Background: an optimization exercise with open tools, aiming at small area and a short achievable clock period. Do not read the settings as production practice.
Function was checked by simulation only, so behaviour that the tests miss may differ from the original.
The series may have gaps, and a smaller design here may also do less where the tests do not look.
Power and IR drop assume default switching activity.

run_1/metal_stack.png
Only two layers are drawn.
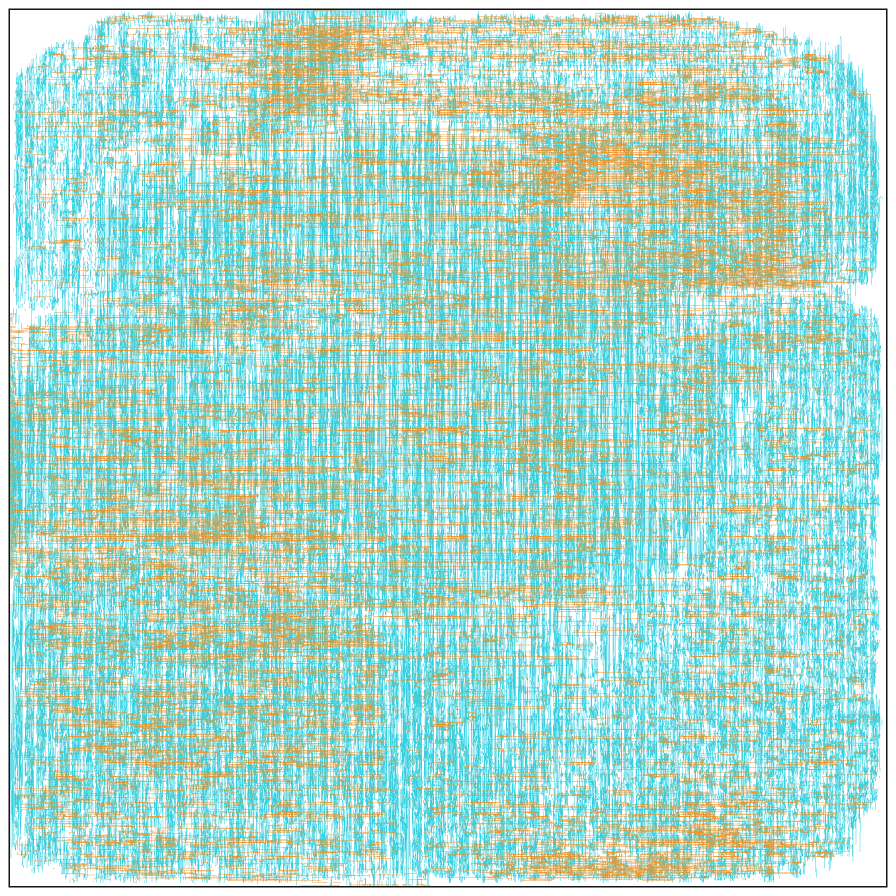
run_1/density.png
The die is cut into 25 by 25 equal tiles; white is low, dark blue is high, 0 to 100% covered.
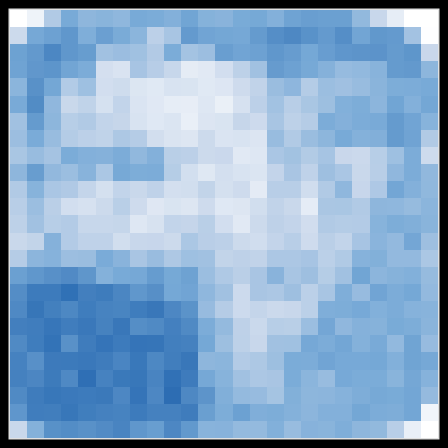
run_1/layout.png
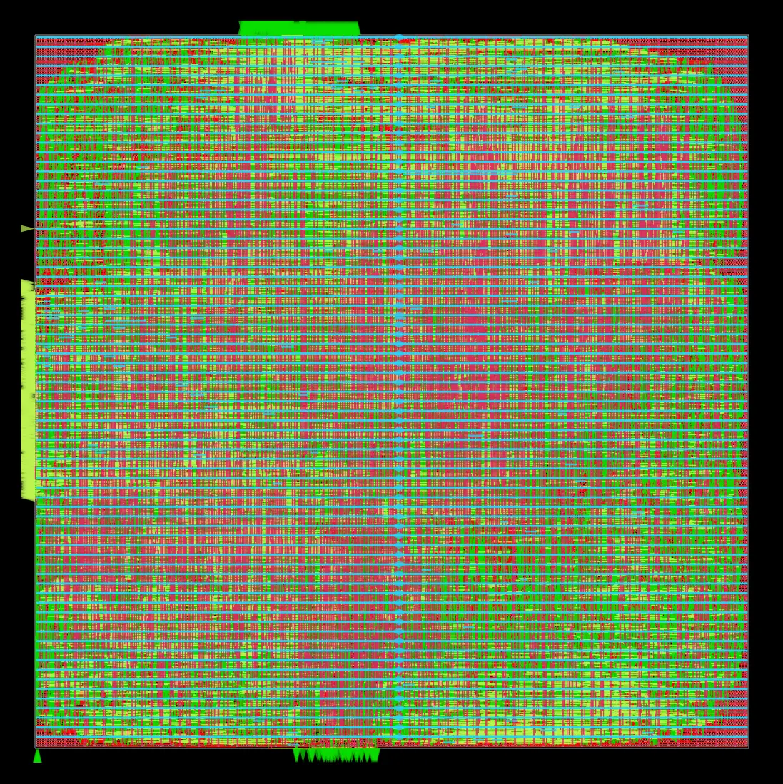
==> design.v <==
`timescale 1ns / 1ps
 `timescale 1ns / 1ps
module ysyx_22040365_if(
  input                               clk           ,
  input                               rst           ,
  input	                              B_flush       ,
  input  [63 : 0]     pc_change     ,
  input 	                            stall_mem_ex  ,
  input                               stall_mem_ex1 ,
  input                               stall_mem_ex2 ,
  output                              if_flush      ,
  output reg [63 : 0] pc_12         ,
  output     [31 : 0]                 inst_12       ,
  input      [63 : 0]                 imem_rdata
);
parameter PC_START_RESET = 64'h00000000_80000000 - 4;
reg   B_flush1;
wire  flush_valid_lj;    
wire  stall_valid;
wire  flush_valid_lb; 
wire  ch_pc_valid;
always@(posedge clk)begin
  B_flush1  <=  B_flush;
end
assign flush_valid_lj = (stall_mem_ex2) ? B_flush1 : B_flush;
assign flush_valid_lb = B_flush && stall_mem_ex2;
assign ch_pc_valid    = flush_valid_lj || flush_valid_lb;
assign stall_valid    = (stall_mem_ex == 1'b1)||(stall_mem_ex1 == 1'b1);
assign if_flush       = (stall_mem_ex1)||((stall_mem_ex2)&&(B_flush1));
always@( posedge clk )
begin
  if(rst)
  begin 
    pc_12 <= PC_START_RESET;
  end
  else if(!stall_valid)
  begin
 	 case(ch_pc_valid)
 	 1'b0:   begin    pc_12 <= pc_12 + 4;  end
	 1'b1:   begin    pc_12 <= pc_change;  end
	 default:         pc_12 <= pc_12 + 4;
	 endcase
  end
  else begin
	pc_12 <= pc_12;
  end
end
wire [63:0] rdata = imem_rdata;
assign inst_12 = pc_12[2] ? rdata[63 : 32] : rdata[31 : 0];
endmodule
 `timescale 1ns / 1ps
module ysyx_22040365_ifid_reg( 
  input                               rst,
  input                               clk,
  input                               B_flush, 
  input                               if_flush,
  input                               stall_mem_ex,
  input  [63 : 0]     pc_12,
  input  [31 : 0] 	                  inst_12,
  output reg	                        rs1_en_23,
  output reg [4 : 0]                  rs1_addr_23,
  output reg	                        rs2_en_23,
  output reg [4 : 0]                  rs2_addr_23,
  output reg	                        rd_en_23,
  output reg [4 : 0]                  rd_addr_23,
  output reg [63 : 0] imm_23,
  output reg [63 : 0]	pc_23,
  output reg [31 : 0]	                inst_23,
  output reg [7 : 0]                  inst_opcode_23,
  output reg [6 : 0]                  inst_type_23
);
wire    pc_reset;
assign  pc_reset = B_flush||if_flush;
wire [7  : 0]inst_opcode;  
wire [6  : 0]opcode;
wire [4  : 0]rd;
wire [2  : 0]func3;
wire [4  : 0]rs1;
wire [4  : 0]rs2;
wire [6  : 0]func7;  
wire [6  : 0]inst_type;
assign opcode    = inst_12[6  :  0];
assign rd        = inst_12[11 :  7];
assign func3     = inst_12[14 : 12];
assign rs1       = inst_12[19 : 15];
assign rs2       = inst_12[24 : 20];
assign func7     = inst_12[31 : 25];
assign inst_type = {1'b0, S_type, U_type, J_type, B_type, R_type, I_type}; 
wire [63 : 0]  immI; 
wire [63 : 0]  immB;
wire [63 : 0]  immU;
wire [63 : 0]  immS;
wire [63 : 0]  immJ;
assign immI =( (rst == 1'b1) || (pc_reset == 1'b1) ) ? 0 :(  { {52{inst_12[31]}}, inst_12[31:20]} );
assign immB =( (rst == 1'b1) || (pc_reset == 1'b1) ) ? 0 :(  { {52{inst_12[31]}}, inst_12[7], inst_12[30:25], inst_12[11:8], 1'b0});
assign immU =( (rst == 1'b1) || (pc_reset == 1'b1) ) ? 0 :(  { {33{inst_12[31]}}, inst_12[30:20], inst_12[19:12], {12{1'b0}} });
assign immS =( (rst == 1'b1) || (pc_reset == 1'b1) ) ? 0 :(  { {53{inst_12[31]}}, inst_12[30:25], inst_12[11:7] });
assign immJ =( (rst == 1'b1) || (pc_reset == 1'b1) ) ? 0 :(  { {44{inst_12[31]}}, inst_12[19:12], inst_12[20], inst_12[30:25], inst_12[24:21], 1'b0});
always@(posedge clk) begin
  if(rst || pc_reset)begin
    rs1_addr_23     <= 5'd0;
    rs2_addr_23     <= 5'd0;
    rd_addr_23      <= 5'd0;
    pc_23           <= 64'd0;
    inst_23         <= 32'd0;
    inst_opcode_23  <= 8'd0;
    inst_type_23    <= 7'd0;
  end
  else if(stall_mem_ex)begin
    rs1_addr_23     <= rs1_addr_23   ;
    rs2_addr_23     <= rs2_addr_23   ;
    rd_addr_23      <= rd_addr_23    ;
    pc_23           <= pc_23         ;
    inst_23         <= inst_23       ;
    inst_opcode_23  <= inst_opcode_23;
    inst_type_23    <= inst_type_23  ;
  end
  else begin
    rs1_addr_23     <= rs1;
    rs2_addr_23     <= rs2;
    rd_addr_23      <= rd;
    pc_23           <= pc_12;
    inst_23         <= inst_12;
    inst_opcode_23  <= inst_opcode;
    inst_type_23    <= inst_type;
  end
end
always@(posedge clk) begin
  if(rst || pc_reset) begin
    rs1_en_23       <= 1'b0;
    rs2_en_23       <= 1'b0;
    rd_en_23        <= 1'b0;
    imm_23          <= 64'd0;
  end
  else if(stall_mem_ex)begin
    rs1_en_23       <= rs1_en_23 ;
    rs2_en_23       <= rs2_en_23 ;
    rd_en_23        <= rd_en_23  ;
    imm_23          <= imm_23    ;
  end
  else begin
  case (inst_type)
  7'b0000001: begin  
    rs1_en_23       <= 1'b1;
    rs2_en_23       <= 1'b0;
    rd_en_23        <= 1'b1;
    imm_23          <= immI;
  end
   7'b0000010: begin  
    rs1_en_23       <= 1'b1;
    rs2_en_23       <= 1'b1;
    rd_en_23        <= 1'b1;
    imm_23          <= 64'd0;
  end
   7'b0000100: begin  
    rs1_en_23       <= 1'b1;
    rs2_en_23       <= 1'b1;
    rd_en_23        <= 1'b0;
    imm_23          <= immB;
  end
  7'b0001000: begin  
    rs1_en_23       <= 1'b0;
    rs2_en_23       <= 1'b0;
    rd_en_23        <= 1'b1;
    imm_23          <= immJ;
  end
  7'b0010000: begin  
    rs1_en_23       <= 1'b0;
    rs2_en_23       <= 1'b0;
    rd_en_23        <= 1'b1;
    imm_23          <= immU;
  end
  7'b0100000: begin  
    rs1_en_23       <= 1'b1;
    rs2_en_23       <= 1'b1;
    rd_en_23        <= 1'b0;
    imm_23          <= immS;
  end
  default: begin  
    rs1_en_23       <= 1'b0;
    rs2_en_23       <= 1'b0;
    rd_en_23        <= 1'b0;
    imm_23          <= 64'd0;
  end
  endcase
  end
end
assign inst_opcode[0] = (inst_addi||inst_addiw||inst_bne ||inst_auipc||inst_addw||inst_and  ||inst_bge ||inst_blt||inst_jalr||inst_or   ||inst_slliw
||inst_sll||inst_slti||inst_sltu||inst_sraiw||inst_sraw||inst_srliw||inst_srlw||inst_xor||inst_ld||inst_lbu||inst_lhu||inst_lwu||inst_sw||inst_sb
||inst_mulh||inst_mulhsu||inst_div||inst_rem||inst_divw||inst_remw) ;
assign inst_opcode[1] = (inst_lui ||inst_addiw||inst_jal ||inst_auipc||inst_andi||inst_and  ||inst_bgeu||inst_blt||inst_sub ||inst_or   ||inst_sllw
||inst_sll||inst_sltiu||inst_sltu||inst_sra||inst_sraw||inst_srl||inst_srlw||inst_xori||inst_ld||inst_lh ||inst_lhu  ||inst_sd||inst_sw ||inst_mul
||inst_mulh||inst_mulw||inst_div ||inst_remu||inst_divw||inst_remuw) ;
assign inst_opcode[2] = (inst_slli||inst_bne  ||inst_jal ||inst_auipc||inst_beq ||inst_bge  ||inst_bgeu||inst_blt||inst_ori ||inst_slliw||inst_sllw
||inst_sll||inst_srai||inst_sraiw||inst_sra||inst_sraw||inst_subw||inst_xor||inst_xori||inst_ld||inst_lw||inst_lwu ||inst_sd||inst_sw
||inst_mulhu||inst_mulhsu||inst_mulw||inst_div||inst_divuw||inst_remw||inst_remuw) ;
assign inst_opcode[3] = (inst_add ||inst_addw ||inst_andi||inst_and  ||inst_beq ||inst_bge  ||inst_bgeu||inst_blt||inst_slt ||inst_slti ||inst_sltiu
||inst_sltu||inst_srai||inst_sraiw||inst_sra||inst_sraw||inst_lb||inst_lbu||inst_lh||inst_lhu ||inst_lw||inst_lwu||inst_sd||inst_sw ||inst_divu
||inst_rem ||inst_remu||inst_divw||inst_divuw||inst_remw||inst_remuw) ;
assign inst_opcode[4] = (inst_bltu||inst_jalr ||inst_sub ||inst_or   ||inst_ori ||inst_slliw||inst_sllw||inst_sll||inst_slt ||inst_slti ||inst_sltiu
||inst_sltu||inst_srai||inst_sraiw||inst_sra||inst_sraw||inst_sh||inst_sb||inst_mul||inst_mulh||inst_mulhu||inst_mulhsu||inst_mulw||inst_div||inst_divu
||inst_rem ||inst_remu||inst_divw||inst_divuw||inst_remw||inst_remuw);
assign inst_opcode[5] = (inst_srli||inst_srliw||inst_srl ||inst_srlw ||inst_subw||inst_xor  ||inst_xori||inst_ld ||inst_lb  ||inst_lbu||inst_lh
||inst_lhu||inst_lw||inst_lwu||inst_sd||inst_sw||inst_sh||inst_sb ||inst_mul||inst_mulh||inst_mulhu||inst_mulhsu ||inst_mulw||inst_div||inst_divu
||inst_rem||inst_remu||inst_divw||inst_divuw||inst_remw||inst_remuw);
assign inst_opcode[6] =  0;
assign inst_opcode[7] =  0;
wire U_type   =  (inst_auipc | inst_lui);
wire I_type   =  (inst_addi  | inst_addiw | inst_srli | inst_srliw | inst_srai | inst_sraiw | inst_slli | inst_slliw | inst_xori | inst_ori | inst_andi
                 | inst_slti | inst_sltiu | inst_jalr | inst_lhu | inst_lh | inst_lbu | inst_lb | inst_lw | inst_lwu | inst_ld);
wire B_type   =  (inst_beq | inst_bne | inst_bge | inst_bgeu | inst_blt | inst_bltu);
wire J_type   =  (inst_jal);
wire R_type   =  (inst_add | inst_addw | inst_sub | inst_subw | inst_sraw | inst_srlw | inst_sll | inst_sllw | inst_xor | inst_or | inst_and | inst_sltu
                | inst_slt | inst_srl  | inst_sra | inst_mul  | inst_mulh | inst_mulhu| inst_mulhsu|inst_mulw|inst_div  |inst_divu| inst_rem | inst_remu
                | inst_divw| inst_divuw| inst_remw| inst_remuw);
wire S_type   =  (inst_sd | inst_sw | inst_sb | inst_sh);
wire  inst_ld =    ~opcode[2] & ~opcode[3] & ~opcode[4] & ~opcode[5] & ~opcode[6]
                 & func3[0] & func3[1] & ~func3[2];
wire inst_addi   =   ~opcode[2] & ~opcode[3] & opcode[4] & ~opcode[5] & ~opcode[6]
                 & ~func3[0] & ~func3[1] & ~func3[2];
wire  inst_lui   =    opcode[2] & ~opcode[3] & opcode[4] & opcode[5] & ~opcode[6] ;
wire  inst_addiw =    ~opcode[2] & opcode[3] & opcode[4] & ~opcode[5] & ~opcode[6]
                 & ~func3[0] & ~func3[1] & ~func3[2];
wire  inst_slli  =    ~opcode[2] & ~opcode[3] & opcode[4] & ~opcode[5] & ~opcode[6]
                 & func3[0] & ~func3[1] & ~func3[2]
                 & ~func7[1] & ~func7[2]& ~func7[3]& ~func7[4]& ~func7[5]& ~func7[6];
wire  inst_bne   =    ~opcode[2] & ~opcode[3] & ~opcode[4] & opcode[5] & opcode[6]
                 & func3[0] & ~func3[1] & ~func3[2];
wire  inst_jal	 =     opcode[2] & opcode[3] & ~opcode[4] & opcode[5] & opcode[6] ;
wire  inst_auipc =    opcode[2] & ~opcode[3] & opcode[4] & ~opcode[5] & ~opcode[6] ;
wire  inst_add   =   ~opcode[2] & ~opcode[3] & opcode[4] & opcode[5] & ~opcode[6]
                 & ~func3[0] & ~func3[1] & ~func3[2] 
                 & ~func7[0] & ~func7[1] & ~func7[2]& ~func7[3]& ~func7[4]& ~func7[5]& ~func7[6];
wire  inst_addw  =   ~opcode[2] & opcode[3] & opcode[4] & opcode[5] & ~opcode[6]
                 & ~func3[0] & ~func3[1] & ~func3[2]     
                 & ~func7[0] & ~func7[1] & ~func7[2]& ~func7[3]& ~func7[4]& ~func7[5]& ~func7[6];
wire  inst_andi  =   ~opcode[2] & ~opcode[3] & opcode[4] & ~opcode[5] & ~opcode[6]
                 & func3[0] & func3[1] & func3[2];
wire  inst_and   =   ~opcode[2] & ~opcode[3] & opcode[4] &  opcode[5] & ~opcode[6]
                 & func3[0] & func3[1] & func3[2]
                 & ~func7[0] & ~func7[1] & ~func7[2]& ~func7[3]& ~func7[4]& ~func7[5]& ~func7[6];
wire  inst_beq   =  ~opcode[2] & ~opcode[3] & ~opcode[4] &  opcode[5] & opcode[6]
                 & ~func3[0] & ~func3[1] & ~func3[2];
wire  inst_bge   =  ~opcode[2] & ~opcode[3] & ~opcode[4] &  opcode[5] & opcode[6]
                 & func3[0] & ~func3[1] & func3[2];
wire  inst_bgeu  =  ~opcode[2] & ~opcode[3] & ~opcode[4] &  opcode[5] & opcode[6]
                 & func3[0] & func3[1] & func3[2];
wire  inst_blt   =  ~opcode[2] & ~opcode[3] & ~opcode[4] &  opcode[5] & opcode[6]
                 & ~func3[0] & ~func3[1] & func3[2];
wire  inst_bltu  =  ~opcode[2] & ~opcode[3] & ~opcode[4] &  opcode[5] & opcode[6]
                 & ~func3[0] & func3[1] & func3[2];
wire  inst_jalr  =  opcode[2] & ~opcode[3] & ~opcode[4] &  opcode[5] & opcode[6]
                 & ~func3[0] & ~func3[1] & ~func3[2];
wire  inst_sub   =  ~opcode[2] & ~opcode[3] & opcode[4] &  opcode[5] & ~opcode[6]
                 & ~func3[0] & ~func3[1] & ~func3[2]      
                 & ~func7[0] & ~func7[1] & ~func7[2]& ~func7[3]& ~func7[4]& func7[5]& ~func7[6];
wire  inst_or    =  ~opcode[2] & ~opcode[3] & opcode[4] &  opcode[5] & ~opcode[6]
                 & ~func3[0] & func3[1] & func3[2]   
                 & ~func7[0] & ~func7[1] & ~func7[2]& ~func7[3]& ~func7[4]& ~func7[5]& ~func7[6];
wire  inst_ori   =  ~opcode[2] & ~opcode[3] & opcode[4] &  ~opcode[5] & ~opcode[6]
                 & ~func3[0] & func3[1] & func3[2]        ;
wire  inst_slliw =  ~opcode[2] & opcode[3] & opcode[4] &  ~opcode[5] & ~opcode[6]
                 & func3[0] & ~func3[1] & ~func3[2]       
                 & ~func7[0] & ~func7[1] & ~func7[2]& ~func7[3]& ~func7[4]& ~func7[5]& ~func7[6];
wire  inst_sllw  =  ~opcode[2] & opcode[3] & opcode[4] &  opcode[5] & ~opcode[6]
                 & func3[0] & ~func3[1] & ~func3[2]        
                 & ~func7[0] & ~func7[1] & ~func7[2]& ~func7[3]& ~func7[4]& ~func7[5]& ~func7[6];
wire  inst_sll  =  ~opcode[2] & ~opcode[3] & opcode[4] &  opcode[5] & ~opcode[6]
                 & func3[0] & ~func3[1] & ~func3[2]        
                 & ~func7[0] & ~func7[1] & ~func7[2]& ~func7[3]& ~func7[4]& ~func7[5]& ~func7[6];
wire  inst_slt  =  ~opcode[2] & ~opcode[3] & opcode[4] &  opcode[5] & ~opcode[6]
                 & ~func3[0] & func3[1] & ~func3[2]        
                 & ~func7[0] & ~func7[1] & ~func7[2]& ~func7[3]& ~func7[4]& ~func7[5]& ~func7[6];
wire  inst_slti =  ~opcode[2] & ~opcode[3] & opcode[4] &  ~opcode[5] & ~opcode[6]
                 & ~func3[0] & func3[1] & ~func3[2]        ;
wire  inst_sltiu=  ~opcode[2] & ~opcode[3] & opcode[4] &  ~opcode[5] & ~opcode[6]
                 & func3[0] & func3[1] & ~func3[2]        ;
wire  inst_sltu =  ~opcode[2] & ~opcode[3] & opcode[4] &  opcode[5] & ~opcode[6]
                 & func3[0] & func3[1] & ~func3[2]        
                 & ~func7[0] & ~func7[1] & ~func7[2]& ~func7[3]& ~func7[4]& ~func7[5]& ~func7[6];
wire  inst_srai =  ~opcode[2] & ~opcode[3] & opcode[4] &  ~opcode[5] & ~opcode[6]
                 & func3[0] & ~func3[1] & func3[2] 
                 & ~func7[1] & ~func7[2]& ~func7[3]& ~func7[4]& func7[5]& ~func7[6];
wire  inst_sraiw =  ~opcode[2] & opcode[3] & opcode[4] &  ~opcode[5] & ~opcode[6]
                 & func3[0] & ~func3[1] & func3[2]
                 & ~func7[0] & ~func7[1] & ~func7[2]& ~func7[3]& ~func7[4]& func7[5]& ~func7[6];
wire  inst_sra   =  ~opcode[2] & ~opcode[3] & opcode[4] &  opcode[5] & ~opcode[6]
                 & func3[0] & ~func3[1] & func3[2] & inst_12[30]       ;
wire  inst_sraw  =  ~opcode[2] & opcode[3] & opcode[4] &  opcode[5] & ~opcode[6]
                 & func3[0] & ~func3[1] & func3[2]
                 & ~func7[0]&~func7[1] & ~func7[2]& ~func7[3]& ~func7[4]& func7[5]& ~func7[6];
wire  inst_srli  =  ~opcode[2] & ~opcode[3] & opcode[4] &  ~opcode[5] & ~opcode[6]
                 & func3[0] & ~func3[1] & func3[2] 
                 & ~func7[1] & ~func7[2]& ~func7[3]& ~func7[4]& ~func7[5]& ~func7[6];
wire  inst_srliw =  ~opcode[2] & opcode[3] & opcode[4] &  ~opcode[5] & ~opcode[6]
                 & func3[0] & ~func3[1] & func3[2] 
                 & ~func7[0]& ~func7[1] & ~func7[2]& ~func7[3]& ~func7[4]& ~func7[5]& ~func7[6];
wire  inst_srl   =  ~opcode[2] & ~opcode[3] & opcode[4] &  opcode[5] & ~opcode[6]
                 & func3[0] & ~func3[1] & func3[2] & ~inst_12[30]       ;
wire  inst_srlw  =  ~opcode[2] & opcode[3] & opcode[4] &  opcode[5] & ~opcode[6]
                 & func3[0] & ~func3[1] & func3[2]
                 & ~func7[0]& ~func7[1] & ~func7[2]& ~func7[3]& ~func7[4]& ~func7[5]& ~func7[6];
wire  inst_subw  =  ~opcode[2] & opcode[3] & opcode[4] &  opcode[5] & ~opcode[6]
                 & ~func3[0] & ~func3[1] & ~func3[2]    
                 & ~func7[0] & ~func7[1] & ~func7[2]& ~func7[3]& ~func7[4]& func7[5]& ~func7[6];
wire  inst_xor  =  ~opcode[2] & ~opcode[3] & opcode[4] &  opcode[5] & ~opcode[6]
                 & ~func3[0] & ~func3[1] & func3[2] 
                 & ~func7[0] & ~func7[1] & ~func7[2]& ~func7[3]& ~func7[4]& ~func7[5]& ~func7[6];
wire  inst_xori =  ~opcode[2] & ~opcode[3] & opcode[4] &  ~opcode[5] & ~opcode[6]
                 & ~func3[0] & ~func3[1] & func3[2]     ;
wire  inst_lb =  ~opcode[2] & ~opcode[3] & ~opcode[4] &  ~opcode[5] & ~opcode[6]
                 & ~func3[0] & ~func3[1] & ~func3[2]     ;
wire  inst_lbu =  ~opcode[2] & ~opcode[3] & ~opcode[4] &  ~opcode[5] & ~opcode[6]
                 & ~func3[0] & ~func3[1] & func3[2]     ;
wire  inst_lh =  ~opcode[2] & ~opcode[3] & ~opcode[4] &  ~opcode[5] & ~opcode[6]
                 & func3[0] & ~func3[1] & ~func3[2]     ;
wire  inst_lhu =  ~opcode[2] & ~opcode[3] & ~opcode[4] &  ~opcode[5] & ~opcode[6]
                 & func3[0] & ~func3[1] & func3[2]     ;
wire  inst_lw =  ~opcode[2] & ~opcode[3] & ~opcode[4] &  ~opcode[5] & ~opcode[6]
                 & ~func3[0] & func3[1] & ~func3[2]     ;
wire  inst_lwu =  ~opcode[2] & ~opcode[3] & ~opcode[4] &  ~opcode[5] & ~opcode[6]
                 & ~func3[0] & func3[1] & func3[2]     ;
wire  inst_sd =  ~opcode[2] & ~opcode[3] & ~opcode[4] &  opcode[5] & ~opcode[6]
                 & func3[0] & func3[1] & ~func3[2]     ;
wire  inst_sw =  ~opcode[2] & ~opcode[3] & ~opcode[4] &  opcode[5] & ~opcode[6]
                 & ~func3[0] & func3[1] & ~func3[2]     ;
wire  inst_sh =  ~opcode[2] & ~opcode[3] & ~opcode[4] &  opcode[5] & ~opcode[6]
                 & func3[0] & ~func3[1] & ~func3[2]     ;
wire  inst_sb =  ~opcode[2] & ~opcode[3] & ~opcode[4] &  opcode[5] & ~opcode[6]
                 & ~func3[0] & ~func3[1] & ~func3[2]     ;
wire  inst_mul=  ~opcode[2] & ~opcode[3] & opcode[4] &  opcode[5] & ~opcode[6]
                 & ~func3[0] & ~func3[1] & ~func3[2]     
                 & func7[0]  & ~func7[1] & ~func7[2]& ~func7[3]& ~func7[4]& ~func7[5]& ~func7[6];
wire  inst_mulh= ~opcode[2] & ~opcode[3] & opcode[4] &  opcode[5] & ~opcode[6]
                 & func3[0] & ~func3[1] & ~func3[2]     
                 & func7[0]  & ~func7[1] & ~func7[2]& ~func7[3]& ~func7[4]& ~func7[5]& ~func7[6];
wire  inst_mulhu= ~opcode[2] & ~opcode[3] & opcode[4] &  opcode[5] & ~opcode[6]
                 & func3[0] & func3[1] & ~func3[2]     
                 & func7[0]  & ~func7[1] & ~func7[2]& ~func7[3]& ~func7[4]& ~func7[5]& ~func7[6];                 
wire  inst_mulhsu= ~opcode[2] & ~opcode[3] & opcode[4] &  opcode[5] & ~opcode[6]
                 & ~func3[0] & func3[1] & ~func3[2]     
                 & func7[0]  & ~func7[1] & ~func7[2]& ~func7[3]& ~func7[4]& ~func7[5]& ~func7[6];
wire  inst_mulw= ~opcode[2] & opcode[3] & opcode[4] &  opcode[5] & ~opcode[6]
                 & func3[0] & func3[1]  & func3[2]     
                 & func7[0] & ~func7[1] & ~func7[2]& ~func7[3]& ~func7[4]& ~func7[5]& ~func7[6];
wire  inst_div = ~opcode[2] & ~opcode[3] & opcode[4] &  opcode[5] & ~opcode[6]
                 & ~func3[0] & ~func3[1]  & func3[2]     
                 & func7[0] & ~func7[1] & ~func7[2]& ~func7[3]& ~func7[4]& ~func7[5]& ~func7[6];
wire  inst_divu = ~opcode[2] & ~opcode[3] & opcode[4] &  opcode[5] & ~opcode[6]
                 & func3[0]  & ~func3[1]  & func3[2]     
                 & func7[0] & ~func7[1] & ~func7[2]& ~func7[3]& ~func7[4]& ~func7[5]& ~func7[6];
wire  inst_rem  = ~opcode[2] & ~opcode[3] & opcode[4] &  opcode[5] & ~opcode[6]
                 & ~func3[0]  & func3[1]  & func3[2]     
                 & func7[0] & ~func7[1] & ~func7[2]& ~func7[3]& ~func7[4]& ~func7[5]& ~func7[6];
wire  inst_remu= ~opcode[2] & ~opcode[3] & opcode[4] &  opcode[5] & ~opcode[6]
                 & func3[0] & func3[1]  & func3[2]     
                 & func7[0] & ~func7[1] & ~func7[2]& ~func7[3]& ~func7[4]& ~func7[5]& ~func7[6];
wire  inst_divw= ~opcode[2] & opcode[3] & opcode[4] &  opcode[5] & ~opcode[6]
                 & ~func3[0]  & ~func3[1]  & func3[2]     
                 & func7[0] & ~func7[1] & ~func7[2]& ~func7[3]& ~func7[4]& ~func7[5]& ~func7[6];
wire  inst_divuw= ~opcode[2] & opcode[3] & opcode[4] &  opcode[5] & ~opcode[6]
                 & func3[0] & ~func3[1] & func3[2]     
                 & func7[0] & ~func7[1] & ~func7[2]& ~func7[3]& ~func7[4]& ~func7[5]& ~func7[6];
wire  inst_remw = ~opcode[2] & opcode[3] & opcode[4] &  opcode[5] & ~opcode[6]
                 & ~func3[0] & func3[1]  & func3[2]     
                 & func7[0] & ~func7[1] & ~func7[2]& ~func7[3]& ~func7[4]& ~func7[5]& ~func7[6];
wire  inst_remuw= ~opcode[2] & opcode[3] & opcode[4] &  opcode[5] & ~opcode[6]
                 & func3[0]  & func3[1]  & func3[2]     
                 & func7[0] & ~func7[1] & ~func7[2]& ~func7[3]& ~func7[4]& ~func7[5]& ~func7[6];
endmodule
 `timescale 1ns / 1ps
module ysyx_22040365_regfile  (
  input                                   clk,
	input                                   rst,
	input                                   stall_mem_ex,
  input                                   stall_mem_ex1,
  input   		                            w_ena,  
	input        [4  : 0]                   w_addr, 
	input        [63 : 0]   w_data, 
  input   		                            rs1_en_23,
	input        [4  : 0]                   rs1_addr_23,
  output reg   [4  : 0]                   rs1_addr_34,
  output reg   [63 : 0]   rs1_data_34,
  input   		                            rs2_en_23,
	input        [4  : 0]                   rs2_addr_23,
  output reg   [4  : 0]                   rs2_addr_34,
  output reg   [63 : 0]   rs2_data_34,
  input  	                                 rd_en_23,
  input        [4 : 0]                     rd_addr_23,
  input        [63 : 0]    imm_23,
  input        [63 : 0]	   pc_23,
  input        [31: 0]	                   inst_23,
  input        [7 : 0]                     inst_opcode_23,
  input        [6 : 0]                     inst_type_23,
  output reg                               rd_en_34,
  output reg   [4 : 0]                     rd_addr_34,
  output reg   [63 : 0]    imm_34,
  output reg   [63 : 0]	   pc_34,
  output reg   [31: 0]	                   inst_34,
  output reg   [7 : 0]                     inst_opcode_34,
  output reg   [6 : 0]                     inst_type_34
);
	reg [63 : 0] 	regs[0:31];
  always @(posedge clk) begin
    if(rst) begin
      rs1_data_34 <= 64'h00000000_00000000;
    end
    else if(stall_mem_ex)begin
      rs1_data_34 <= rs1_data_34;
    end
    else if((rs1_en_23==1'b1) &&(rs1_addr_23!=5'd0))begin
      if((w_ena==1'b1)&&(w_addr==rs1_addr_23))begin
        rs1_data_34 <= w_data;
      end
      else begin
        rs1_data_34 <= regs[rs1_addr_23];
      end
    end
    else begin
      rs1_data_34 <= 64'h00000000_00000000;
    end
  end
  always @(posedge clk) begin
    if(rst) begin
      rs2_data_34 <= 64'h00000000_00000000;
    end
    else if(stall_mem_ex)begin
      rs2_data_34 <= rs2_data_34;
    end
    else if((rs2_en_23==1'b1)&&(rs2_addr_23!=5'd0))begin
      if((w_ena==1'b1)&&(w_addr==rs2_addr_23))begin
        rs2_data_34 <= w_data;
      end
      else begin
        rs2_data_34 <= regs[rs2_addr_23];
      end
    end
    else begin
      rs2_data_34 <= 64'h00000000_00000000;
    end
  end
  always @(posedge clk) begin
    if(!stall_mem_ex) begin  
      rd_en_34        <=  rd_en_23;
      rd_addr_34      <=  rd_addr_23;
      imm_34          <=  imm_23;
      pc_34           <=  pc_23;
      inst_34         <=  inst_23;
      inst_opcode_34  <=  inst_opcode_23;
      inst_type_34    <=  inst_type_23;
      rs1_addr_34     <=  rs1_addr_23;
      rs2_addr_34     <=  rs2_addr_23;
    end
    else begin  
      rd_en_34        <=  rd_en_34;
      rd_addr_34      <=  rd_addr_34;
      imm_34          <=  imm_34;
      pc_34           <=  pc_34;
      inst_34         <=  inst_34;
      inst_opcode_34  <=  inst_opcode_34;
      inst_type_34    <=  inst_type_34;
      rs1_addr_34     <=  rs1_addr_34;
      rs2_addr_34     <=  rs2_addr_34;
    end
  end
  always @(posedge clk) begin
    if(rst) begin
    	regs[ 0] <= 64'h00000000_00000000;
			regs[ 1] <= 64'h00000000_00000000;
			regs[ 2] <= 64'h00000000_00000000;
			regs[ 3] <= 64'h00000000_00000000;
			regs[ 4] <= 64'h00000000_00000000;
			regs[ 5] <= 64'h00000000_00000000;
			regs[ 6] <= 64'h00000000_00000000;
			regs[ 7] <= 64'h00000000_00000000;
			regs[ 8] <= 64'h00000000_00000000;
			regs[ 9] <= 64'h00000000_00000000;
			regs[10] <= 64'h00000000_00000000;
			regs[11] <= 64'h00000000_00000000;
			regs[12] <= 64'h00000000_00000000;
			regs[13] <= 64'h00000000_00000000;
			regs[14] <= 64'h00000000_00000000;
			regs[15] <= 64'h00000000_00000000;
			regs[16] <= 64'h00000000_00000000;
			regs[17] <= 64'h00000000_00000000;
			regs[18] <= 64'h00000000_00000000;
			regs[19] <= 64'h00000000_00000000;
			regs[20] <= 64'h00000000_00000000;
			regs[21] <= 64'h00000000_00000000;
			regs[22] <= 64'h00000000_00000000;
			regs[23] <= 64'h00000000_00000000;
			regs[24] <= 64'h00000000_00000000;
			regs[25] <= 64'h00000000_00000000;
			regs[26] <= 64'h00000000_00000000;
			regs[27] <= 64'h00000000_00000000;
			regs[28] <= 64'h00000000_00000000;
			regs[29] <= 64'h00000000_00000000;
			regs[30] <= 64'h00000000_00000000;
			regs[31] <= 64'h00000000_00000000;
    end
    else begin
			if ((w_ena == 1'b1) && (w_addr != 5'h00))	
				regs[w_addr] <= w_data;
		end
  end
endmodule
 `timescale 1ns / 1ps
module ysyx_22040365_idex_reg (
  input  rst,
  input  clk,
  input  B_flush,  
  input  stall_mem_ex,
  input  stall_mem_ex1,  
  input        [63 : 0]   rs1_data_34,
  input        [63 : 0]   rs2_data_34,
  input        [63 : 0]   imm_34,
  input        [63 : 0]   pc_34,
  input        [7 : 0]                    inst_opcode_34,
  input        [6 : 0]                    inst_type_34,
  output  reg  [3 : 0]                    op_type_45,
  output  reg  [63 : 0]   op1_45,
  output  reg  [63 : 0]   op2_45,
  output  reg  [63 : 0]   op3_45,
  output  reg                             bit_w,
  output  reg  [6 : 0]                    inst_type_45,
  input	                            rd_en_34,
  input        [4 : 0]                    rd_addr_34,       
  input        [31: 0]                    inst_34,
  output reg   [7 : 0]                    inst_opcode_45,
  output reg                              rd_en_45,
  output reg   [4 : 0]                    rd_addr_45,       
  output reg   [31: 0]                    inst_45,
  output reg   [63 : 0]   pc_45,         
  input        [4  : 0]                   rs1_addr_34,
  input        [4  : 0]                   rs2_addr_34,
  input                                   rd_en_56,
  input        [4  : 0]                   rd_addr_56,
  input        [63 : 0]   ex_data_56,  
  input        [63 : 0]   result_78,
  input                                   rd_en_78,
  input        [4 : 0]                    rd_addr_78
);
wire    pc_reset;
reg     B_flush1;
always@(posedge clk)begin
  B_flush1    <=    B_flush; 
end
assign  pc_reset = (B_flush||B_flush1)&&(stall_mem_ex1!=1'b1);
reg  [63 : 0]  rs1_data;
reg  [63 : 0]  rs2_data;
wire	                        op1_bypass_ex;
wire	                        op2_bypass_ex;
wire	                        op1_bypass_mem;
wire	                        op2_bypass_mem;
wire                           op1_successive_mem;
wire                           op2_successive_mem;
reg                            op1_bypass_mem_latency;
reg  [63 : 0]  op1_data_mem_latency; 
reg  [4 : 0]                   rs1_addr34_latency;
reg                            op2_bypass_mem_latency;
reg  [63 : 0]  op2_data_mem_latency;
reg  [4 : 0]                   rs2_addr34_latency;
always@(posedge clk)begin
  if(rst)begin
    op1_bypass_mem_latency <= 1'b0;
    op1_data_mem_latency   <=  64'h00000000_00000000;
    rs1_addr34_latency     <= 5'd0;
  end
  else begin
    op1_bypass_mem_latency <= op1_bypass_mem;
    op1_data_mem_latency   <= result_78 ;
    rs1_addr34_latency     <= rs1_addr_34;
  end
end
always@(posedge clk)begin
  if(rst)begin
    op2_bypass_mem_latency <= 1'b0;
    op2_data_mem_latency   <=  64'h00000000_00000000;
    rs2_addr34_latency     <= 5'd0;
  end
  else begin
    op2_bypass_mem_latency <= op2_bypass_mem;
    op2_data_mem_latency   <= result_78 ;
    rs2_addr34_latency     <= rs2_addr_34;
  end
end
assign  op1_successive_mem  = op1_bypass_mem_latency && op2_bypass_mem&&(rs1_addr34_latency==rs1_addr_34);
assign  op2_successive_mem  = op2_bypass_mem_latency && op1_bypass_mem&&(rs2_addr34_latency==rs2_addr_34); 
assign  op1_bypass_mem = ((rd_en_78 == 1'b1) && (rd_addr_78 == rs1_addr_34) && (rd_addr_78 != 5'b00000) ) ? 1'b1 : 1'b0;
assign  op2_bypass_mem = ((rd_en_78 == 1'b1) && (rd_addr_78 == rs2_addr_34) && (rd_addr_78 != 5'b00000) ) ? 1'b1 : 1'b0;
assign  op1_bypass_ex  = ((rd_en_56 == 1'b1) && (rd_addr_56 == rs1_addr_34) && (rd_addr_56 != 5'b00000) ) ? 1'b1 : 1'b0;
assign  op2_bypass_ex  = ((rd_en_56 == 1'b1) && (rd_addr_56 == rs2_addr_34) && (rd_addr_56 != 5'b00000) ) ? 1'b1 : 1'b0;
always@ (*) begin
	if( (rst == 1'b1) || (pc_reset == 1'b1) )begin
                rs1_data = 64'h00000000_00000000;
        end
        else if(op1_bypass_ex == 1'b1  && stall_mem_ex1 !=1'b1)begin
	         rs1_data = ex_data_56; 
	 end
	 else if(op1_bypass_mem == 1'b1 ) begin
		  rs1_data = result_78;  
        end
        else if(op1_successive_mem)begin
                rs1_data = op1_data_mem_latency;     
        end
	 else begin  rs1_data = rs1_data_34;   end
end
always@ (*) begin
        if( (rst == 1'b1) || (pc_reset == 1'b1) )begin
                rs2_data = 64'h00000000_00000000;
        end
        else if(op2_bypass_ex == 1'b1 && stall_mem_ex1 !=1'b1 )begin
                rs2_data = ex_data_56; 
        end
        else if(op2_bypass_mem == 1'b1 )begin
                rs2_data = result_78; 
        end
        else if(op2_successive_mem)begin
                rs2_data = op2_data_mem_latency;     
        end
        else begin  rs2_data = rs2_data_34;  end
end
wire	[63 : 0]   sub_temp;
wire	[63 : 0]   sub_complement;
wire    sub_flag       =  (inst_opcode_34==8'b00010010)||(inst_opcode_34==8'b00100100); 
assign    sub_complement = (rs2_data != 64'h00000000_00000000) ? {~rs2_data[63:0] + 1'b1} : rs2_data[63:0];
always@(*)begin  
  if( (rst == 1'b1) || (pc_reset == 1'b1) )begin
	op1_45      = 64'h00000000_00000000;
	op2_45      = 64'h00000000_00000000;
       op3_45      = 64'h00000000_00000000;
  end
  else begin
	case( inst_type_34 )
        7'b0000001: begin  
        op1_45      =  rs1_data;
        op2_45      =  imm_34;
        op3_45      =  64'h00000000_00000000;
        end
        7'b0000010: begin  
        op1_45      =  rs1_data;
        op3_45      =  64'h00000000_00000000;
            if(sub_flag)begin
            op2_45      =  sub_complement; 
            end
            else begin
            op2_45      =  rs2_data;
            end
        end
        7'b0000100: begin  
        op1_45      =  rs1_data;
        op2_45      =  rs2_data;
        op3_45      =  imm_34;
        end
        7'b0001000: begin  
        op1_45      =  pc_34;
        op2_45      =  imm_34;
        op3_45      =  64'h00000000_00000000;
        end
        7'b0010000: begin  
        op3_45      =  64'h00000000_00000000;
        if(inst_opcode_34==8'b00000111)begin
          op1_45      =  pc_34;
          op2_45      =  imm_34;
        end
        else begin
          op1_45      =  imm_34;
          op2_45      =  64'h00000000_00000000;
        end        
        end
        7'b0100000: begin  
        op1_45      =  rs1_data;
        op2_45      =  rs2_data;
        op3_45      =  imm_34;
        end
        default: begin  
        op1_45      =  64'h00000000_00000000;
        op2_45      =  64'h00000000_00000000;
        op3_45      =  64'h00000000_00000000;
        end
        endcase		
  end
end
wire    sum_type;
wire    div_type;
wire    mul_type;
wire    sl_type;
wire    sr_type;
wire    xor_type;
wire    or_type;
wire    and_type;
wire    set_type;
assign  sum_type =( (inst_opcode_34==8'b00000111)||(inst_opcode_34==8'b00000001)
||(inst_opcode_34==8'b00001000)||(inst_opcode_34==8'b00001001)
||(inst_opcode_34==8'b00000011)||(inst_opcode_34==8'b00010010)
||(inst_opcode_34==8'b00100100)||(inst_opcode_34==8'b00001100)
||(inst_opcode_34==8'b00000101)||(inst_opcode_34==8'b00001101)
||(inst_opcode_34==8'b00001110)||(inst_opcode_34==8'b00001111)
||(inst_opcode_34==8'b00010000)||(inst_opcode_34==8'b00000110)
||(inst_opcode_34==8'b00010001)||(inst_opcode_34==8'b00101011)
||(inst_opcode_34==8'b00101010)||(inst_opcode_34==8'b00101001)
||(inst_opcode_34==8'b00101000)||(inst_opcode_34==8'b00101100)
||(inst_opcode_34==8'b00101101)||(inst_opcode_34==8'b00100111)
||(inst_opcode_34==8'b00101110)||(inst_opcode_34==8'b00101111)
||(inst_opcode_34==8'b00110001)||(inst_opcode_34==8'b00110000)
||(inst_opcode_34==8'b00000010)
);
assign  div_type = ( (inst_opcode_34==8'b00110111)||(inst_opcode_34==8'b00111000)
||(inst_opcode_34==8'b00111001)||(inst_opcode_34==8'b00111010)
||(inst_opcode_34==8'b00111011)||(inst_opcode_34==8'b00111100)
||(inst_opcode_34==8'b00111101)||(inst_opcode_34==8'b00111110)
);
assign  mul_type = ( (inst_opcode_34 == 8'b00110010)||(inst_opcode_34 == 8'b00110011)
||(inst_opcode_34 == 8'b00110101)||(inst_opcode_34 == 8'b00110100) 
||(inst_opcode_34==8'b00110110));
assign  sl_type  = ( (inst_opcode_34==8'b00010111)||(inst_opcode_34==8'b00000100)
||(inst_opcode_34==8'b00010110)||(inst_opcode_34==8'b00010101)
);
assign  sr_type  = ( (inst_opcode_34==8'b00100000)||(inst_opcode_34==8'b00100001)
||(inst_opcode_34==8'b00011100)||(inst_opcode_34==8'b00011101)
||(inst_opcode_34==8'b00011111)||(inst_opcode_34==8'b00100011)
||(inst_opcode_34==8'b00011110)||(inst_opcode_34==8'b00100010)
);
assign  xor_type = ( (inst_opcode_34==8'b00100101)||(inst_opcode_34==8'b00100110)
);
assign  or_type  = ( (inst_opcode_34==8'b00010011)||(inst_opcode_34==8'b00010100)
);
assign  and_type = ( (inst_opcode_34==8'b00001011)||(inst_opcode_34==8'b00001010)
);
assign  set_type = ( (inst_opcode_34==8'b00011001)||(inst_opcode_34==8'b00011010)
||(inst_opcode_34==8'b00011000)||(inst_opcode_34==8'b00011011)
);
always@(*)begin  
  if( (rst == 1'b1) || (pc_reset == 1'b1) )begin
        op_type_45  = 4'b1111;
  end
  else if(sum_type)begin
        op_type_45  = 4'b0000;
  end
  else if(mul_type)begin
         op_type_45 = 4'b0001;
  end
  else if(div_type)begin
         op_type_45 = 4'b0010;
  end
  else if(sl_type)begin
         op_type_45 = 4'b0011;
  end
  else if(sr_type)begin
         op_type_45 = 4'b0100;
  end
  else if(xor_type)begin
         op_type_45 = 4'b0101;
  end
  else if(or_type)begin
         op_type_45 = 4'b0110;
  end
  else if(and_type)begin
         op_type_45 = 4'b0111;
  end
  else if(set_type)begin
         op_type_45 = 4'b1000;
  end
  else begin
         op_type_45 = 4'b1111;  
  end
end
wire bit_w_temp = ( (inst_opcode_34==8'b00000011)||(inst_opcode_34==8'b00001001)
||(inst_opcode_34==8'b00100100)||(inst_opcode_34==8'b00100001)
||(inst_opcode_34==8'b00011111)||(inst_opcode_34==8'b00011101)
||(inst_opcode_34==8'b00100011)||(inst_opcode_34==8'b00010110)
||(inst_opcode_34==8'b00010101)||(inst_opcode_34==8'b00110110)
||(inst_opcode_34==8'b00111011)||(inst_opcode_34==8'b00111100)
||(inst_opcode_34==8'b00111101)||(inst_opcode_34==8'b00111110)
);
always@(*)begin  
    bit_w = bit_w_temp;
end
always@(*)begin 
  if( (rst == 1'b1) || (pc_reset == 1'b1) )begin
        inst_opcode_45  =      8'd0;
        rd_en_45        =      1'b0;     
        rd_addr_45      =      5'd0;     
        inst_45         =      32'd0;
        pc_45           =      64'h00000000_00000000;   
        inst_type_45    =      7'd0;
  end
  else begin
        inst_opcode_45  =      inst_opcode_34;
        rd_en_45        =      rd_en_34;     
        rd_addr_45      =      rd_addr_34;     
        inst_45         =      inst_34;
        pc_45           =      pc_34;
        inst_type_45    =      inst_type_34;
  end
end
endmodule
 `timescale 1ns / 1ps
module ysyx_22040365_ex(
  input                               rst,
  input                               clk,
  input                               stall_mem_ex,
  input                               stall_mem_ex1,
  input  [3 : 0]                      op_type_45,
  input  [63 : 0]     op1_45,
  input  [63 : 0]     op2_45,
  input  [63 : 0]     op3_45,
  input                               bit_w,
  input  [6 : 0]                      inst_type_45,
  input  [7 : 0]                      inst_opcode_45,
  input                               rd_en_45,
  input  [4 : 0]                      rd_addr_45,       
  input  [31: 0]                      inst_45,
  input  [63 : 0]     pc_45,
  output reg [7 : 0]                  inst_opcode_56,
  output reg                          rd_en_56,
  output reg [4 : 0]                  rd_addr_56,       
  output reg [31: 0]                  inst_56,
  output reg [63 : 0] pc_56,
  output reg [63 : 0] ex_data_56,
  output reg [63 : 0] store_data_56,                      
  output reg                          B_flush,
  output reg [63 : 0] pc_change  
);
wire   [5 : 0]                  shamt;
wire   [63 : 0] op1_shamt;
assign shamt = (bit_w==1'b0) ? op2_45[5:0] : {1'b0,op2_45[4:0]};
assign op1_shamt  =  (bit_w==1'b0) ? op1_45[63:0] : op1_45[31:0];
wire   logic_shamt  = ( (inst_opcode_45==8'b00100000)||(inst_opcode_45==8'b00100001)
                    ||(inst_opcode_45==8'b00100011)||(inst_opcode_45==8'b00100010));
wire   arithmetic_w = ( (inst_opcode_45==8'b00011101)||(inst_opcode_45==8'b00011111));
wire   set_valid;
wire   slti_valid,sltiu_valid;
assign slti_valid = ((inst_opcode_45 == 8'b00011001)||(inst_opcode_45 == 8'b00011000))  ? ( ($signed(op1_45) ) < ($signed(op2_45))  ) : 1'b0;
assign sltiu_valid= ((inst_opcode_45 == 8'b00011010)||(inst_opcode_45 == 8'b00011011)) ? ( (op1_45 < op2_45 )  ) : 1'b0;
assign set_valid  = slti_valid || sltiu_valid;
wire [127 : 0]                  extend_data;
wire [63 : 0]   mul_temp; 
wire [63 : 0]   div_temp;
wire [63 : 0]   rem_temp; 
wire [63 : 0]   MDR_op1_su;
wire [63 : 0]   MDR_op2_su;
wire [63 : 0]   MDR_op1;
wire [63 : 0]   MDR_op2;
wire extend_valid;
wire div_valid;
assign div_valid   =( (inst_opcode_45==8'b00110111)||(inst_opcode_45==8'b00111000)
||(inst_opcode_45==8'b00111011)||(inst_opcode_45==8'b00111100)
);
assign MDR_op1_su  = ((inst_opcode_45 == 8'b00110010)||(inst_opcode_45 == 8'b00110011)
||(inst_opcode_45 == 8'b00110101)||(inst_opcode_45==8'b00110111)||(inst_opcode_45 == 8'b00111001)
||(inst_opcode_45 ==8'b00111011)||(inst_opcode_45 ==8'b00111101)) 
? ($signed(op1_45)) : op1_45;
assign MDR_op2_su  = ((inst_opcode_45 == 8'b00110010)||(inst_opcode_45 == 8'b00110011)
||(inst_opcode_45==8'b00110111)||(inst_opcode_45 == 8'b00111001)
||(inst_opcode_45 ==8'b00111011)||(inst_opcode_45 ==8'b00111101))
? ($signed(op2_45)) : op2_45;
assign MDR_op1 = (bit_w==1'b1) ? (MDR_op1_su[31:0]) : MDR_op1_su;
assign MDR_op2 = (bit_w==1'b1) ? (MDR_op2_su[31:0]) : MDR_op2_su;
assign extend_valid= ( (inst_opcode_45 == 8'b00110011)||(inst_opcode_45 == 8'b00110100)||(inst_opcode_45 == 8'b00110101));
assign extend_data = (extend_valid==1'b1) ? (MDR_op1*MDR_op2) : (128'd0);
assign mul_temp    = (extend_valid==1'b1) ? (extend_data[127:64]) : (extend_data[63:0]) ;
assign div_temp    = (MDR_op2 == 64'h00000000_00000000) ? 64'hffffffff_ffffffff : (MDR_op1 / MDR_op2);
assign rem_temp    = (MDR_op2 == 64'h00000000_00000000) ? MDR_op1 : (MDR_op1 % MDR_op2);
reg    [63 : 0]  ex_data_temp; 
wire   [63 : 0]  alu_result;
assign  alu_result  = (bit_w==1'b1) ? {{32{ex_data_temp[31]}},ex_data_temp[31:0]} : ex_data_temp;
always@(*)begin
  if(rst)begin
    ex_data_temp  = 64'h00000000_00000000;
  end
  else begin
    case(op_type_45)
    4'b0000:begin
      if(inst_type_45==7'b0000100)begin 
        ex_data_temp = pc_45  + op3_45;
      end
      else if(inst_opcode_45 == 8'b00010001)begin 
        ex_data_temp = ((op1_45+op2_45) & 64'hfffffffe);
      end
      else if(inst_type_45 == 7'b0100000)begin 
        ex_data_temp = op1_45 + op3_45;
      end
      else begin
        ex_data_temp = op1_45 + op2_45;
      end
    end    
    4'b0001:begin
      ex_data_temp = mul_temp;
    end       
    4'b0010:begin
      if(div_valid)begin
      ex_data_temp = div_temp;
      end
      else begin
      ex_data_temp = rem_temp;
      end
    end           
    4'b0011:begin
      ex_data_temp = op1_45 << shamt;
    end        
    4'b0100:begin
      if(logic_shamt)begin
        ex_data_temp = op1_shamt >> shamt;
      end
      else if(arithmetic_w)begin
         ex_data_temp = ($signed(op1_45[31:0])) >>> shamt;
      end
      else begin
         ex_data_temp = ($signed(op1_shamt)) >>> shamt;
      end
    end 
    4'b1000:begin
        if(set_valid)begin ex_data_temp = 64'd1;end
        else begin         ex_data_temp = 64'd0;end
    end      
    4'b0101:begin
         ex_data_temp = op1_45 ^ op2_45;
    end         
    4'b0110:begin
         ex_data_temp = op1_45 | op2_45;
    end          
    4'b0111:begin
         ex_data_temp = op1_45 & op2_45;
    end         
    default:begin
         ex_data_temp  = 64'h00000000_00000000;
    end 
    endcase      
  end
end
wire   bne_valid;
wire   beq_valid;
wire   bge_valid;
wire   bgeu_valid;
wire   blt_valid;
wire   bltu_valid;
wire   branch_valid;
assign bne_valid    = (inst_opcode_45 == 8'b00000101)  ? ( op1_45 != op2_45 ) : 1'b0;
assign beq_valid    = (inst_opcode_45 == 8'b00001100)  ? ( op1_45 == op2_45 ) : 1'b0;
assign bge_valid    = (inst_opcode_45 == 8'b00001101)  ? ( ($signed(op1_45) ) >= ($signed(op2_45))) : 1'b0;
assign bgeu_valid   = (inst_opcode_45 == 8'b00001110) ? ( op1_45 >= op2_45 ) : 1'b0;
assign blt_valid    = (inst_opcode_45 == 8'b00001111)  ? ( ($signed(op1_45) ) < ($signed(op2_45))  ) : 1'b0;
assign bltu_valid   = (inst_opcode_45 == 8'b00010000) ? ( op1_45 < op2_45  ) : 1'b0;
assign branch_valid = (stall_mem_ex!=1'b1) ? 
                      ((bne_valid==1'b1)||(beq_valid==1'b1)
                      ||(bge_valid==1'b1)||(bgeu_valid==1'b1)
                      ||(blt_valid==1'b1)||(bltu_valid==1'b1))
                      : 1'b0;
wire    bj_valid;
wire    jump;
assign  jump        = ( (inst_opcode_45==8'b00000110)||(inst_opcode_45==8'b00010001) ); 
assign  bj_valid    = ( (branch_valid==1'b1)||(jump==1'b1));
always@(posedge clk)begin
  if(rst) begin
      ex_data_56      <= 64'h00000000_00000000;
      store_data_56   <= 64'h00000000_00000000;
      B_flush         <= 1'b0;
      pc_change       <= 64'h00000000_00000000;
  end
  else if(stall_mem_ex1&&B_flush)begin 
      B_flush         <= 1'b0;
      pc_change       <= alu_result;
      ex_data_56      <= ex_data_56;  
      store_data_56   <= store_data_56;
  end
  else begin
    if(bj_valid == 1'b1)begin
      B_flush         <= 1'b1;
      pc_change       <= alu_result;
      ex_data_56      <= pc_45 + 4;  
      store_data_56   <= 64'h00000000_00000000;
    end
    else begin
      B_flush         <= 1'b0;
      pc_change       <= 64'h00000000_00000000;
      ex_data_56      <= alu_result;
      store_data_56   <= op2_45;
    end
  end
end
always@(posedge clk)begin
  if(rst) begin
    inst_opcode_56  <= 8'd0;
    rd_en_56        <= 1'b0;
    rd_addr_56      <= 5'd0;
    inst_56         <= 32'd0;
    pc_56           <= 64'h00000000_00000000;
  end
  else if(stall_mem_ex1)begin  
    inst_opcode_56  <= inst_opcode_56 ;
    rd_en_56        <= rd_en_56       ;
    rd_addr_56      <= rd_addr_56     ;
    inst_56         <= inst_56        ;
    pc_56           <= pc_56          ;
  end
  else begin
    inst_opcode_56  <= inst_opcode_45;
    rd_en_56        <= rd_en_45;
    rd_addr_56      <= rd_addr_45;
    inst_56         <= inst_45;
    pc_56           <= pc_45; 
  end
end  
endmodule
 `timescale 1ns / 1ps
module ysyx_22040365_exmem_reg(
input                               rst,
input                               clk,
input  [7 : 0]                      inst_opcode_56,
input  [63 : 0]     ex_data_56,
input  [63 : 0]     store_data_56,
output reg                          store_67,
output reg                          load_67,
output reg [63 : 0] wmask_67,
output reg [63 : 0] store_data_67,
output reg [63 : 0] ex_data_67,
input                               rd_en_56,
input  [4 : 0]                      rd_addr_56,
input  [31: 0]                      inst_56,
input  [63 : 0]     pc_56,
output reg [7 : 0]                  inst_opcode_67,
output reg                          rd_en_67,
output reg [4 : 0]                  rd_addr_67,
output reg [31: 0]                  inst_67, 
output reg [63 : 0] pc_67                                            
);
wire store_temp_67  ; 
wire load_temp_67   ;
assign store_temp_67 = ( (inst_opcode_56 == 8'b00101110)||(inst_opcode_56 == 8'b00101111)
                       ||(inst_opcode_56 == 8'b00110000)||(inst_opcode_56 == 8'b00110001)
);
assign load_temp_67  = ( (inst_opcode_56 == 8'b00100111)||(inst_opcode_56 == 8'b00101000)
                       ||(inst_opcode_56 == 8'b00101001)||(inst_opcode_56 == 8'b00101010)
                       ||(inst_opcode_56 == 8'b00101011)||(inst_opcode_56 == 8'b00101100)
                       ||(inst_opcode_56 == 8'b00101101));
reg  [63 : 0]      wmask_temp;
wire [63 : 0]      sw_mask;
reg  [63 : 0]      sh_mask;
reg  [63 : 0]      sb_mask;
assign sw_mask = (ex_data_56[2]==1'b1) ? (64'hffffffff00000000) : (64'h00000000ffffffff); 
always@(*)begin
  if(rst)begin
    sh_mask =  64'h00000000_00000000;
  end
  else begin
    case(ex_data_56[2:1])
    2'b00:begin     sh_mask =  64'h000000000000ffff;end
    2'b01:begin     sh_mask =  64'h00000000ffff0000;end
    2'b10:begin     sh_mask =  64'h0000ffff00000000;end
    default:begin   sh_mask =  64'hffff000000000000;end
    endcase
  end
end
always@(*)begin
  if(rst)begin
    sb_mask =  64'h00000000_00000000;
  end
  else begin
    case (ex_data_56[2:0])
    3'b000:begin  sb_mask = 64'h00000000000000ff;end
    3'b001:begin  sb_mask = 64'h000000000000ff00;end
    3'b010:begin  sb_mask = 64'h0000000000ff0000;end
    3'b011:begin  sb_mask = 64'h00000000ff000000;end
    3'b100:begin  sb_mask = 64'h000000ff00000000;end
    3'b101:begin  sb_mask = 64'h0000ff0000000000;end
    3'b110:begin  sb_mask = 64'h00ff000000000000;end
    default:begin sb_mask = 64'hff00000000000000;end
    endcase
  end
end
always@(*)begin
  if(rst)begin
    wmask_temp = 64'h00000000_00000000;
  end
  else begin
    case(inst_opcode_56)
    8'b00101110:begin wmask_temp = 64'hffffffffffffffff;end
    8'b00101111:begin wmask_temp = sw_mask; end
    8'b00110000:begin wmask_temp = sh_mask; end
    8'b00110001:begin wmask_temp = sb_mask; end
    default:begin  wmask_temp = 64'hffffffffffffffff;end
    endcase
  end
end
reg  [63 : 0]      store_data_temp;
wire [63 : 0]      store_data_temp_sw;
reg  [63 : 0]      store_data_temp_sh;
reg  [63 : 0]      store_data_temp_sb;
assign store_data_temp_sw = (ex_data_56[2]==1'b1) ? ((store_data_56<<32)&sw_mask) : (store_data_56&sw_mask);
always@(*)begin
  if(rst)begin
    store_data_temp_sh =  64'h00000000_00000000;
  end
  else begin
    case(ex_data_56[2:1])
    2'b00:begin     store_data_temp_sh =  store_data_56 & sh_mask;      end
    2'b01:begin     store_data_temp_sh =  (store_data_56<<16) & sh_mask;end
    2'b10:begin     store_data_temp_sh =  (store_data_56<<32) & sh_mask;end
    default:begin   store_data_temp_sh =  (store_data_56<<48) & sh_mask;end
    endcase
  end
end
always@(*)begin
  if(rst)begin
    store_data_temp_sb =  64'h00000000_00000000;
  end
  else begin
    case (ex_data_56[2:0])
    3'b000:begin  store_data_temp_sb = store_data_56 & sb_mask;      end
    3'b001:begin  store_data_temp_sb = (store_data_56<<8) & sb_mask; end
    3'b010:begin  store_data_temp_sb = (store_data_56<<16)& sb_mask; end
    3'b011:begin  store_data_temp_sb = (store_data_56<<24)& sb_mask; end
    3'b100:begin  store_data_temp_sb = (store_data_56<<32)& sb_mask; end
    3'b101:begin  store_data_temp_sb = (store_data_56<<40)& sb_mask; end
    3'b110:begin  store_data_temp_sb = (store_data_56<<48)& sb_mask; end
    default:begin store_data_temp_sb = (store_data_56<<56)& sb_mask; end
    endcase
  end
end
always@(*)begin
  if(rst)begin
    store_data_temp = 64'h00000000_00000000;
  end
  else begin
    case(inst_opcode_56)
    8'b00101110:begin store_data_temp = store_data_56; end
    8'b00101111:begin store_data_temp = store_data_temp_sw; end
    8'b00110000:begin store_data_temp = store_data_temp_sh; end
    8'b00110001:begin store_data_temp = store_data_temp_sb; end
    default:begin  store_data_temp = store_data_56;end
    endcase
  end
end
always@(*)begin
  if(rst)begin
    store_67        = 1'b0;
    load_67         = 1'b0;
    ex_data_67      = 64'h00000000_00000000;
    store_data_67   = 64'h00000000_00000000;
    wmask_67        = 64'h00000000_00000000;
  end
  else if(load_temp_67)begin
    store_67        = 1'b0;
    load_67         = 1'b1;
    ex_data_67      = ex_data_56;
    store_data_67   = 64'h00000000_00000000;
    wmask_67        = 64'h00000000_00000000; 
  end
  else if(store_temp_67)begin
    store_67        = 1'b1;
    load_67         = 1'b0;
    ex_data_67      = ex_data_56;
    store_data_67   = store_data_temp;
    wmask_67        = wmask_temp;
  end
  else begin
    store_67        = 1'b0;
    load_67         = 1'b0;
    ex_data_67      = ex_data_56;
    store_data_67   = 64'h00000000_00000000;
    wmask_67        = 64'h00000000_00000000;
  end
end
always@(*)begin
  if(rst)begin
   rd_en_67         = 1'b0;
   rd_addr_67       = 5'd0;
   inst_67          = 32'd0;
   pc_67            = 64'h00000000_00000000;
   inst_opcode_67   = 8'd0;
  end
  else begin
    rd_en_67        = rd_en_56;
    rd_addr_67      = rd_addr_56;
    inst_67         = inst_56;
    pc_67           = pc_56;
    inst_opcode_67  = inst_opcode_56;
  end
end
endmodule
 `timescale 1ns / 1ps
module ysyx_22040365_mem(
input                               rst,
input                               clk,
input                               store_67,
input                               load_67,
input [63 : 0]      wmask_67,
input [63 : 0]      store_data_67,
input [63 : 0]      ex_data_67,
input [7 : 0]                       inst_opcode_67,
input                               rd_en_67,
input [4 : 0]                       rd_addr_67,
input [31: 0]                       inst_67, 
input [63 : 0]      pc_67,      
output reg [63 : 0] result_78,
output reg                          rd_en_78,
output reg [4 : 0]                  rd_addr_78,
output reg [31: 0]                  inst_78,
output reg [63 : 0] pc_78,
output                              dmem_en,
output                              dmem_wen,
output [63 : 0]     dmem_addr,
output [63 : 0]     dmem_wmask,
output [63 : 0]     dmem_wdata,
input  [63 : 0]     dmem_rdata
);
reg  [63 : 0]  load_data;
wire [63 : 0]  result_temp;
assign result_temp = (load_67==1'b1) ? load_data : ex_data_67;
always@(posedge clk)begin
  if(rst)begin
    result_78       <= 64'h00000000_00000000;
    rd_en_78        <= 1'b0;
    rd_addr_78      <= 5'd0;
    inst_78         <= 32'd0;
    pc_78           <= 64'h00000000_00000000;
  end
  else begin
    result_78       <= result_temp;
    rd_en_78        <= rd_en_67;
    rd_addr_78      <= rd_addr_67;
    inst_78         <= inst_67;
    pc_78           <= pc_67;
  end
end
assign dmem_en    = store_67|load_67;
assign dmem_wen   = store_67;
assign dmem_addr  = ex_data_67;
assign dmem_wmask = wmask_67;
assign dmem_wdata = store_data_67;
wire [63 : 0]  dtcm_data = dmem_rdata;
reg  [63 : 0]  lb_temp;
reg  [63 : 0]  lbu_temp;
reg  [63 : 0]  lh_temp;
reg  [63 : 0]  lhu_temp;
reg  [63 : 0]  lw_temp;
reg  [63 : 0]  lwu_temp;
always@(*)begin
  if(rst)begin
    load_data  = 64'h00000000_00000000;
  end
  else begin
    case(inst_opcode_67)
    8'b00101000 :begin load_data = lb_temp;  end
    8'b00101001:begin load_data = lbu_temp; end
    8'b00101010 :begin load_data = lh_temp;  end
    8'b00101011:begin load_data = lhu_temp; end
    8'b00101100 :begin load_data = lw_temp;  end
    8'b00101101:begin load_data = lwu_temp; end
    8'b00100111 :begin load_data = dtcm_data;end
    default: begin load_data = 64'h00000000_00000000;end  
    endcase
  end
end
always@(*)begin
  if(rst)begin
    lb_temp     = 64'h00000000_00000000;
  end
  else begin
    case(ex_data_67[2:0])
    3'b000:begin lb_temp  = {{56{dtcm_data[7]}}  ,dtcm_data[7:0]  };end
    3'b001:begin lb_temp  = {{56{dtcm_data[15]}} ,dtcm_data[15:8] };end
	  3'b010:begin lb_temp  = {{56{dtcm_data[23]}} ,dtcm_data[23:16]};end
	  3'b011:begin lb_temp  = {{56{dtcm_data[31]}} ,dtcm_data[31:24]};end
	  3'b100:begin lb_temp  = {{56{dtcm_data[39]}} ,dtcm_data[39:32]};end
	  3'b101:begin lb_temp  = {{56{dtcm_data[47]}} ,dtcm_data[47:40]};end
    3'b110:begin lb_temp  = {{56{dtcm_data[55]}} ,dtcm_data[55:48]};end
	  3'b111:begin lb_temp  = {{56{dtcm_data[63]}} ,dtcm_data[63:56]};end
	  default:begin lb_temp = {{56{dtcm_data[7]}}  ,dtcm_data[7:0]  };end
    endcase
  end
end
always@(*)begin
  if(rst)begin
    lbu_temp     = 64'h00000000_00000000;
  end
  else begin
    case(ex_data_67[2:0])
    3'b000:begin lbu_temp  = {{56{1'b0}} ,dtcm_data[7:0] }; end
    3'b001:begin lbu_temp  = {{56{1'b0}} ,dtcm_data[15:8] };end
	  3'b010:begin lbu_temp  = {{56{1'b0}} ,dtcm_data[23:16]};end
	  3'b011:begin lbu_temp  = {{56{1'b0}} ,dtcm_data[31:24]};end
	  3'b100:begin lbu_temp  = {{56{1'b0}} ,dtcm_data[39:32]};end
	  3'b101:begin lbu_temp  = {{56{1'b0}} ,dtcm_data[47:40]};end
    3'b110:begin lbu_temp  = {{56{1'b0}} ,dtcm_data[55:48]};end
	  3'b111:begin lbu_temp  = {{56{1'b0}} ,dtcm_data[63:56]};end
	  default:begin lbu_temp = {{56{1'b0}} ,dtcm_data[7:0]  };end
    endcase
  end
end
always@(*)begin
  if(rst)begin
    lh_temp     = 64'h00000000_00000000;
  end
  else begin
    case(ex_data_67[2:1])
    2'b00:begin lh_temp   = {{48{dtcm_data[15]}} ,dtcm_data[15:0] };end
    2'b01:begin lh_temp   = {{48{dtcm_data[31]}} ,dtcm_data[31:16]};end
    2'b10:begin lh_temp   = {{48{dtcm_data[47]}} ,dtcm_data[47:32]};end
    2'b11:begin lh_temp   = {{48{dtcm_data[63]}} ,dtcm_data[63:48]};end
    default:begin lh_temp = {{48{dtcm_data[15]}} ,dtcm_data[15:0] };end
    endcase
  end
end
always@(*)begin
  if(rst)begin
    lhu_temp     = 64'h00000000_00000000;
  end
  else begin
    case(ex_data_67[2:1])
    2'b00:begin lhu_temp   = {{48{1'b0}} ,dtcm_data[15:0] };end
    2'b01:begin lhu_temp   = {{48{1'b0}} ,dtcm_data[31:16]};end
    2'b10:begin lhu_temp   = {{48{1'b0}} ,dtcm_data[47:32]};end
    2'b11:begin lhu_temp   = {{48{1'b0}} ,dtcm_data[63:48]};end
    default:begin lhu_temp = {{48{1'b0}} ,dtcm_data[15:0] };end
    endcase
  end
end
always@(*)begin
  if(rst)begin
    lw_temp     = 64'h00000000_00000000;
  end
  else begin
    case(ex_data_67[2])
    1'b0: begin lw_temp = {{32{dtcm_data[31]}} ,dtcm_data[31:0]  };end
    1'b1: begin lw_temp = {{32{dtcm_data[63]}} ,dtcm_data[63:32] };end
    default:begin lw_temp = {{32{dtcm_data[31]}} ,dtcm_data[31:0]};end
    endcase
  end
end
always@(*)begin
  if(rst)begin
    lwu_temp     = 64'h00000000_00000000;
  end
  else begin
    case(ex_data_67[2])
    1'b0: begin lwu_temp = {{32{1'b0}} ,dtcm_data[31:0]  };end
    1'b1: begin lwu_temp = {{32{1'b0}} ,dtcm_data[63:32] };end
    default:begin lwu_temp = {{32{1'b0}} ,dtcm_data[31:0]};end
    endcase
  end
end
endmodule
 `timescale 1ns / 1ps
module ysyx_22040365_memwb_reg(
input                                    rst,
input                                    clk,
input [63 : 0]           result_78,
input                                    rd_en_78,
input [4 : 0]                            rd_addr_78,
input [31: 0]                            inst_78,
input [63 : 0]           pc_78,
output reg [63 : 0]      result_83,
output reg                               rd_en_83,
output reg [4 : 0]                       rd_addr_83,
output reg [31: 0]                       inst_83,
output reg [63 : 0]      pc_83
);
always@(*)begin
  if(rst)begin
    result_83       =  64'h00000000_00000000;
    rd_en_83        =  1'b0;
    rd_addr_83      =  5'd0;
    inst_83         =  32'd0;
    pc_83           =  64'h00000000_00000000;
  end
  else begin
    result_83       =  result_78;
    rd_en_83        =  rd_en_78;
    rd_addr_83      =  rd_addr_78;
    inst_83         =  inst_78;
    pc_83           =  pc_78;
  end
end
endmodule
 `timescale 1ns / 1ps
module ysyx_22040365_stall(
  input                                   rst,
  input                                   clk,
  input        [4  : 0]                   rs1_addr_34,
  input        [4  : 0]                   rs2_addr_34,  
  input        [4  : 0]                   rd_addr_56,
  input        [7  : 0]                   inst_opcode_56,
  output reg                              stall_mem_ex,
  output reg                              stall_mem_ex1,
  output reg                              stall_mem_ex2
);
wire   load_type;
assign load_type  = ( (inst_opcode_56 == 8'b00100111)||(inst_opcode_56 == 8'b00101000)
                       ||(inst_opcode_56 == 8'b00101001)||(inst_opcode_56 == 8'b00101010)
                       ||(inst_opcode_56 == 8'b00101011)||(inst_opcode_56 == 8'b00101100)
                       ||(inst_opcode_56 == 8'b00101101));
reg     flag;
wire    stall_mem_ex_temp;
assign  stall_mem_ex_temp = ( (flag==1'b0)&&(rd_addr_56!=5'd0)&&(load_type==1'b1)&&((rs1_addr_34==rd_addr_56)||(rs2_addr_34==rd_addr_56)) )
                           ? 1'b1 : 1'b0;
assign  stall_mem_ex = ( (flag==1'b0) && (stall_mem_ex_temp==1'b1) );
always@(posedge clk)begin
  if(rst)begin
    stall_mem_ex1   <=  1'b0;
    stall_mem_ex2   <=  1'b0;
  end
  else begin
    stall_mem_ex1   <=  stall_mem_ex;
    stall_mem_ex2   <=  stall_mem_ex1;
  end
end
always@(posedge clk)begin
  if(rst)begin
    flag <= 1'b0;
  end
  else if(stall_mem_ex_temp) begin
    flag <= 1'b1;
  end
  else begin
    flag <= 1'b0;
  end
end
endmodule
 `timescale 1ns / 1ps
module ysyx_22040365_cpu_top(
input                                    rst,
input                                    clk,
output [63 : 0]          imem_pc,
input  [63 : 0]          imem_rdata,
output                                   dmem_en,
output                                   dmem_wen,
output [63 : 0]          dmem_addr,
output [63 : 0]          dmem_wmask,
output [63 : 0]          dmem_wdata,
input  [63 : 0]          dmem_rdata,
output                                   wb_en,
output [4 : 0]                           wb_addr,
output [63 : 0]          wb_data
);
wire [63 : 0]           pc_12;
wire [31: 0]                            inst_12;
wire                                    if_flush;
wire                                    rs1_en_23;
wire [4 : 0]                            rs1_addr_23;
wire                                    rs2_en_23;
wire [4 : 0]                            rs2_addr_23;
wire                                    rd_en_23;
wire [4 : 0]                            rd_addr_23;
wire [63 : 0]           imm_23;
wire [63 : 0]           pc_23;
wire [31: 0]                            inst_23;
wire [7 : 0]                            inst_opcode_23;
wire [6 : 0]                            inst_type_23;
wire [63 : 0]           rs1_data_34;
wire [63 : 0]           rs2_data_34;
wire [4 : 0]                            rs1_addr_34;
wire [4 : 0]                            rs2_addr_34;
wire                                    rd_en_34;
wire [4 : 0]                            rd_addr_34;
wire [63 : 0]           imm_34;
wire [63 : 0]           pc_34;
wire [31: 0]                            inst_34;
wire [7 : 0]                            inst_opcode_34;
wire [6 : 0]                            inst_type_34;
wire [3 : 0]                            op_type_45;
wire [63 : 0]           op1_45;
wire [63 : 0]           op2_45;
wire [63 : 0]           op3_45;
wire                                    bit_w;
wire [6 : 0]                            inst_type_45;
wire [7 : 0]                            inst_opcode_45;
wire                                    rd_en_45;
wire [4 : 0]                            rd_addr_45;       
wire [31: 0]                            inst_45;
wire [63 : 0]           pc_45;
wire [7 : 0]                            inst_opcode_56;
wire                                    rd_en_56;
wire [4 : 0]                            rd_addr_56;       
wire [31: 0]                            inst_56;
wire [63 : 0]           pc_56;
wire [63 : 0]           ex_data_56;
wire [63 : 0]           store_data_56;
wire                                    store_67;
wire                                    load_67;
wire [63 : 0]           wmask_67;
wire [63 : 0]           store_data_67;
wire [63 : 0]           ex_data_67;
wire [7 : 0]                            inst_opcode_67;
wire                                    rd_en_67;
wire [4 : 0]                            rd_addr_67;
wire [31: 0]                            inst_67;
wire [63 : 0]           pc_67;           
wire [63 : 0]           result_78;
wire                                    rd_en_78;
wire [4 : 0]                            rd_addr_78;
wire [31: 0]                            inst_78;
wire [63 : 0]           pc_78;
wire [63 : 0]           pc_change;
wire [63 : 0]           result_83;
wire                                    rd_en_83;
wire [4 : 0]                            rd_addr_83;
wire [31: 0]                            inst_83;
wire [63 : 0]           pc_83;
wire                                    stall_mem_ex;
wire                                    stall_mem_ex1;
wire                                    stall_mem_ex2;
wire                                    B_flush;
assign imem_pc = pc_12;
assign wb_en   = rd_en_83;
assign wb_addr = rd_addr_83;
assign wb_data = result_83;
ysyx_22040365_if      u1_ysyx_22040365_if(
    .clk             (clk),
    .rst             (rst),
    .B_flush         (B_flush),
    .pc_change       (pc_change),
    .stall_mem_ex    (stall_mem_ex),
    .stall_mem_ex1   (stall_mem_ex1),
    .stall_mem_ex2   (stall_mem_ex2),
    .if_flush        (if_flush),
    .pc_12           (pc_12),
    .inst_12         (inst_12),
    .imem_rdata      (imem_rdata));
ysyx_22040365_ifid_reg u2_ysyx_22040365_ifid_reg(
    .rst             (rst),
    .clk             (clk),
    .B_flush         (B_flush),
    .if_flush        (if_flush),
    .stall_mem_ex    (stall_mem_ex),
    .pc_12           (pc_12),
    .inst_12         (inst_12),
    .rs1_en_23       (rs1_en_23),
    .rs1_addr_23     (rs1_addr_23),
    .rs2_en_23       (rs2_en_23),
    .rs2_addr_23     (rs2_addr_23),
    .rd_en_23        (rd_en_23),
    .rd_addr_23      (rd_addr_23),
    .imm_23          (imm_23),
    .pc_23           (pc_23),
    .inst_23         (inst_23),
    .inst_opcode_23  (inst_opcode_23),
    .inst_type_23    (inst_type_23));
ysyx_22040365_regfile  u3_ysyx_22040365_regfile(
    .clk             (clk),
    .rst             (rst),
    .stall_mem_ex    (stall_mem_ex),
    .stall_mem_ex1   (stall_mem_ex1),
    .w_ena           (rd_en_83), 
    .w_addr          (rd_addr_83),
    .w_data          (result_83),
    .rs1_en_23       (rs1_en_23),
    .rs1_addr_23     (rs1_addr_23),
    .rs1_addr_34     (rs1_addr_34),
    .rs1_data_34     (rs1_data_34),
    .rs2_en_23       (rs2_en_23),
    .rs2_addr_23     (rs2_addr_23),
    .rs2_addr_34     (rs2_addr_34),
    .rs2_data_34     (rs2_data_34),
    .rd_en_23        (rd_en_23),
    .rd_addr_23      (rd_addr_23),
    .imm_23          (imm_23),
    .pc_23           (pc_23),
    .inst_23         (inst_23),
    .inst_opcode_23  (inst_opcode_23),
    .inst_type_23    (inst_type_23),
    .rd_en_34        (rd_en_34),
    .rd_addr_34      (rd_addr_34),
    .imm_34          (imm_34),
    .pc_34           (pc_34),
    .inst_34         (inst_34),
    .inst_opcode_34  (inst_opcode_34),
    .inst_type_34    (inst_type_34));
ysyx_22040365_idex_reg u4_ysyx_22040365_idex_reg(
    .rst             (rst),
    .clk             (clk),
    .B_flush         (B_flush),  
    .stall_mem_ex    (stall_mem_ex),
    .stall_mem_ex1   (stall_mem_ex1), 
    .rs1_data_34     (rs1_data_34),
    .rs2_data_34     (rs2_data_34),
    .imm_34          (imm_34),
    .pc_34           (pc_34),
    .inst_opcode_34  (inst_opcode_34),
    .inst_type_34    (inst_type_34),
    .op_type_45      (op_type_45),
    .op1_45          (op1_45),
    .op2_45          (op2_45),
    .op3_45          (op3_45),
    .bit_w           (bit_w),
    .inst_type_45    (inst_type_45),
    .rd_en_34        (rd_en_34),
    .rd_addr_34      (rd_addr_34),    
    .inst_34         (inst_34),
    .inst_opcode_45  (inst_opcode_45),
    .rd_en_45        (rd_en_45),
    .rd_addr_45      (rd_addr_45),    
    .inst_45         (inst_45),
    .pc_45           (pc_45), 
    .rs1_addr_34     (rs1_addr_34),
    .rs2_addr_34     (rs2_addr_34),
    .rd_en_56        (rd_en_56),
    .rd_addr_56      (rd_addr_56),
    .ex_data_56      (ex_data_56),  
    .result_78       (result_78),
    .rd_en_78        (rd_en_78),
    .rd_addr_78      (rd_addr_78));
ysyx_22040365_ex    u5_ysyx_22040365_ex(
    .rst             (rst),
    .clk             (clk),
    .stall_mem_ex    (stall_mem_ex),
    .stall_mem_ex1   (stall_mem_ex1),
    .op_type_45      (op_type_45),
    .op1_45          (op1_45),
    .op2_45          (op2_45),
    .op3_45          (op3_45),
    .bit_w           (bit_w),
    .inst_type_45    (inst_type_45),
    .inst_opcode_45  (inst_opcode_45),
    .rd_en_45        (rd_en_45),
    .rd_addr_45      (rd_addr_45),       
    .inst_45         (inst_45),
    .pc_45           (pc_45),
    .inst_opcode_56  (inst_opcode_56),
    .rd_en_56        (rd_en_56),
    .rd_addr_56      (rd_addr_56),       
    .inst_56         (inst_56),
    .pc_56           (pc_56),
    .ex_data_56      (ex_data_56),
    .store_data_56   (store_data_56),     
    .B_flush         (B_flush),
    .pc_change       (pc_change));
ysyx_22040365_exmem_reg u6_ysyx_22040365_exmem_reg(
    .rst             (rst),
    .clk             (clk),
    .inst_opcode_56  (inst_opcode_56),
    .ex_data_56      (ex_data_56    ),
    .store_data_56   (store_data_56 ),
    .store_67        (store_67      ),
    .load_67         (load_67       ),
    .wmask_67        (wmask_67      ),
    .store_data_67   (store_data_67 ),
    .ex_data_67      (ex_data_67    ),
    .rd_en_56        (rd_en_56      ),
    .rd_addr_56      (rd_addr_56    ),
    .inst_56         (inst_56       ),
    .pc_56           (pc_56         ),
    .inst_opcode_67  (inst_opcode_67),
    .rd_en_67        (rd_en_67      ),
    .rd_addr_67      (rd_addr_67    ),
    .inst_67         (inst_67       ), 
    .pc_67           (pc_67         ));    
ysyx_22040365_mem   u7_ysyx_22040365_mem(
    .rst             (rst           ),
    .clk             (clk           ),
    .store_67        (store_67      ),
    .load_67         (load_67       ),
    .wmask_67        (wmask_67      ),
    .store_data_67   (store_data_67 ),
    .ex_data_67      (ex_data_67    ),
    .inst_opcode_67  (inst_opcode_67),
    .rd_en_67        (rd_en_67      ),
    .rd_addr_67      (rd_addr_67    ),
    .inst_67         (inst_67       ), 
    .pc_67           (pc_67         ),      
    .result_78       (result_78     ),
    .rd_en_78        (rd_en_78      ),
    .rd_addr_78      (rd_addr_78    ),
    .inst_78         (inst_78       ),
    .pc_78           (pc_78         ),
    .dmem_en         (dmem_en       ),
    .dmem_wen        (dmem_wen      ),
    .dmem_addr       (dmem_addr     ),
    .dmem_wmask      (dmem_wmask    ),
    .dmem_wdata      (dmem_wdata    ),
    .dmem_rdata      (dmem_rdata    ));
ysyx_22040365_memwb_reg u8_ysyx_22040365_memwb_reg(
    .rst             (rst         ),
    .clk             (clk         ),
    .result_78       (result_78   ),
    .rd_en_78        (rd_en_78    ),
    .rd_addr_78      (rd_addr_78  ),
    .inst_78         (inst_78     ),
    .pc_78           (pc_78       ),
    .result_83       (result_83   ),
    .rd_en_83        (rd_en_83    ),
    .rd_addr_83      (rd_addr_83  ),
    .inst_83         (inst_83     ),
    .pc_83           (pc_83       ));
ysyx_22040365_stall u_ysyx_22040365_stall(
    .rst             (rst           ),
    .clk             (clk           ),
    .rs1_addr_34     (rs1_addr_34   ),
    .rs2_addr_34     (rs2_addr_34   ),  
    .rd_addr_56      (rd_addr_56    ),
    .inst_opcode_56  (inst_opcode_56),
    .stall_mem_ex    (stall_mem_ex  ),
    .stall_mem_ex1   (stall_mem_ex1 ),
    .stall_mem_ex2   (stall_mem_ex2 ));
endmodule
==> run.sh <==
#!/bin/bash
# synth_recipe.tcl (not shown) runs the flow's synth.tcl, then flattens the netlist and writes it again
# the make line also repeats each setting of config.mk as NAME=value (left out here)
make -C /OpenROAD-flow-scripts/flow DESIGN_CONFIG=/design/flow/config.mk WORK_HOME=/design/flow/orfs CLKGATE_MAP_FILE= SYNTH_SCRIPT=/design/flow/synth_recipe.tcl finish
==> config.mk <==
export PLATFORM = sky130hd
export DESIGN_NAME = ysyx_22040365_cpu_top
export DESIGN_NICKNAME = ysyx_22040365_cpu_top
export VERILOG_FILES = /design/flow/design.v
export SDC_FILE = /design/flow/constraint.sdc
export NUM_CORES = 8
export LEC_CHECK = 0
export CAP_MARGIN = 40
export CORE_MARGIN = 2
export CORE_UTILIZATION = 40
export SLEW_MARGIN = 30
==> constraint.sdc <==
create_clock -name core_clock -period 500.0 [get_ports {clk}]
set_input_delay 100.0000 -clock core_clock [delete_from_list [all_inputs] [get_ports {clk}]]
set_output_delay 100.0000 -clock core_clock [all_outputs]
set_load 0.01 [all_outputs]
==> flow_metrics.py, run 1 <==
metrics = {
    "status": {
        "status": "timing/DRC/antenna clean",
    },
    "logic_synthesis": {
        "yosysUniqueCellTypes": 130,
        "syn_area_um2": 407000,
        "async_flop_share_pct": 0,
        "synth_flop_cell": "edfxtp_1",
        "ys_seq_area_share_pct": 19.4,
        "synthTopCellsByArea": "fa_1 (19%), edfxtp_1 (16%), ha_1 (9.4%)",
        "syn_inst": 47000,
        "yosysMostFrequentCell": "nand2_1",
        "synth_top_cell_by_area": "fa_1",
        "synth-edff-count": 2172,
        "synth_common_cells": "nand2_1 (6517), nor2_1 (5972), inv_1 (4426)",
        "synth-seq-cells": 2855,
        "yosysTopAreaCellShare_pct": 18.9,
        "avgSynthCellArea_um2": 8.65,
        "yosys_warnings": 10,
    },
    "finish": {
        "multi_input_area_share_pct": 67.6,
        "buffer_area_share_pct": 5.10,
        "clk_share_pct": 2.11,
        "design.seq.count": 2855,
        "fin_util_pct": 44.3,
        "fillers": 99600,
        "seqAreaFraction_pct": 17.6,
        "inv_count": 4458,
        "buffers_excl_clock": 2569,
        "multi_input_cells": 36800,
        "clock_buffers": 354,
        "area_growth_pct": 10.6,
        "regArea_um2": 78900,
        "multi_input_area_um2": 304000,
        "final_area_um2": 450000,
        "dominant-cell-class": "multi-input gates",
        "nets": 54000,
        "drive_above_1_share_pct": 11.1,
        "n_antenna_cell": 326,
    },
    "clock_network": {
        "htree_levels": 5,
        "cts.repair.resized": 0,
        "clock-root-buffer": "clkbuf_16",
        "worstSkewPairLatency_ps": 990,
        "cts_buffer_depth": 4,
        "cts.sinks": 2855,
        "cts_hold_buf": 0,
        "clk_pin_slew_ps": 70,
        "cts_buffers": 282,
        "cts_tree": "yes",
        "postCtsSetupBuffers": 0,
    },
    "pwr": {
        "largestPowerGroup": "combinational cells",
        "comb_power_mw": 2680,
        "power_mw": 2680,
        "p_sw_share_pct": 60.0,
        "combinationalPowerShare_pct": 100.0,
        "p_int_mw": 1070,
        "p_seq_mw": 0.270,
        "p_leak_nw": 195,
        "seqPwrFrac_pct": 0,
        "power.density_nw_per_um2": 5960,
        "p_switching_mw": 1610,
        "p_clk_mw": 0.231,
        "peakVddDrop_uv": 6540,
        "clock_power_share_pct": 0,
    },
    "sta": {
        "min_period_ps": 420420,
        "period_share_pct": 84.1,
        "relSlewSlack_pct": 13.0,
        "tightest_slew_ps": 1300,
        "drv_slew": 0,
        "fin_tns_setup_ps": 0,
        "hold_violations": 0,
        "final.setup.worst_slack_ps": 79580,
        "max_freq_mhz": 2.38,
        "finalSetupViolations": 0,
        "rsz0062_at_grt": "false",
        "hold-worst-slack_ps": 346,
        "skew_ps": 143,
    },
    "worst_setup_path": {
        "reg2reg_depth": 1118,
        "cp_common_cell": "o21a_1",
        "cp-end-kind": "flip-flop",
        "cp.arrival_ps": 421160,
        "critical_path.max_fanout": 60,
        "worstReg2RegStart": "u7_ysyx_22040365_mem.rd_addr_78[3]",
        "max_stage_delay_ps": 900,
        "crit_type": "in -> reg",
        "rrSetupSlack_ps": 176760,
        "crit_path_start": "rst",
        "path_buf_inv": 73,
        "cp.depth": 840,
        "crit_required_ps": 500740,
        "crit_end": "u5_ysyx_22040365_ex.pc_change[61]",
        "crit_family": "compound AO/OA/AOI/OAI gates",
        "r2r-end": "u5_ysyx_22040365_ex.pc_change[61]",
        "crit_path_top_delay_cell": "nor3_4",
        "start_kind": "input pin",
    },
    "grt": {
        "antenna_found_initial": 406,
        "grt_pass1_wl_mm": 3360,
        "grt_max_degree": 133,
        "grt-ovfl-total": 0,
        "grt_pass1_vias": 387000,
    },
    "detailed_routing": {
        "avgViaCountPerCell": 6.61,
        "drtIter0Drc": 59200,
        "antenna_left": 0,
        "dr.pass1.iters": 10,
        "drc": 0,
    },
    "die": {
        "core_um2": 1010000,
        "pin_count": 458,
        "taps": 13600,
        "die_y_mm": 1.01,
        "die_x_mm": 1.01,
        "initial_core_util_pct": 40.1,
    },
    "hold_path": {
        "min_to": "u3_ysyx_22040365_regfile.pc_34[36]",
        "holdPathStages": 0,
        "hp-class": "reg -> reg",
        "hp-start": "u2_ysyx_22040365_ifid_reg.pc_23[36]",
    },
    "job": {
        "cap_viol_max_count": 0,
    },
    "place": {
        "port-buffer-count": 453,
        "dp.cells": 60100,
        "placed_area_um2": 438000,
        "dpl_worst_slack_ps": 89170,
        "dp_hpwl_mm": 1990,
        "gp_congestion": 1.11,
    },
}
## Picture notes: metal_stack.png
| color | layer | wire length |
|---|---|---|
| orange | met3 | 328 mm |
| cyan | met2 | 1010 mm |
via count: 404000
Total GRT Usage: 48.0%
final WL: 2530 mm
DR WL/cell: 41.4 um

## Picture notes: density.png
emptiest ninth of the die: middle
densest ninth of the die: bottom left
nearly empty tiles: 0.80%
mean over tiles: 42%
tiles over 75% full: 0.20%

## Picture notes: layout.png
Finished Layout Cells: 61100
cell row count: 370
Die ar.: 1020000 um^2

-- run 1: state kept, by name, indices dropped and copies added, names as in the netlist, 6 cells and up, named ones only --
name,flops
u3_ysyx_22040365_regfile.regs,2048
u1_ysyx_22040365_if.pc_12,64
u2_ysyx_22040365_ifid_reg.pc_23,64
u3_ysyx_22040365_regfile.pc_34,64
u3_ysyx_22040365_regfile.rs1_data_34,64
u3_ysyx_22040365_regfile.rs2_data_34,64
u4_ysyx_22040365_idex_reg.op1_data_mem_latency,64
u5_ysyx_22040365_ex.ex_data_56,64
u5_ysyx_22040365_ex.pc_change,64
u5_ysyx_22040365_ex.store_data_56,64
u7_ysyx_22040365_mem.result_78,64
u2_ysyx_22040365_ifid_reg.imm_23,32
u3_ysyx_22040365_regfile.imm_34,32
u2_ysyx_22040365_ifid_reg.inst_opcode_23,6
u2_ysyx_22040365_ifid_reg.inst_type_23,6
u3_ysyx_22040365_regfile.inst_opcode_34,6
u3_ysyx_22040365_regfile.inst_type_34,6
u5_ysyx_22040365_ex.inst_opcode_56,6
-- run 1: kinds of logic (layout without fill, tap and decap cells) --
family	after synthesis	in the layout	synth area share, %
other cells	1	390	0.000922
xor+xnor	1688	1688	3.64
mux	2003	2003	8.93
flops	2855	2855	19.4
simple gates	16700	16700	17.6
compound gates	9462	9462	15.1
fa+ha+maj	6901	6901	28.3
buf+inv	7454	7532	7.00
-- run 1: cells in the final DEF (no fill, tap or decap), types with 248 or more instances in the layout --
cell,instances
clkbuf_16,291
a21o_1,858
a211oi_1,349
nand2b_1,280
diode_2,326
o21ai_0,1976
fa_1,3841
nand2_1,6382
inv_1,4365
xnor2_1,1016
o21a_1,638
clkdlybuf4s50_1,450
a21oi_1,2441
and2_1,377
o211ai_1,248
or3_1,285
nor3_1,894
mux2i_1,470
nor2_1,5865
dfxtp_1,667
nor2b_1,450
xor2_1,656
nand3_1,624
buf_4,1811
edfxtp_1,2172
mux4_2,1280
and3_1,370
ha_1,3058
a31oi_1,398
-- run 1: metal layers --
metal	share of wire, %	vias up	track usage, %
li1	-	162000	-
met1	37	205000	59.7
met2	40	30400	67.2
met3	13	6818	16.9
met4	9.8	174	38.4
met5	0.055	-	0.106
run_1/final_worst_path.png
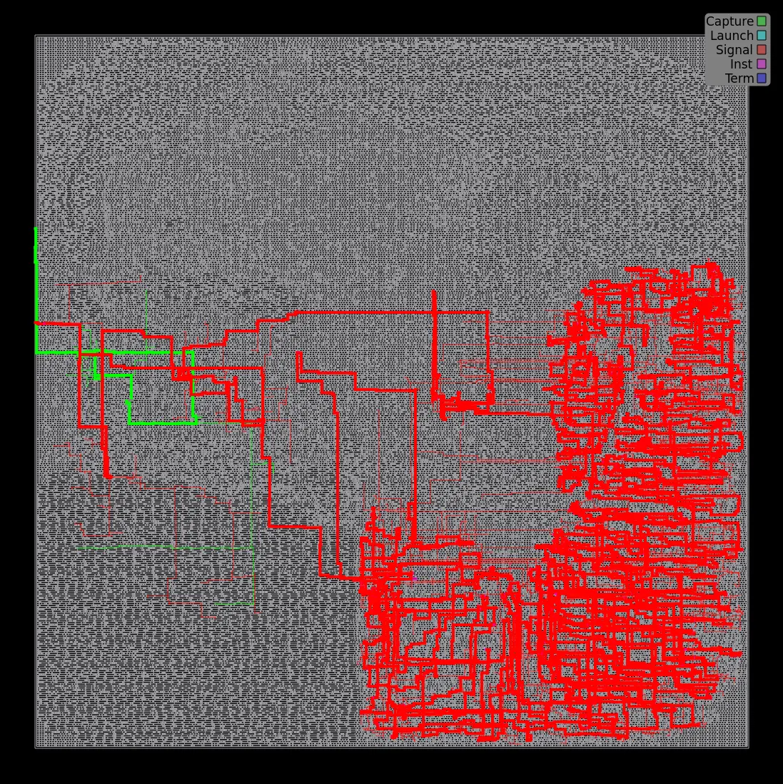

--- run 2: outline of the changes from run 1 ---
design.v: 1696 -> 1443 lines; modules unchanged: 3
  ysyx_22040365_ifid_reg: edited, 319 -> 265 lines
  ysyx_22040365_regfile: edited, 135 -> 77 lines
  ysyx_22040365_idex_reg: edited, 290 -> 284 lines
  ysyx_22040365_ex: edited, 207 -> 141 lines
  ysyx_22040365_mdu: new, 143 lines
  ysyx_22040365_exmem_reg: edited, 175 -> 60 lines
  ysyx_22040365_mem: edited, 162 -> 65 lines
  ysyx_22040365_memwb_reg: edited, 31 -> 31 lines
==> module ysyx_22040365_idex_reg as of run 2 <==
module ysyx_22040365_idex_reg (
  input  rst,
  input  clk,
  input  B_flush,  
  input  stall_mem_ex,
  input  stall_mem_ex1,  
  input        [63 : 0]   rs1_data_34,
  input        [63 : 0]   rs2_data_34,
  input        [63 : 0]   imm_34,
  input        [63 : 0]   pc_34,
  input        [7 : 0]                    inst_opcode_34,
  input        [6 : 0]                    inst_type_34,
  output  reg  [3 : 0]                    op_type_45,
  output  reg  [63 : 0]   op1_45,
  output  reg  [63 : 0]   op2_45,
  output  reg  [63 : 0]   op3_45,
  output  reg                             bit_w,
  output  reg  [6 : 0]                    inst_type_45,
  input	                            rd_en_34,
  input        [4 : 0]                    rd_addr_34,       
  input        [31: 0]                    inst_34,
  output reg   [7 : 0]                    inst_opcode_45,
  output reg                              rd_en_45,
  output reg   [4 : 0]                    rd_addr_45,       
  output reg   [31: 0]                    inst_45,
  output reg   [63 : 0]   pc_45,         
  input        [4  : 0]                   rs1_addr_34,
  input        [4  : 0]                   rs2_addr_34,
  input                                   rd_en_56,
  input        [4  : 0]                   rd_addr_56,
  input        [63 : 0]   ex_data_56,  
  input        [63 : 0]   result_78,
  input                                   rd_en_78,
  input        [4 : 0]                    rd_addr_78
);
wire    pc_reset;
reg     B_flush1;
always@(posedge clk)begin
  B_flush1    <=    B_flush; 
end
assign  pc_reset = (B_flush||B_flush1)&&(stall_mem_ex1!=1'b1);
reg  [63 : 0]  rs1_data;
reg  [63 : 0]  rs2_data;
wire	                        op1_bypass_ex;
wire	                        op2_bypass_ex;
wire	                        op1_bypass_mem;
wire	                        op2_bypass_mem;
wire                           op1_successive_mem;
wire                           op2_successive_mem;
reg                            op1_bypass_mem_latency;
reg  [63 : 0]  op1_data_mem_latency; 
reg  [4 : 0]                   rs1_addr34_latency;
reg                            op2_bypass_mem_latency;
reg  [63 : 0]  op2_data_mem_latency;
reg  [4 : 0]                   rs2_addr34_latency;
always@(posedge clk)begin
  if(rst)begin
    op1_bypass_mem_latency <= 1'b0;
    op1_data_mem_latency   <=  64'h00000000_00000000;
    rs1_addr34_latency     <= 5'd0;
  end
  else begin
    op1_bypass_mem_latency <= op1_bypass_mem;
    op1_data_mem_latency   <= result_78 ;
    rs1_addr34_latency     <= rs1_addr_34;
  end
end
always@(posedge clk)begin
  if(rst)begin
    op2_bypass_mem_latency <= 1'b0;
    op2_data_mem_latency   <=  64'h00000000_00000000;
    rs2_addr34_latency     <= 5'd0;
  end
  else begin
    op2_bypass_mem_latency <= op2_bypass_mem;
    op2_data_mem_latency   <= result_78 ;
    rs2_addr34_latency     <= rs2_addr_34;
  end
end
assign  op1_successive_mem  = op1_bypass_mem_latency && op2_bypass_mem&&(rs1_addr34_latency==rs1_addr_34);
assign  op2_successive_mem  = op2_bypass_mem_latency && op1_bypass_mem&&(rs2_addr34_latency==rs2_addr_34); 
assign  op1_bypass_mem = ((rd_en_78 == 1'b1) && (rd_addr_78 == rs1_addr_34) && (rd_addr_78 != 5'b00000) ) ? 1'b1 : 1'b0;
assign  op2_bypass_mem = ((rd_en_78 == 1'b1) && (rd_addr_78 == rs2_addr_34) && (rd_addr_78 != 5'b00000) ) ? 1'b1 : 1'b0;
assign  op1_bypass_ex  = ((rd_en_56 == 1'b1) && (rd_addr_56 == rs1_addr_34) && (rd_addr_56 != 5'b00000) ) ? 1'b1 : 1'b0;
assign  op2_bypass_ex  = ((rd_en_56 == 1'b1) && (rd_addr_56 == rs2_addr_34) && (rd_addr_56 != 5'b00000) ) ? 1'b1 : 1'b0;
always@ (*) begin
	if( pc_reset == 1'b1 )begin
                rs1_data = 64'h00000000_00000000;
        end
        else if(op1_bypass_ex == 1'b1  && stall_mem_ex1 !=1'b1)begin
	         rs1_data = ex_data_56; 
	 end
	 else if(op1_bypass_mem == 1'b1 ) begin
		  rs1_data = result_78;  
        end
        else if(op1_successive_mem)begin
                rs1_data = op1_data_mem_latency;     
        end
	 else begin  rs1_data = rs1_data_34;   end
end
always@ (*) begin
        if( pc_reset == 1'b1 )begin
                rs2_data = 64'h00000000_00000000;
        end
        else if(op2_bypass_ex == 1'b1 && stall_mem_ex1 !=1'b1 )begin
                rs2_data = ex_data_56; 
        end
        else if(op2_bypass_mem == 1'b1 )begin
                rs2_data = result_78; 
        end
        else if(op2_successive_mem)begin
                rs2_data = op2_data_mem_latency;     
        end
        else begin  rs2_data = rs2_data_34;  end
end
wire	[63 : 0]   sub_temp;
wire	[63 : 0]   sub_complement;
wire    sub_flag       =  (inst_opcode_34==8'b00010010)||(inst_opcode_34==8'b00100100); 
always@(*)begin  
  if( pc_reset == 1'b1 )begin
	op1_45      = 64'h00000000_00000000;
	op2_45      = 64'h00000000_00000000;
       op3_45      = 64'h00000000_00000000;
  end
  else begin
	case( inst_type_34 )
        7'b0000001: begin  
        op1_45      =  rs1_data;
        op2_45      =  imm_34;
        op3_45      =  64'h00000000_00000000;
        end
        7'b0000010: begin  
        op1_45      =  rs1_data;
        op3_45      =  64'h00000000_00000000;
            op2_45      =  rs2_data;  
        end
        7'b0000100: begin  
        op1_45      =  rs1_data;
        op2_45      =  rs2_data;
        op3_45      =  imm_34;
        end
        7'b0001000: begin  
        op1_45      =  pc_34;
        op2_45      =  imm_34;
        op3_45      =  64'h00000000_00000000;
        end
        7'b0010000: begin  
        op3_45      =  64'h00000000_00000000;
        if(inst_opcode_34==8'b00000111)begin
          op1_45      =  pc_34;
          op2_45      =  imm_34;
        end
        else begin
          op1_45      =  imm_34;
          op2_45      =  64'h00000000_00000000;
        end        
        end
        7'b0100000: begin  
        op1_45      =  rs1_data;
        op2_45      =  rs2_data;
        op3_45      =  imm_34;
        end
        default: begin  
        op1_45      =  64'h00000000_00000000;
        op2_45      =  64'h00000000_00000000;
        op3_45      =  64'h00000000_00000000;
        end
        endcase		
  end
end
wire    sum_type;
wire    div_type;
wire    mul_type;
wire    sl_type;
wire    sr_type;
wire    xor_type;
wire    or_type;
wire    and_type;
wire    set_type;
assign  sum_type =( (inst_opcode_34==8'b00000111)||(inst_opcode_34==8'b00000001)
||(inst_opcode_34==8'b00001000)||(inst_opcode_34==8'b00001001)
||(inst_opcode_34==8'b00000011)||(inst_opcode_34==8'b00010010)
||(inst_opcode_34==8'b00100100)||(inst_opcode_34==8'b00001100)
||(inst_opcode_34==8'b00000101)||(inst_opcode_34==8'b00001101)
||(inst_opcode_34==8'b00001110)||(inst_opcode_34==8'b00001111)
||(inst_opcode_34==8'b00010000)||(inst_opcode_34==8'b00000110)
||(inst_opcode_34==8'b00010001)||(inst_opcode_34==8'b00101011)
||(inst_opcode_34==8'b00101010)||(inst_opcode_34==8'b00101001)
||(inst_opcode_34==8'b00101000)||(inst_opcode_34==8'b00101100)
||(inst_opcode_34==8'b00101101)||(inst_opcode_34==8'b00100111)
||(inst_opcode_34==8'b00101110)||(inst_opcode_34==8'b00101111)
||(inst_opcode_34==8'b00110001)||(inst_opcode_34==8'b00110000)
||(inst_opcode_34==8'b00000010)
);
assign  div_type = ( (inst_opcode_34==8'b00110111)||(inst_opcode_34==8'b00111000)
||(inst_opcode_34==8'b00111001)||(inst_opcode_34==8'b00111010)
||(inst_opcode_34==8'b00111011)||(inst_opcode_34==8'b00111100)
||(inst_opcode_34==8'b00111101)||(inst_opcode_34==8'b00111110)
);
assign  mul_type = ( (inst_opcode_34 == 8'b00110010)||(inst_opcode_34 == 8'b00110011)
||(inst_opcode_34 == 8'b00110101)||(inst_opcode_34 == 8'b00110100) 
||(inst_opcode_34==8'b00110110));
assign  sl_type  = ( (inst_opcode_34==8'b00010111)||(inst_opcode_34==8'b00000100)
||(inst_opcode_34==8'b00010110)||(inst_opcode_34==8'b00010101)
);
assign  sr_type  = ( (inst_opcode_34==8'b00100000)||(inst_opcode_34==8'b00100001)
||(inst_opcode_34==8'b00011100)||(inst_opcode_34==8'b00011101)
||(inst_opcode_34==8'b00011111)||(inst_opcode_34==8'b00100011)
||(inst_opcode_34==8'b00011110)||(inst_opcode_34==8'b00100010)
);
assign  xor_type = ( (inst_opcode_34==8'b00100101)||(inst_opcode_34==8'b00100110)
);
assign  or_type  = ( (inst_opcode_34==8'b00010011)||(inst_opcode_34==8'b00010100)
);
assign  and_type = ( (inst_opcode_34==8'b00001011)||(inst_opcode_34==8'b00001010)
);
assign  set_type = ( (inst_opcode_34==8'b00011001)||(inst_opcode_34==8'b00011010)
||(inst_opcode_34==8'b00011000)||(inst_opcode_34==8'b00011011)
);
always@(*)begin  
  if( pc_reset == 1'b1 )begin
        op_type_45  = 4'b1111;
  end
  else if(sum_type)begin
        op_type_45  = 4'b0000;
  end
  else if(mul_type)begin
         op_type_45 = 4'b0001;
  end
  else if(div_type)begin
         op_type_45 = 4'b0010;
  end
  else if(sl_type)begin
         op_type_45 = 4'b0011;
  end
  else if(sr_type)begin
         op_type_45 = 4'b0100;
  end
  else if(xor_type)begin
         op_type_45 = 4'b0101;
  end
  else if(or_type)begin
         op_type_45 = 4'b0110;
  end
  else if(and_type)begin
         op_type_45 = 4'b0111;
  end
  else if(set_type)begin
         op_type_45 = 4'b1000;
  end
  else begin
         op_type_45 = 4'b1111;  
  end
end
wire bit_w_temp = ( (inst_opcode_34==8'b00000011)||(inst_opcode_34==8'b00001001)
||(inst_opcode_34==8'b00100100)||(inst_opcode_34==8'b00100001)
||(inst_opcode_34==8'b00011111)||(inst_opcode_34==8'b00011101)
||(inst_opcode_34==8'b00100011)||(inst_opcode_34==8'b00010110)
||(inst_opcode_34==8'b00010101)||(inst_opcode_34==8'b00110110)
||(inst_opcode_34==8'b00111011)||(inst_opcode_34==8'b00111100)
||(inst_opcode_34==8'b00111101)||(inst_opcode_34==8'b00111110)
);
always@(*)begin  
    bit_w = bit_w_temp;
end
always@(*)begin 
  if( pc_reset == 1'b1 )begin
        inst_opcode_45  =      8'd0;
        rd_en_45        =      1'b0;     
        rd_addr_45      =      5'd0;     
        inst_45         =      32'd0;
        pc_45           =      64'h00000000_00000000;   
        inst_type_45    =      7'd0;
  end
  else begin
        inst_opcode_45  =      inst_opcode_34;
        rd_en_45        =      rd_en_34;     
        rd_addr_45      =      rd_addr_34;     
        inst_45         =      inst_34;
        pc_45           =      pc_34;
        inst_type_45    =      inst_type_34;
  end
end
endmodule
==> module ysyx_22040365_memwb_reg as of run 2 <==
module ysyx_22040365_memwb_reg(
input                                    rst,
input                                    clk,
input [63 : 0]           result_78,
input                                    rd_en_78,
input [4 : 0]                            rd_addr_78,
input [31: 0]                            inst_78,
input [63 : 0]           pc_78,
output reg [63 : 0]      result_83,
output reg                               rd_en_83,
output reg [4 : 0]                       rd_addr_83,
output reg [31: 0]                       inst_83,
output reg [63 : 0]      pc_83
);
always@(*)begin
  if(1'b0)begin
    result_83       =  64'h00000000_00000000;
    rd_en_83        =  1'b0;
    rd_addr_83      =  5'd0;
    inst_83         =  32'd0;
    pc_83           =  64'h00000000_00000000;
  end
  else begin
    result_83       =  result_78;
    rd_en_83        =  rd_en_78;
    rd_addr_83      =  rd_addr_78;
    inst_83         =  inst_78;
    pc_83           =  pc_78;
  end
end
endmodule
==> flow/run.sh (new file) <==
#!/bin/bash
# Own flow: the standard layout (standard synthesis, floorplan, place, CTS, route),
# with the resizer's timing repair asked to leave a setup margin, so that it shortens
# the critical paths below the clock period. The SDC and the period are unchanged.
set -euo pipefail
bash standard.sh SETUP_SLACK_MARGIN=398 finish > standard_flow.log 2>&1
==> standard.sh (new file) <==
#!/bin/bash
# synth_recipe.tcl (not shown) runs the flow's synth.tcl, then flattens the netlist and writes it again
# the make line also repeats each setting of config.mk as NAME=value (left out here)
make -C /OpenROAD-flow-scripts/flow DESIGN_CONFIG=/design/flow/config.mk WORK_HOME=/design/flow/orfs CLKGATE_MAP_FILE= SYNTH_SCRIPT=/design/flow/synth_recipe.tcl "${@:-finish}"
--- a/config.mk
+++ b/config.mk
@@ -6,6 +6,7 @@
 export NUM_CORES = 8
 export LEC_CHECK = 0
-export CAP_MARGIN = 40
+export ABC_AREA = 1
+export CAP_MARGIN = 20
 export CORE_MARGIN = 2
-export CORE_UTILIZATION = 40
-export SLEW_MARGIN = 30
+export CORE_UTILIZATION = 38
+export SLEW_MARGIN = 20
removed: run.sh
run_2/final_worst_path.png
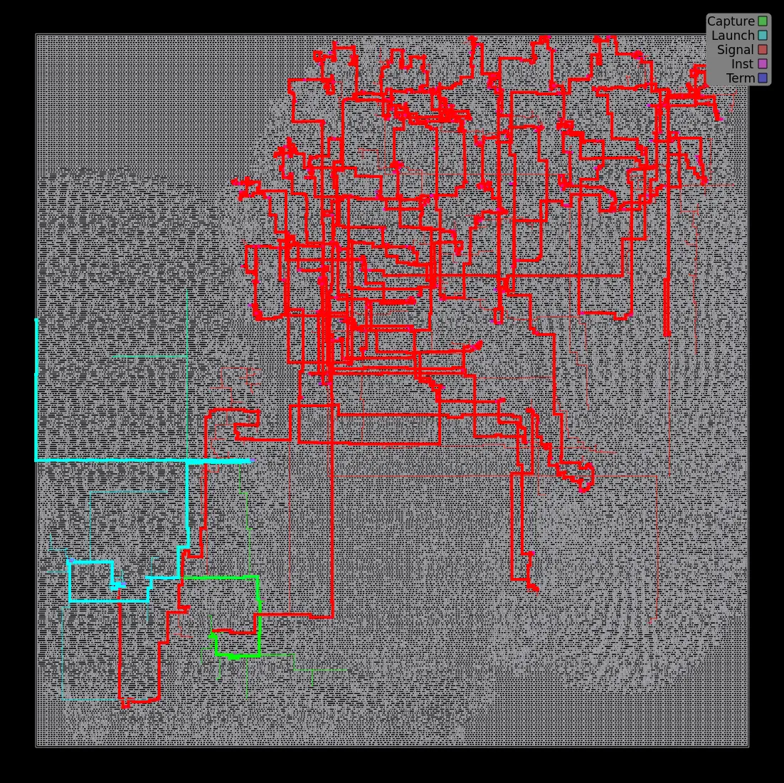
post-route core utilization: 45.0%
Finished Layout Cells: 64200
post-route minimum period: 107020 ps

run_2/metal_stack.png
Only two layers are drawn.
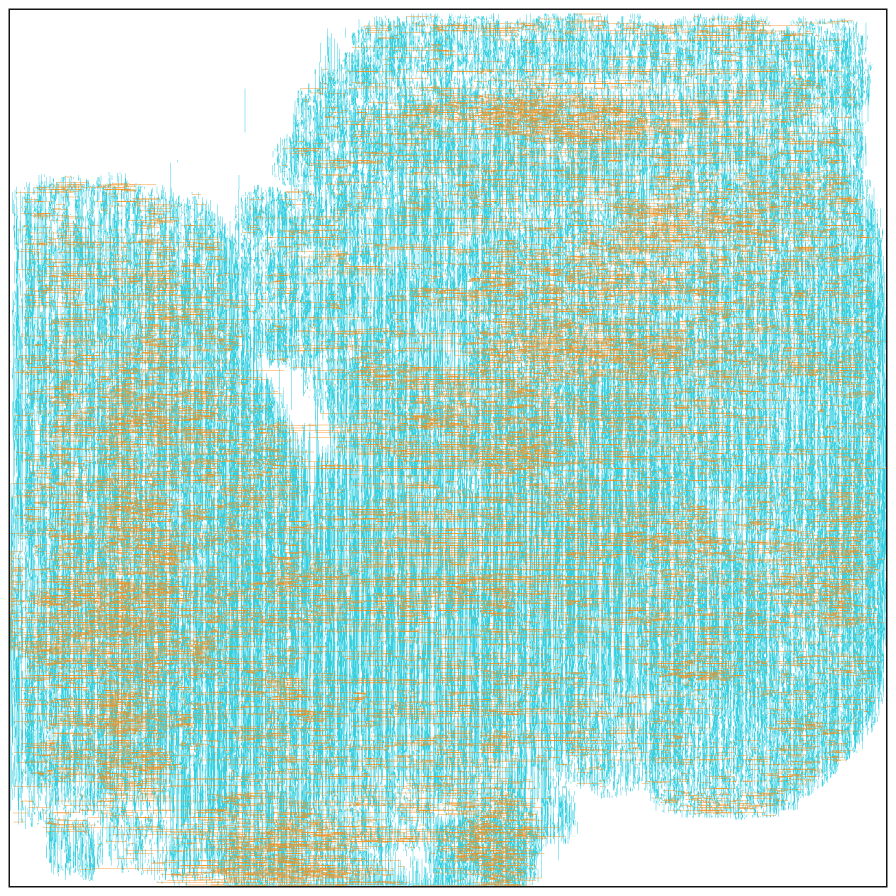
| color | layer | wire length |
|---|---|---|
| orange | met3 | 272 mm |
| cyan | met2 | 956 mm |
Total GRT Usage: 44.9%
final WL: 2320 mm
via count: 402000
DR WL/cell: 36.2 um

run_2/layout.png
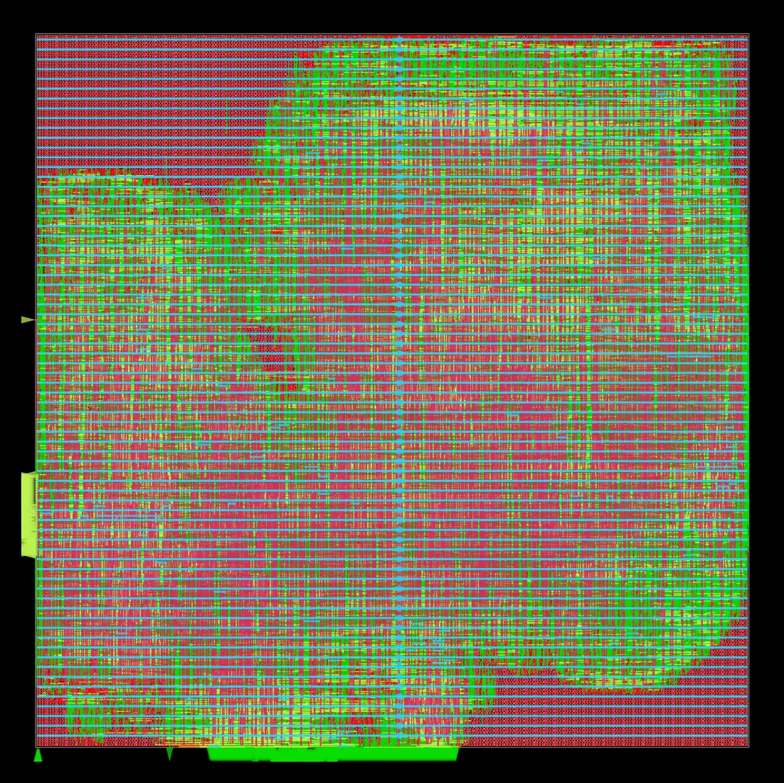
die height: 990 um
num ports: 458
cell row count: 362
Chip Width: 990 um

run_2/density.png
The die is cut into 25 by 25 equal tiles; white is low, dark blue is high, 0 to 100% covered.
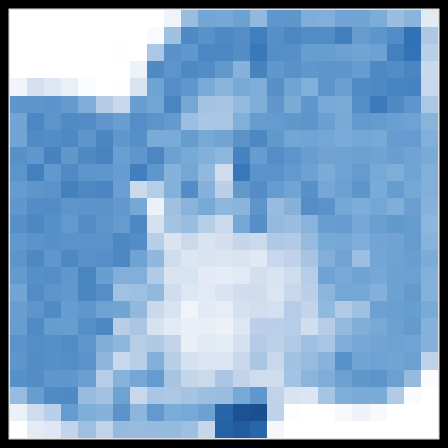
emptiest ninth of the die: top left
tiles over 75% full: 1.0%
fullest tile: 87%

==> flow_metrics.py, run 2 <==
metrics = {
    "status": {
        "status": "complete, but fails checks",
        "check-failures": "capacitance limit, slew limit",
    },
    "grt": {
        "grt_max_degree": 186,
        "antenna_found_initial": 346,
        "grt_pass1_vias": 370000,
        "grt-ovfl-total": 0,
        "grt_pass1_wl_mm": 3100,
    },
    "clock_network": {
        "worstSkewPairLatency_ps": 1040,
        "clk_pin_slew_ps": 70,
        "clock-root-buffer": "clkbuf_16",
        "cts_hold_buf": 0,
        "cts_buffer_depth": 4,
        "htree_levels": 5,
        "cts_buffers": 288,
        "cts.sinks": 2750,
        "cts_tree": "yes",
    },
    "place": {
        "dp_hpwl_mm": 1740,
        "gp_congestion": 1.10,
        "port-buffer-count": 453,
    },
    "hold_path": {
        "holdPathStages": 0,
        "min_to": "u3_ysyx_22040365_regfile.pc_34[11]",
        "hp-start": "u2_ysyx_22040365_ifid_reg.pc_r[11]",
        "hp-class": "reg -> reg",
    },
    "logic_synthesis": {
        "syn_inst": 50000,
        "synth_flop_cell": "edfxtp_1",
        "yosysTopAreaCellShare_pct": 17.1,
        "syn_area_um2": 370000,
        "synth-edff-count": 2108,
        "yosys_warnings": 12,
        "avgSynthCellArea_um2": 7.40,
        "synthTopCellsByArea": "edfxtp_1 (17%), nand2_1 (13%), fa_1 (12%)",
        "yosysUniqueCellTypes": 129,
        "yosysMostFrequentCell": "nand2_1",
        "synth-seq-cells": 2750,
        "ys_seq_area_share_pct": 20.6,
        "synth_common_cells": "nand2_1 (12500), inv_1 (5058), o21ai_0 (4907)",
        "synth_top_cell_by_area": "edfxtp_1",
        "async_flop_share_pct": 0,
    },
    "worst_setup_path": {
        "crit_path_top_delay_cell": "nor2_1",
        "start_kind": "flip-flop",
        "cp_common_cell": "nand2_2",
        "crit_type": "reg -> reg",
        "reg2reg_depth": 635,
        "cp.depth": 635,
        "cp.arrival_ps": 107860,
        "max_stage_delay_ps": 1060,
        "cp-end-kind": "flip-flop",
        "crit_family": "adder cells",
        "crit_required_ps": 500830,
        "path_buf_inv": 117,
        "crit_end": "u5_ysyx_22040365_ex.ex_data_56[54]",
        "crit_path_start": "u3_ysyx_22040365_regfile.rs1_addr_34[4]",
        "r2r-end": "u5_ysyx_22040365_ex.ex_data_56[54]",
        "critical_path.max_fanout": 32,
        "worstReg2RegStart": "u3_ysyx_22040365_regfile.rs1_addr_34[4]",
        "rrSetupSlack_ps": 392980,
    },
    "pwr": {
        "p_seq_mw": 0.285,
        "p_sw_share_pct": 62.9,
        "p_leak_nw": 187,
        "clock_power_share_pct": 0,
        "p_switching_mw": 3140,
        "p_clk_mw": 0.224,
        "seqPwrFrac_pct": 0,
        "power.density_nw_per_um2": 11400,
        "largestPowerGroup": "combinational cells",
        "p_int_mw": 1850,
        "peakVddDrop_uv": 9970,
        "comb_power_mw": 4990,
        "combinationalPowerShare_pct": 100.0,
    },
    "sta": {
        "relSlewSlack_pct": -4.19,
        "hold_violations": 0,
        "rsz0062_at_grt": "true",
        "hold-worst-slack_ps": 376,
        "fin_tns_setup_ps": 0,
        "drv_slew": 4,
        "tightest_slew_ps": 1560,
        "finalSetupViolations": 0,
        "skew_ps": 114,
        "period_share_pct": 21.4,
        "max_freq_mhz": 9.34,
    },
    "die": {
        "initial_core_util_pct": 38.1,
        "core_um2": 971000,
        "die_area_um2": 981000,
    },
    "finish": {
        "largest-register": "u3_ysyx_22040365_regfile.regs",
        "nets": 54900,
        "regArea_um2": 76400,
        "fillers": 99000,
        "area_growth_pct": 18.3,
        "largest_reg_flops": 1984,
        "final_cell_mix": "nand2_1 (12000), inv_1 (4743), o21ai_0 (4406), buf_4 (2679), o22ai_1 (2386)",
        "drive_above_1_share_pct": 19.2,
        "final_common_cell": "nand2_1",
        "multi_input_area_um2": 275000,
    },
    "detailed_routing": {
        "drc": 0,
        "drtIter0Drc": 59600,
        "dr.pass1.iters": 9,
        "antenna_left": 0,
        "avgViaCountPerCell": 6.27,
    },
    "job": {
        "cap_viol_max_count": 1,
    },
}
## run 2: layout make-up
cell class                 instances  area share (%)
clock buffer                     375            1.78
inverter                        5503            5.05
multi-input combinational      38300            62.9
antenna                          314           0.180
timing repair buffer            3809            8.48
tap                            12900            3.70
timing repair inverter            13          0.0252
clock inverter                   143           0.372
sequential                      2750            17.5
## run 2: cell families (layout without fill, tap and decap cells)
logic type / Yosys count / count (layout) / synth area share [%]
AOI/OAI and AO/OA: 11700 / 11700 / 19.3
buffers and inverters: 8934 / 9843 / 10.5
muxes: 207 / 207 / 0.564
DFF: 2750 / 2750 / 20.6
xor gates and xnor gates: 2667 / 2667 / 6.32
other: 0 / 314 / 0
and+or+nand+nor: 19600 / 19700 / 24.5
adders and majority gates: 4071 / 4071 / 18.3
## run 2: timing repair
item / in CTS / in global routing
buffers inserted: 950 / 875
resized for setup: 3502 / 2271
cloned: 125 / 40
setup endpoints to repair: 1396 / 920
pin swaps: 672 / 1600
## run 2: per-stage QoR
stage	total power, mW	cells	instance area (um^2)	worst slack (ps)	utilization, %
2_1_floorplan	3630	50000	370000	396860	-
3_3_place_gp	3410	61300	387000	357910	39.9
3_5_place_dp	3450	61300	387000	358540	39.9
4_1_cts	4350	62900	418000	391610	43.1
5_1_grt	5160	63900	437000	390110	45.0
6_report	4990	64200	437000	392980	45.0
## run 2: metal layers
layer  track usage (%)  part of all wire, %  up-vias
met1              52.1                   35   195000
li1                  -                    -   170000
met3              14.2                   12     8273
met4              42.3                   12      144
met2              65.5                   41    28500
met5             0.228                0.049        -

[static timing again, ports no longer ideal]
In the flow no input, the clock included, has a driving cell. The finished layouts below were timed again as built, in two steps. Step 1: set_driving_cell puts a clkbuf_16 on clk and a buf_2 on each other input, an assumption about the parent block. Step 2, shift: input delay + t, output delay - t, t = (earliest + latest rising clock arrival at the registers) / 2. This alone moves slack from input paths to output paths. Three values: ideal ports, drivers, drivers and shift; two values: the first two.
run	shift t [ns]	slack for setup (ns)	hold slack, ns	slew at the worst register clock pin (ns)	cell pins on the clock port's net
run 1	1.026	79.584 / 79.642 / 78.616	0.346 / 0.346 / 0.346	0.11 / 0.11	1
run 2	1.092	392.979 / 392.979 / 392.979	0.376 / 0.376 / 0.376	0.07 / 0.07	1
For run 1, which loses most, drivers alone change the setup slack by +0.058 ns; drivers and shift together by -0.968 ns.
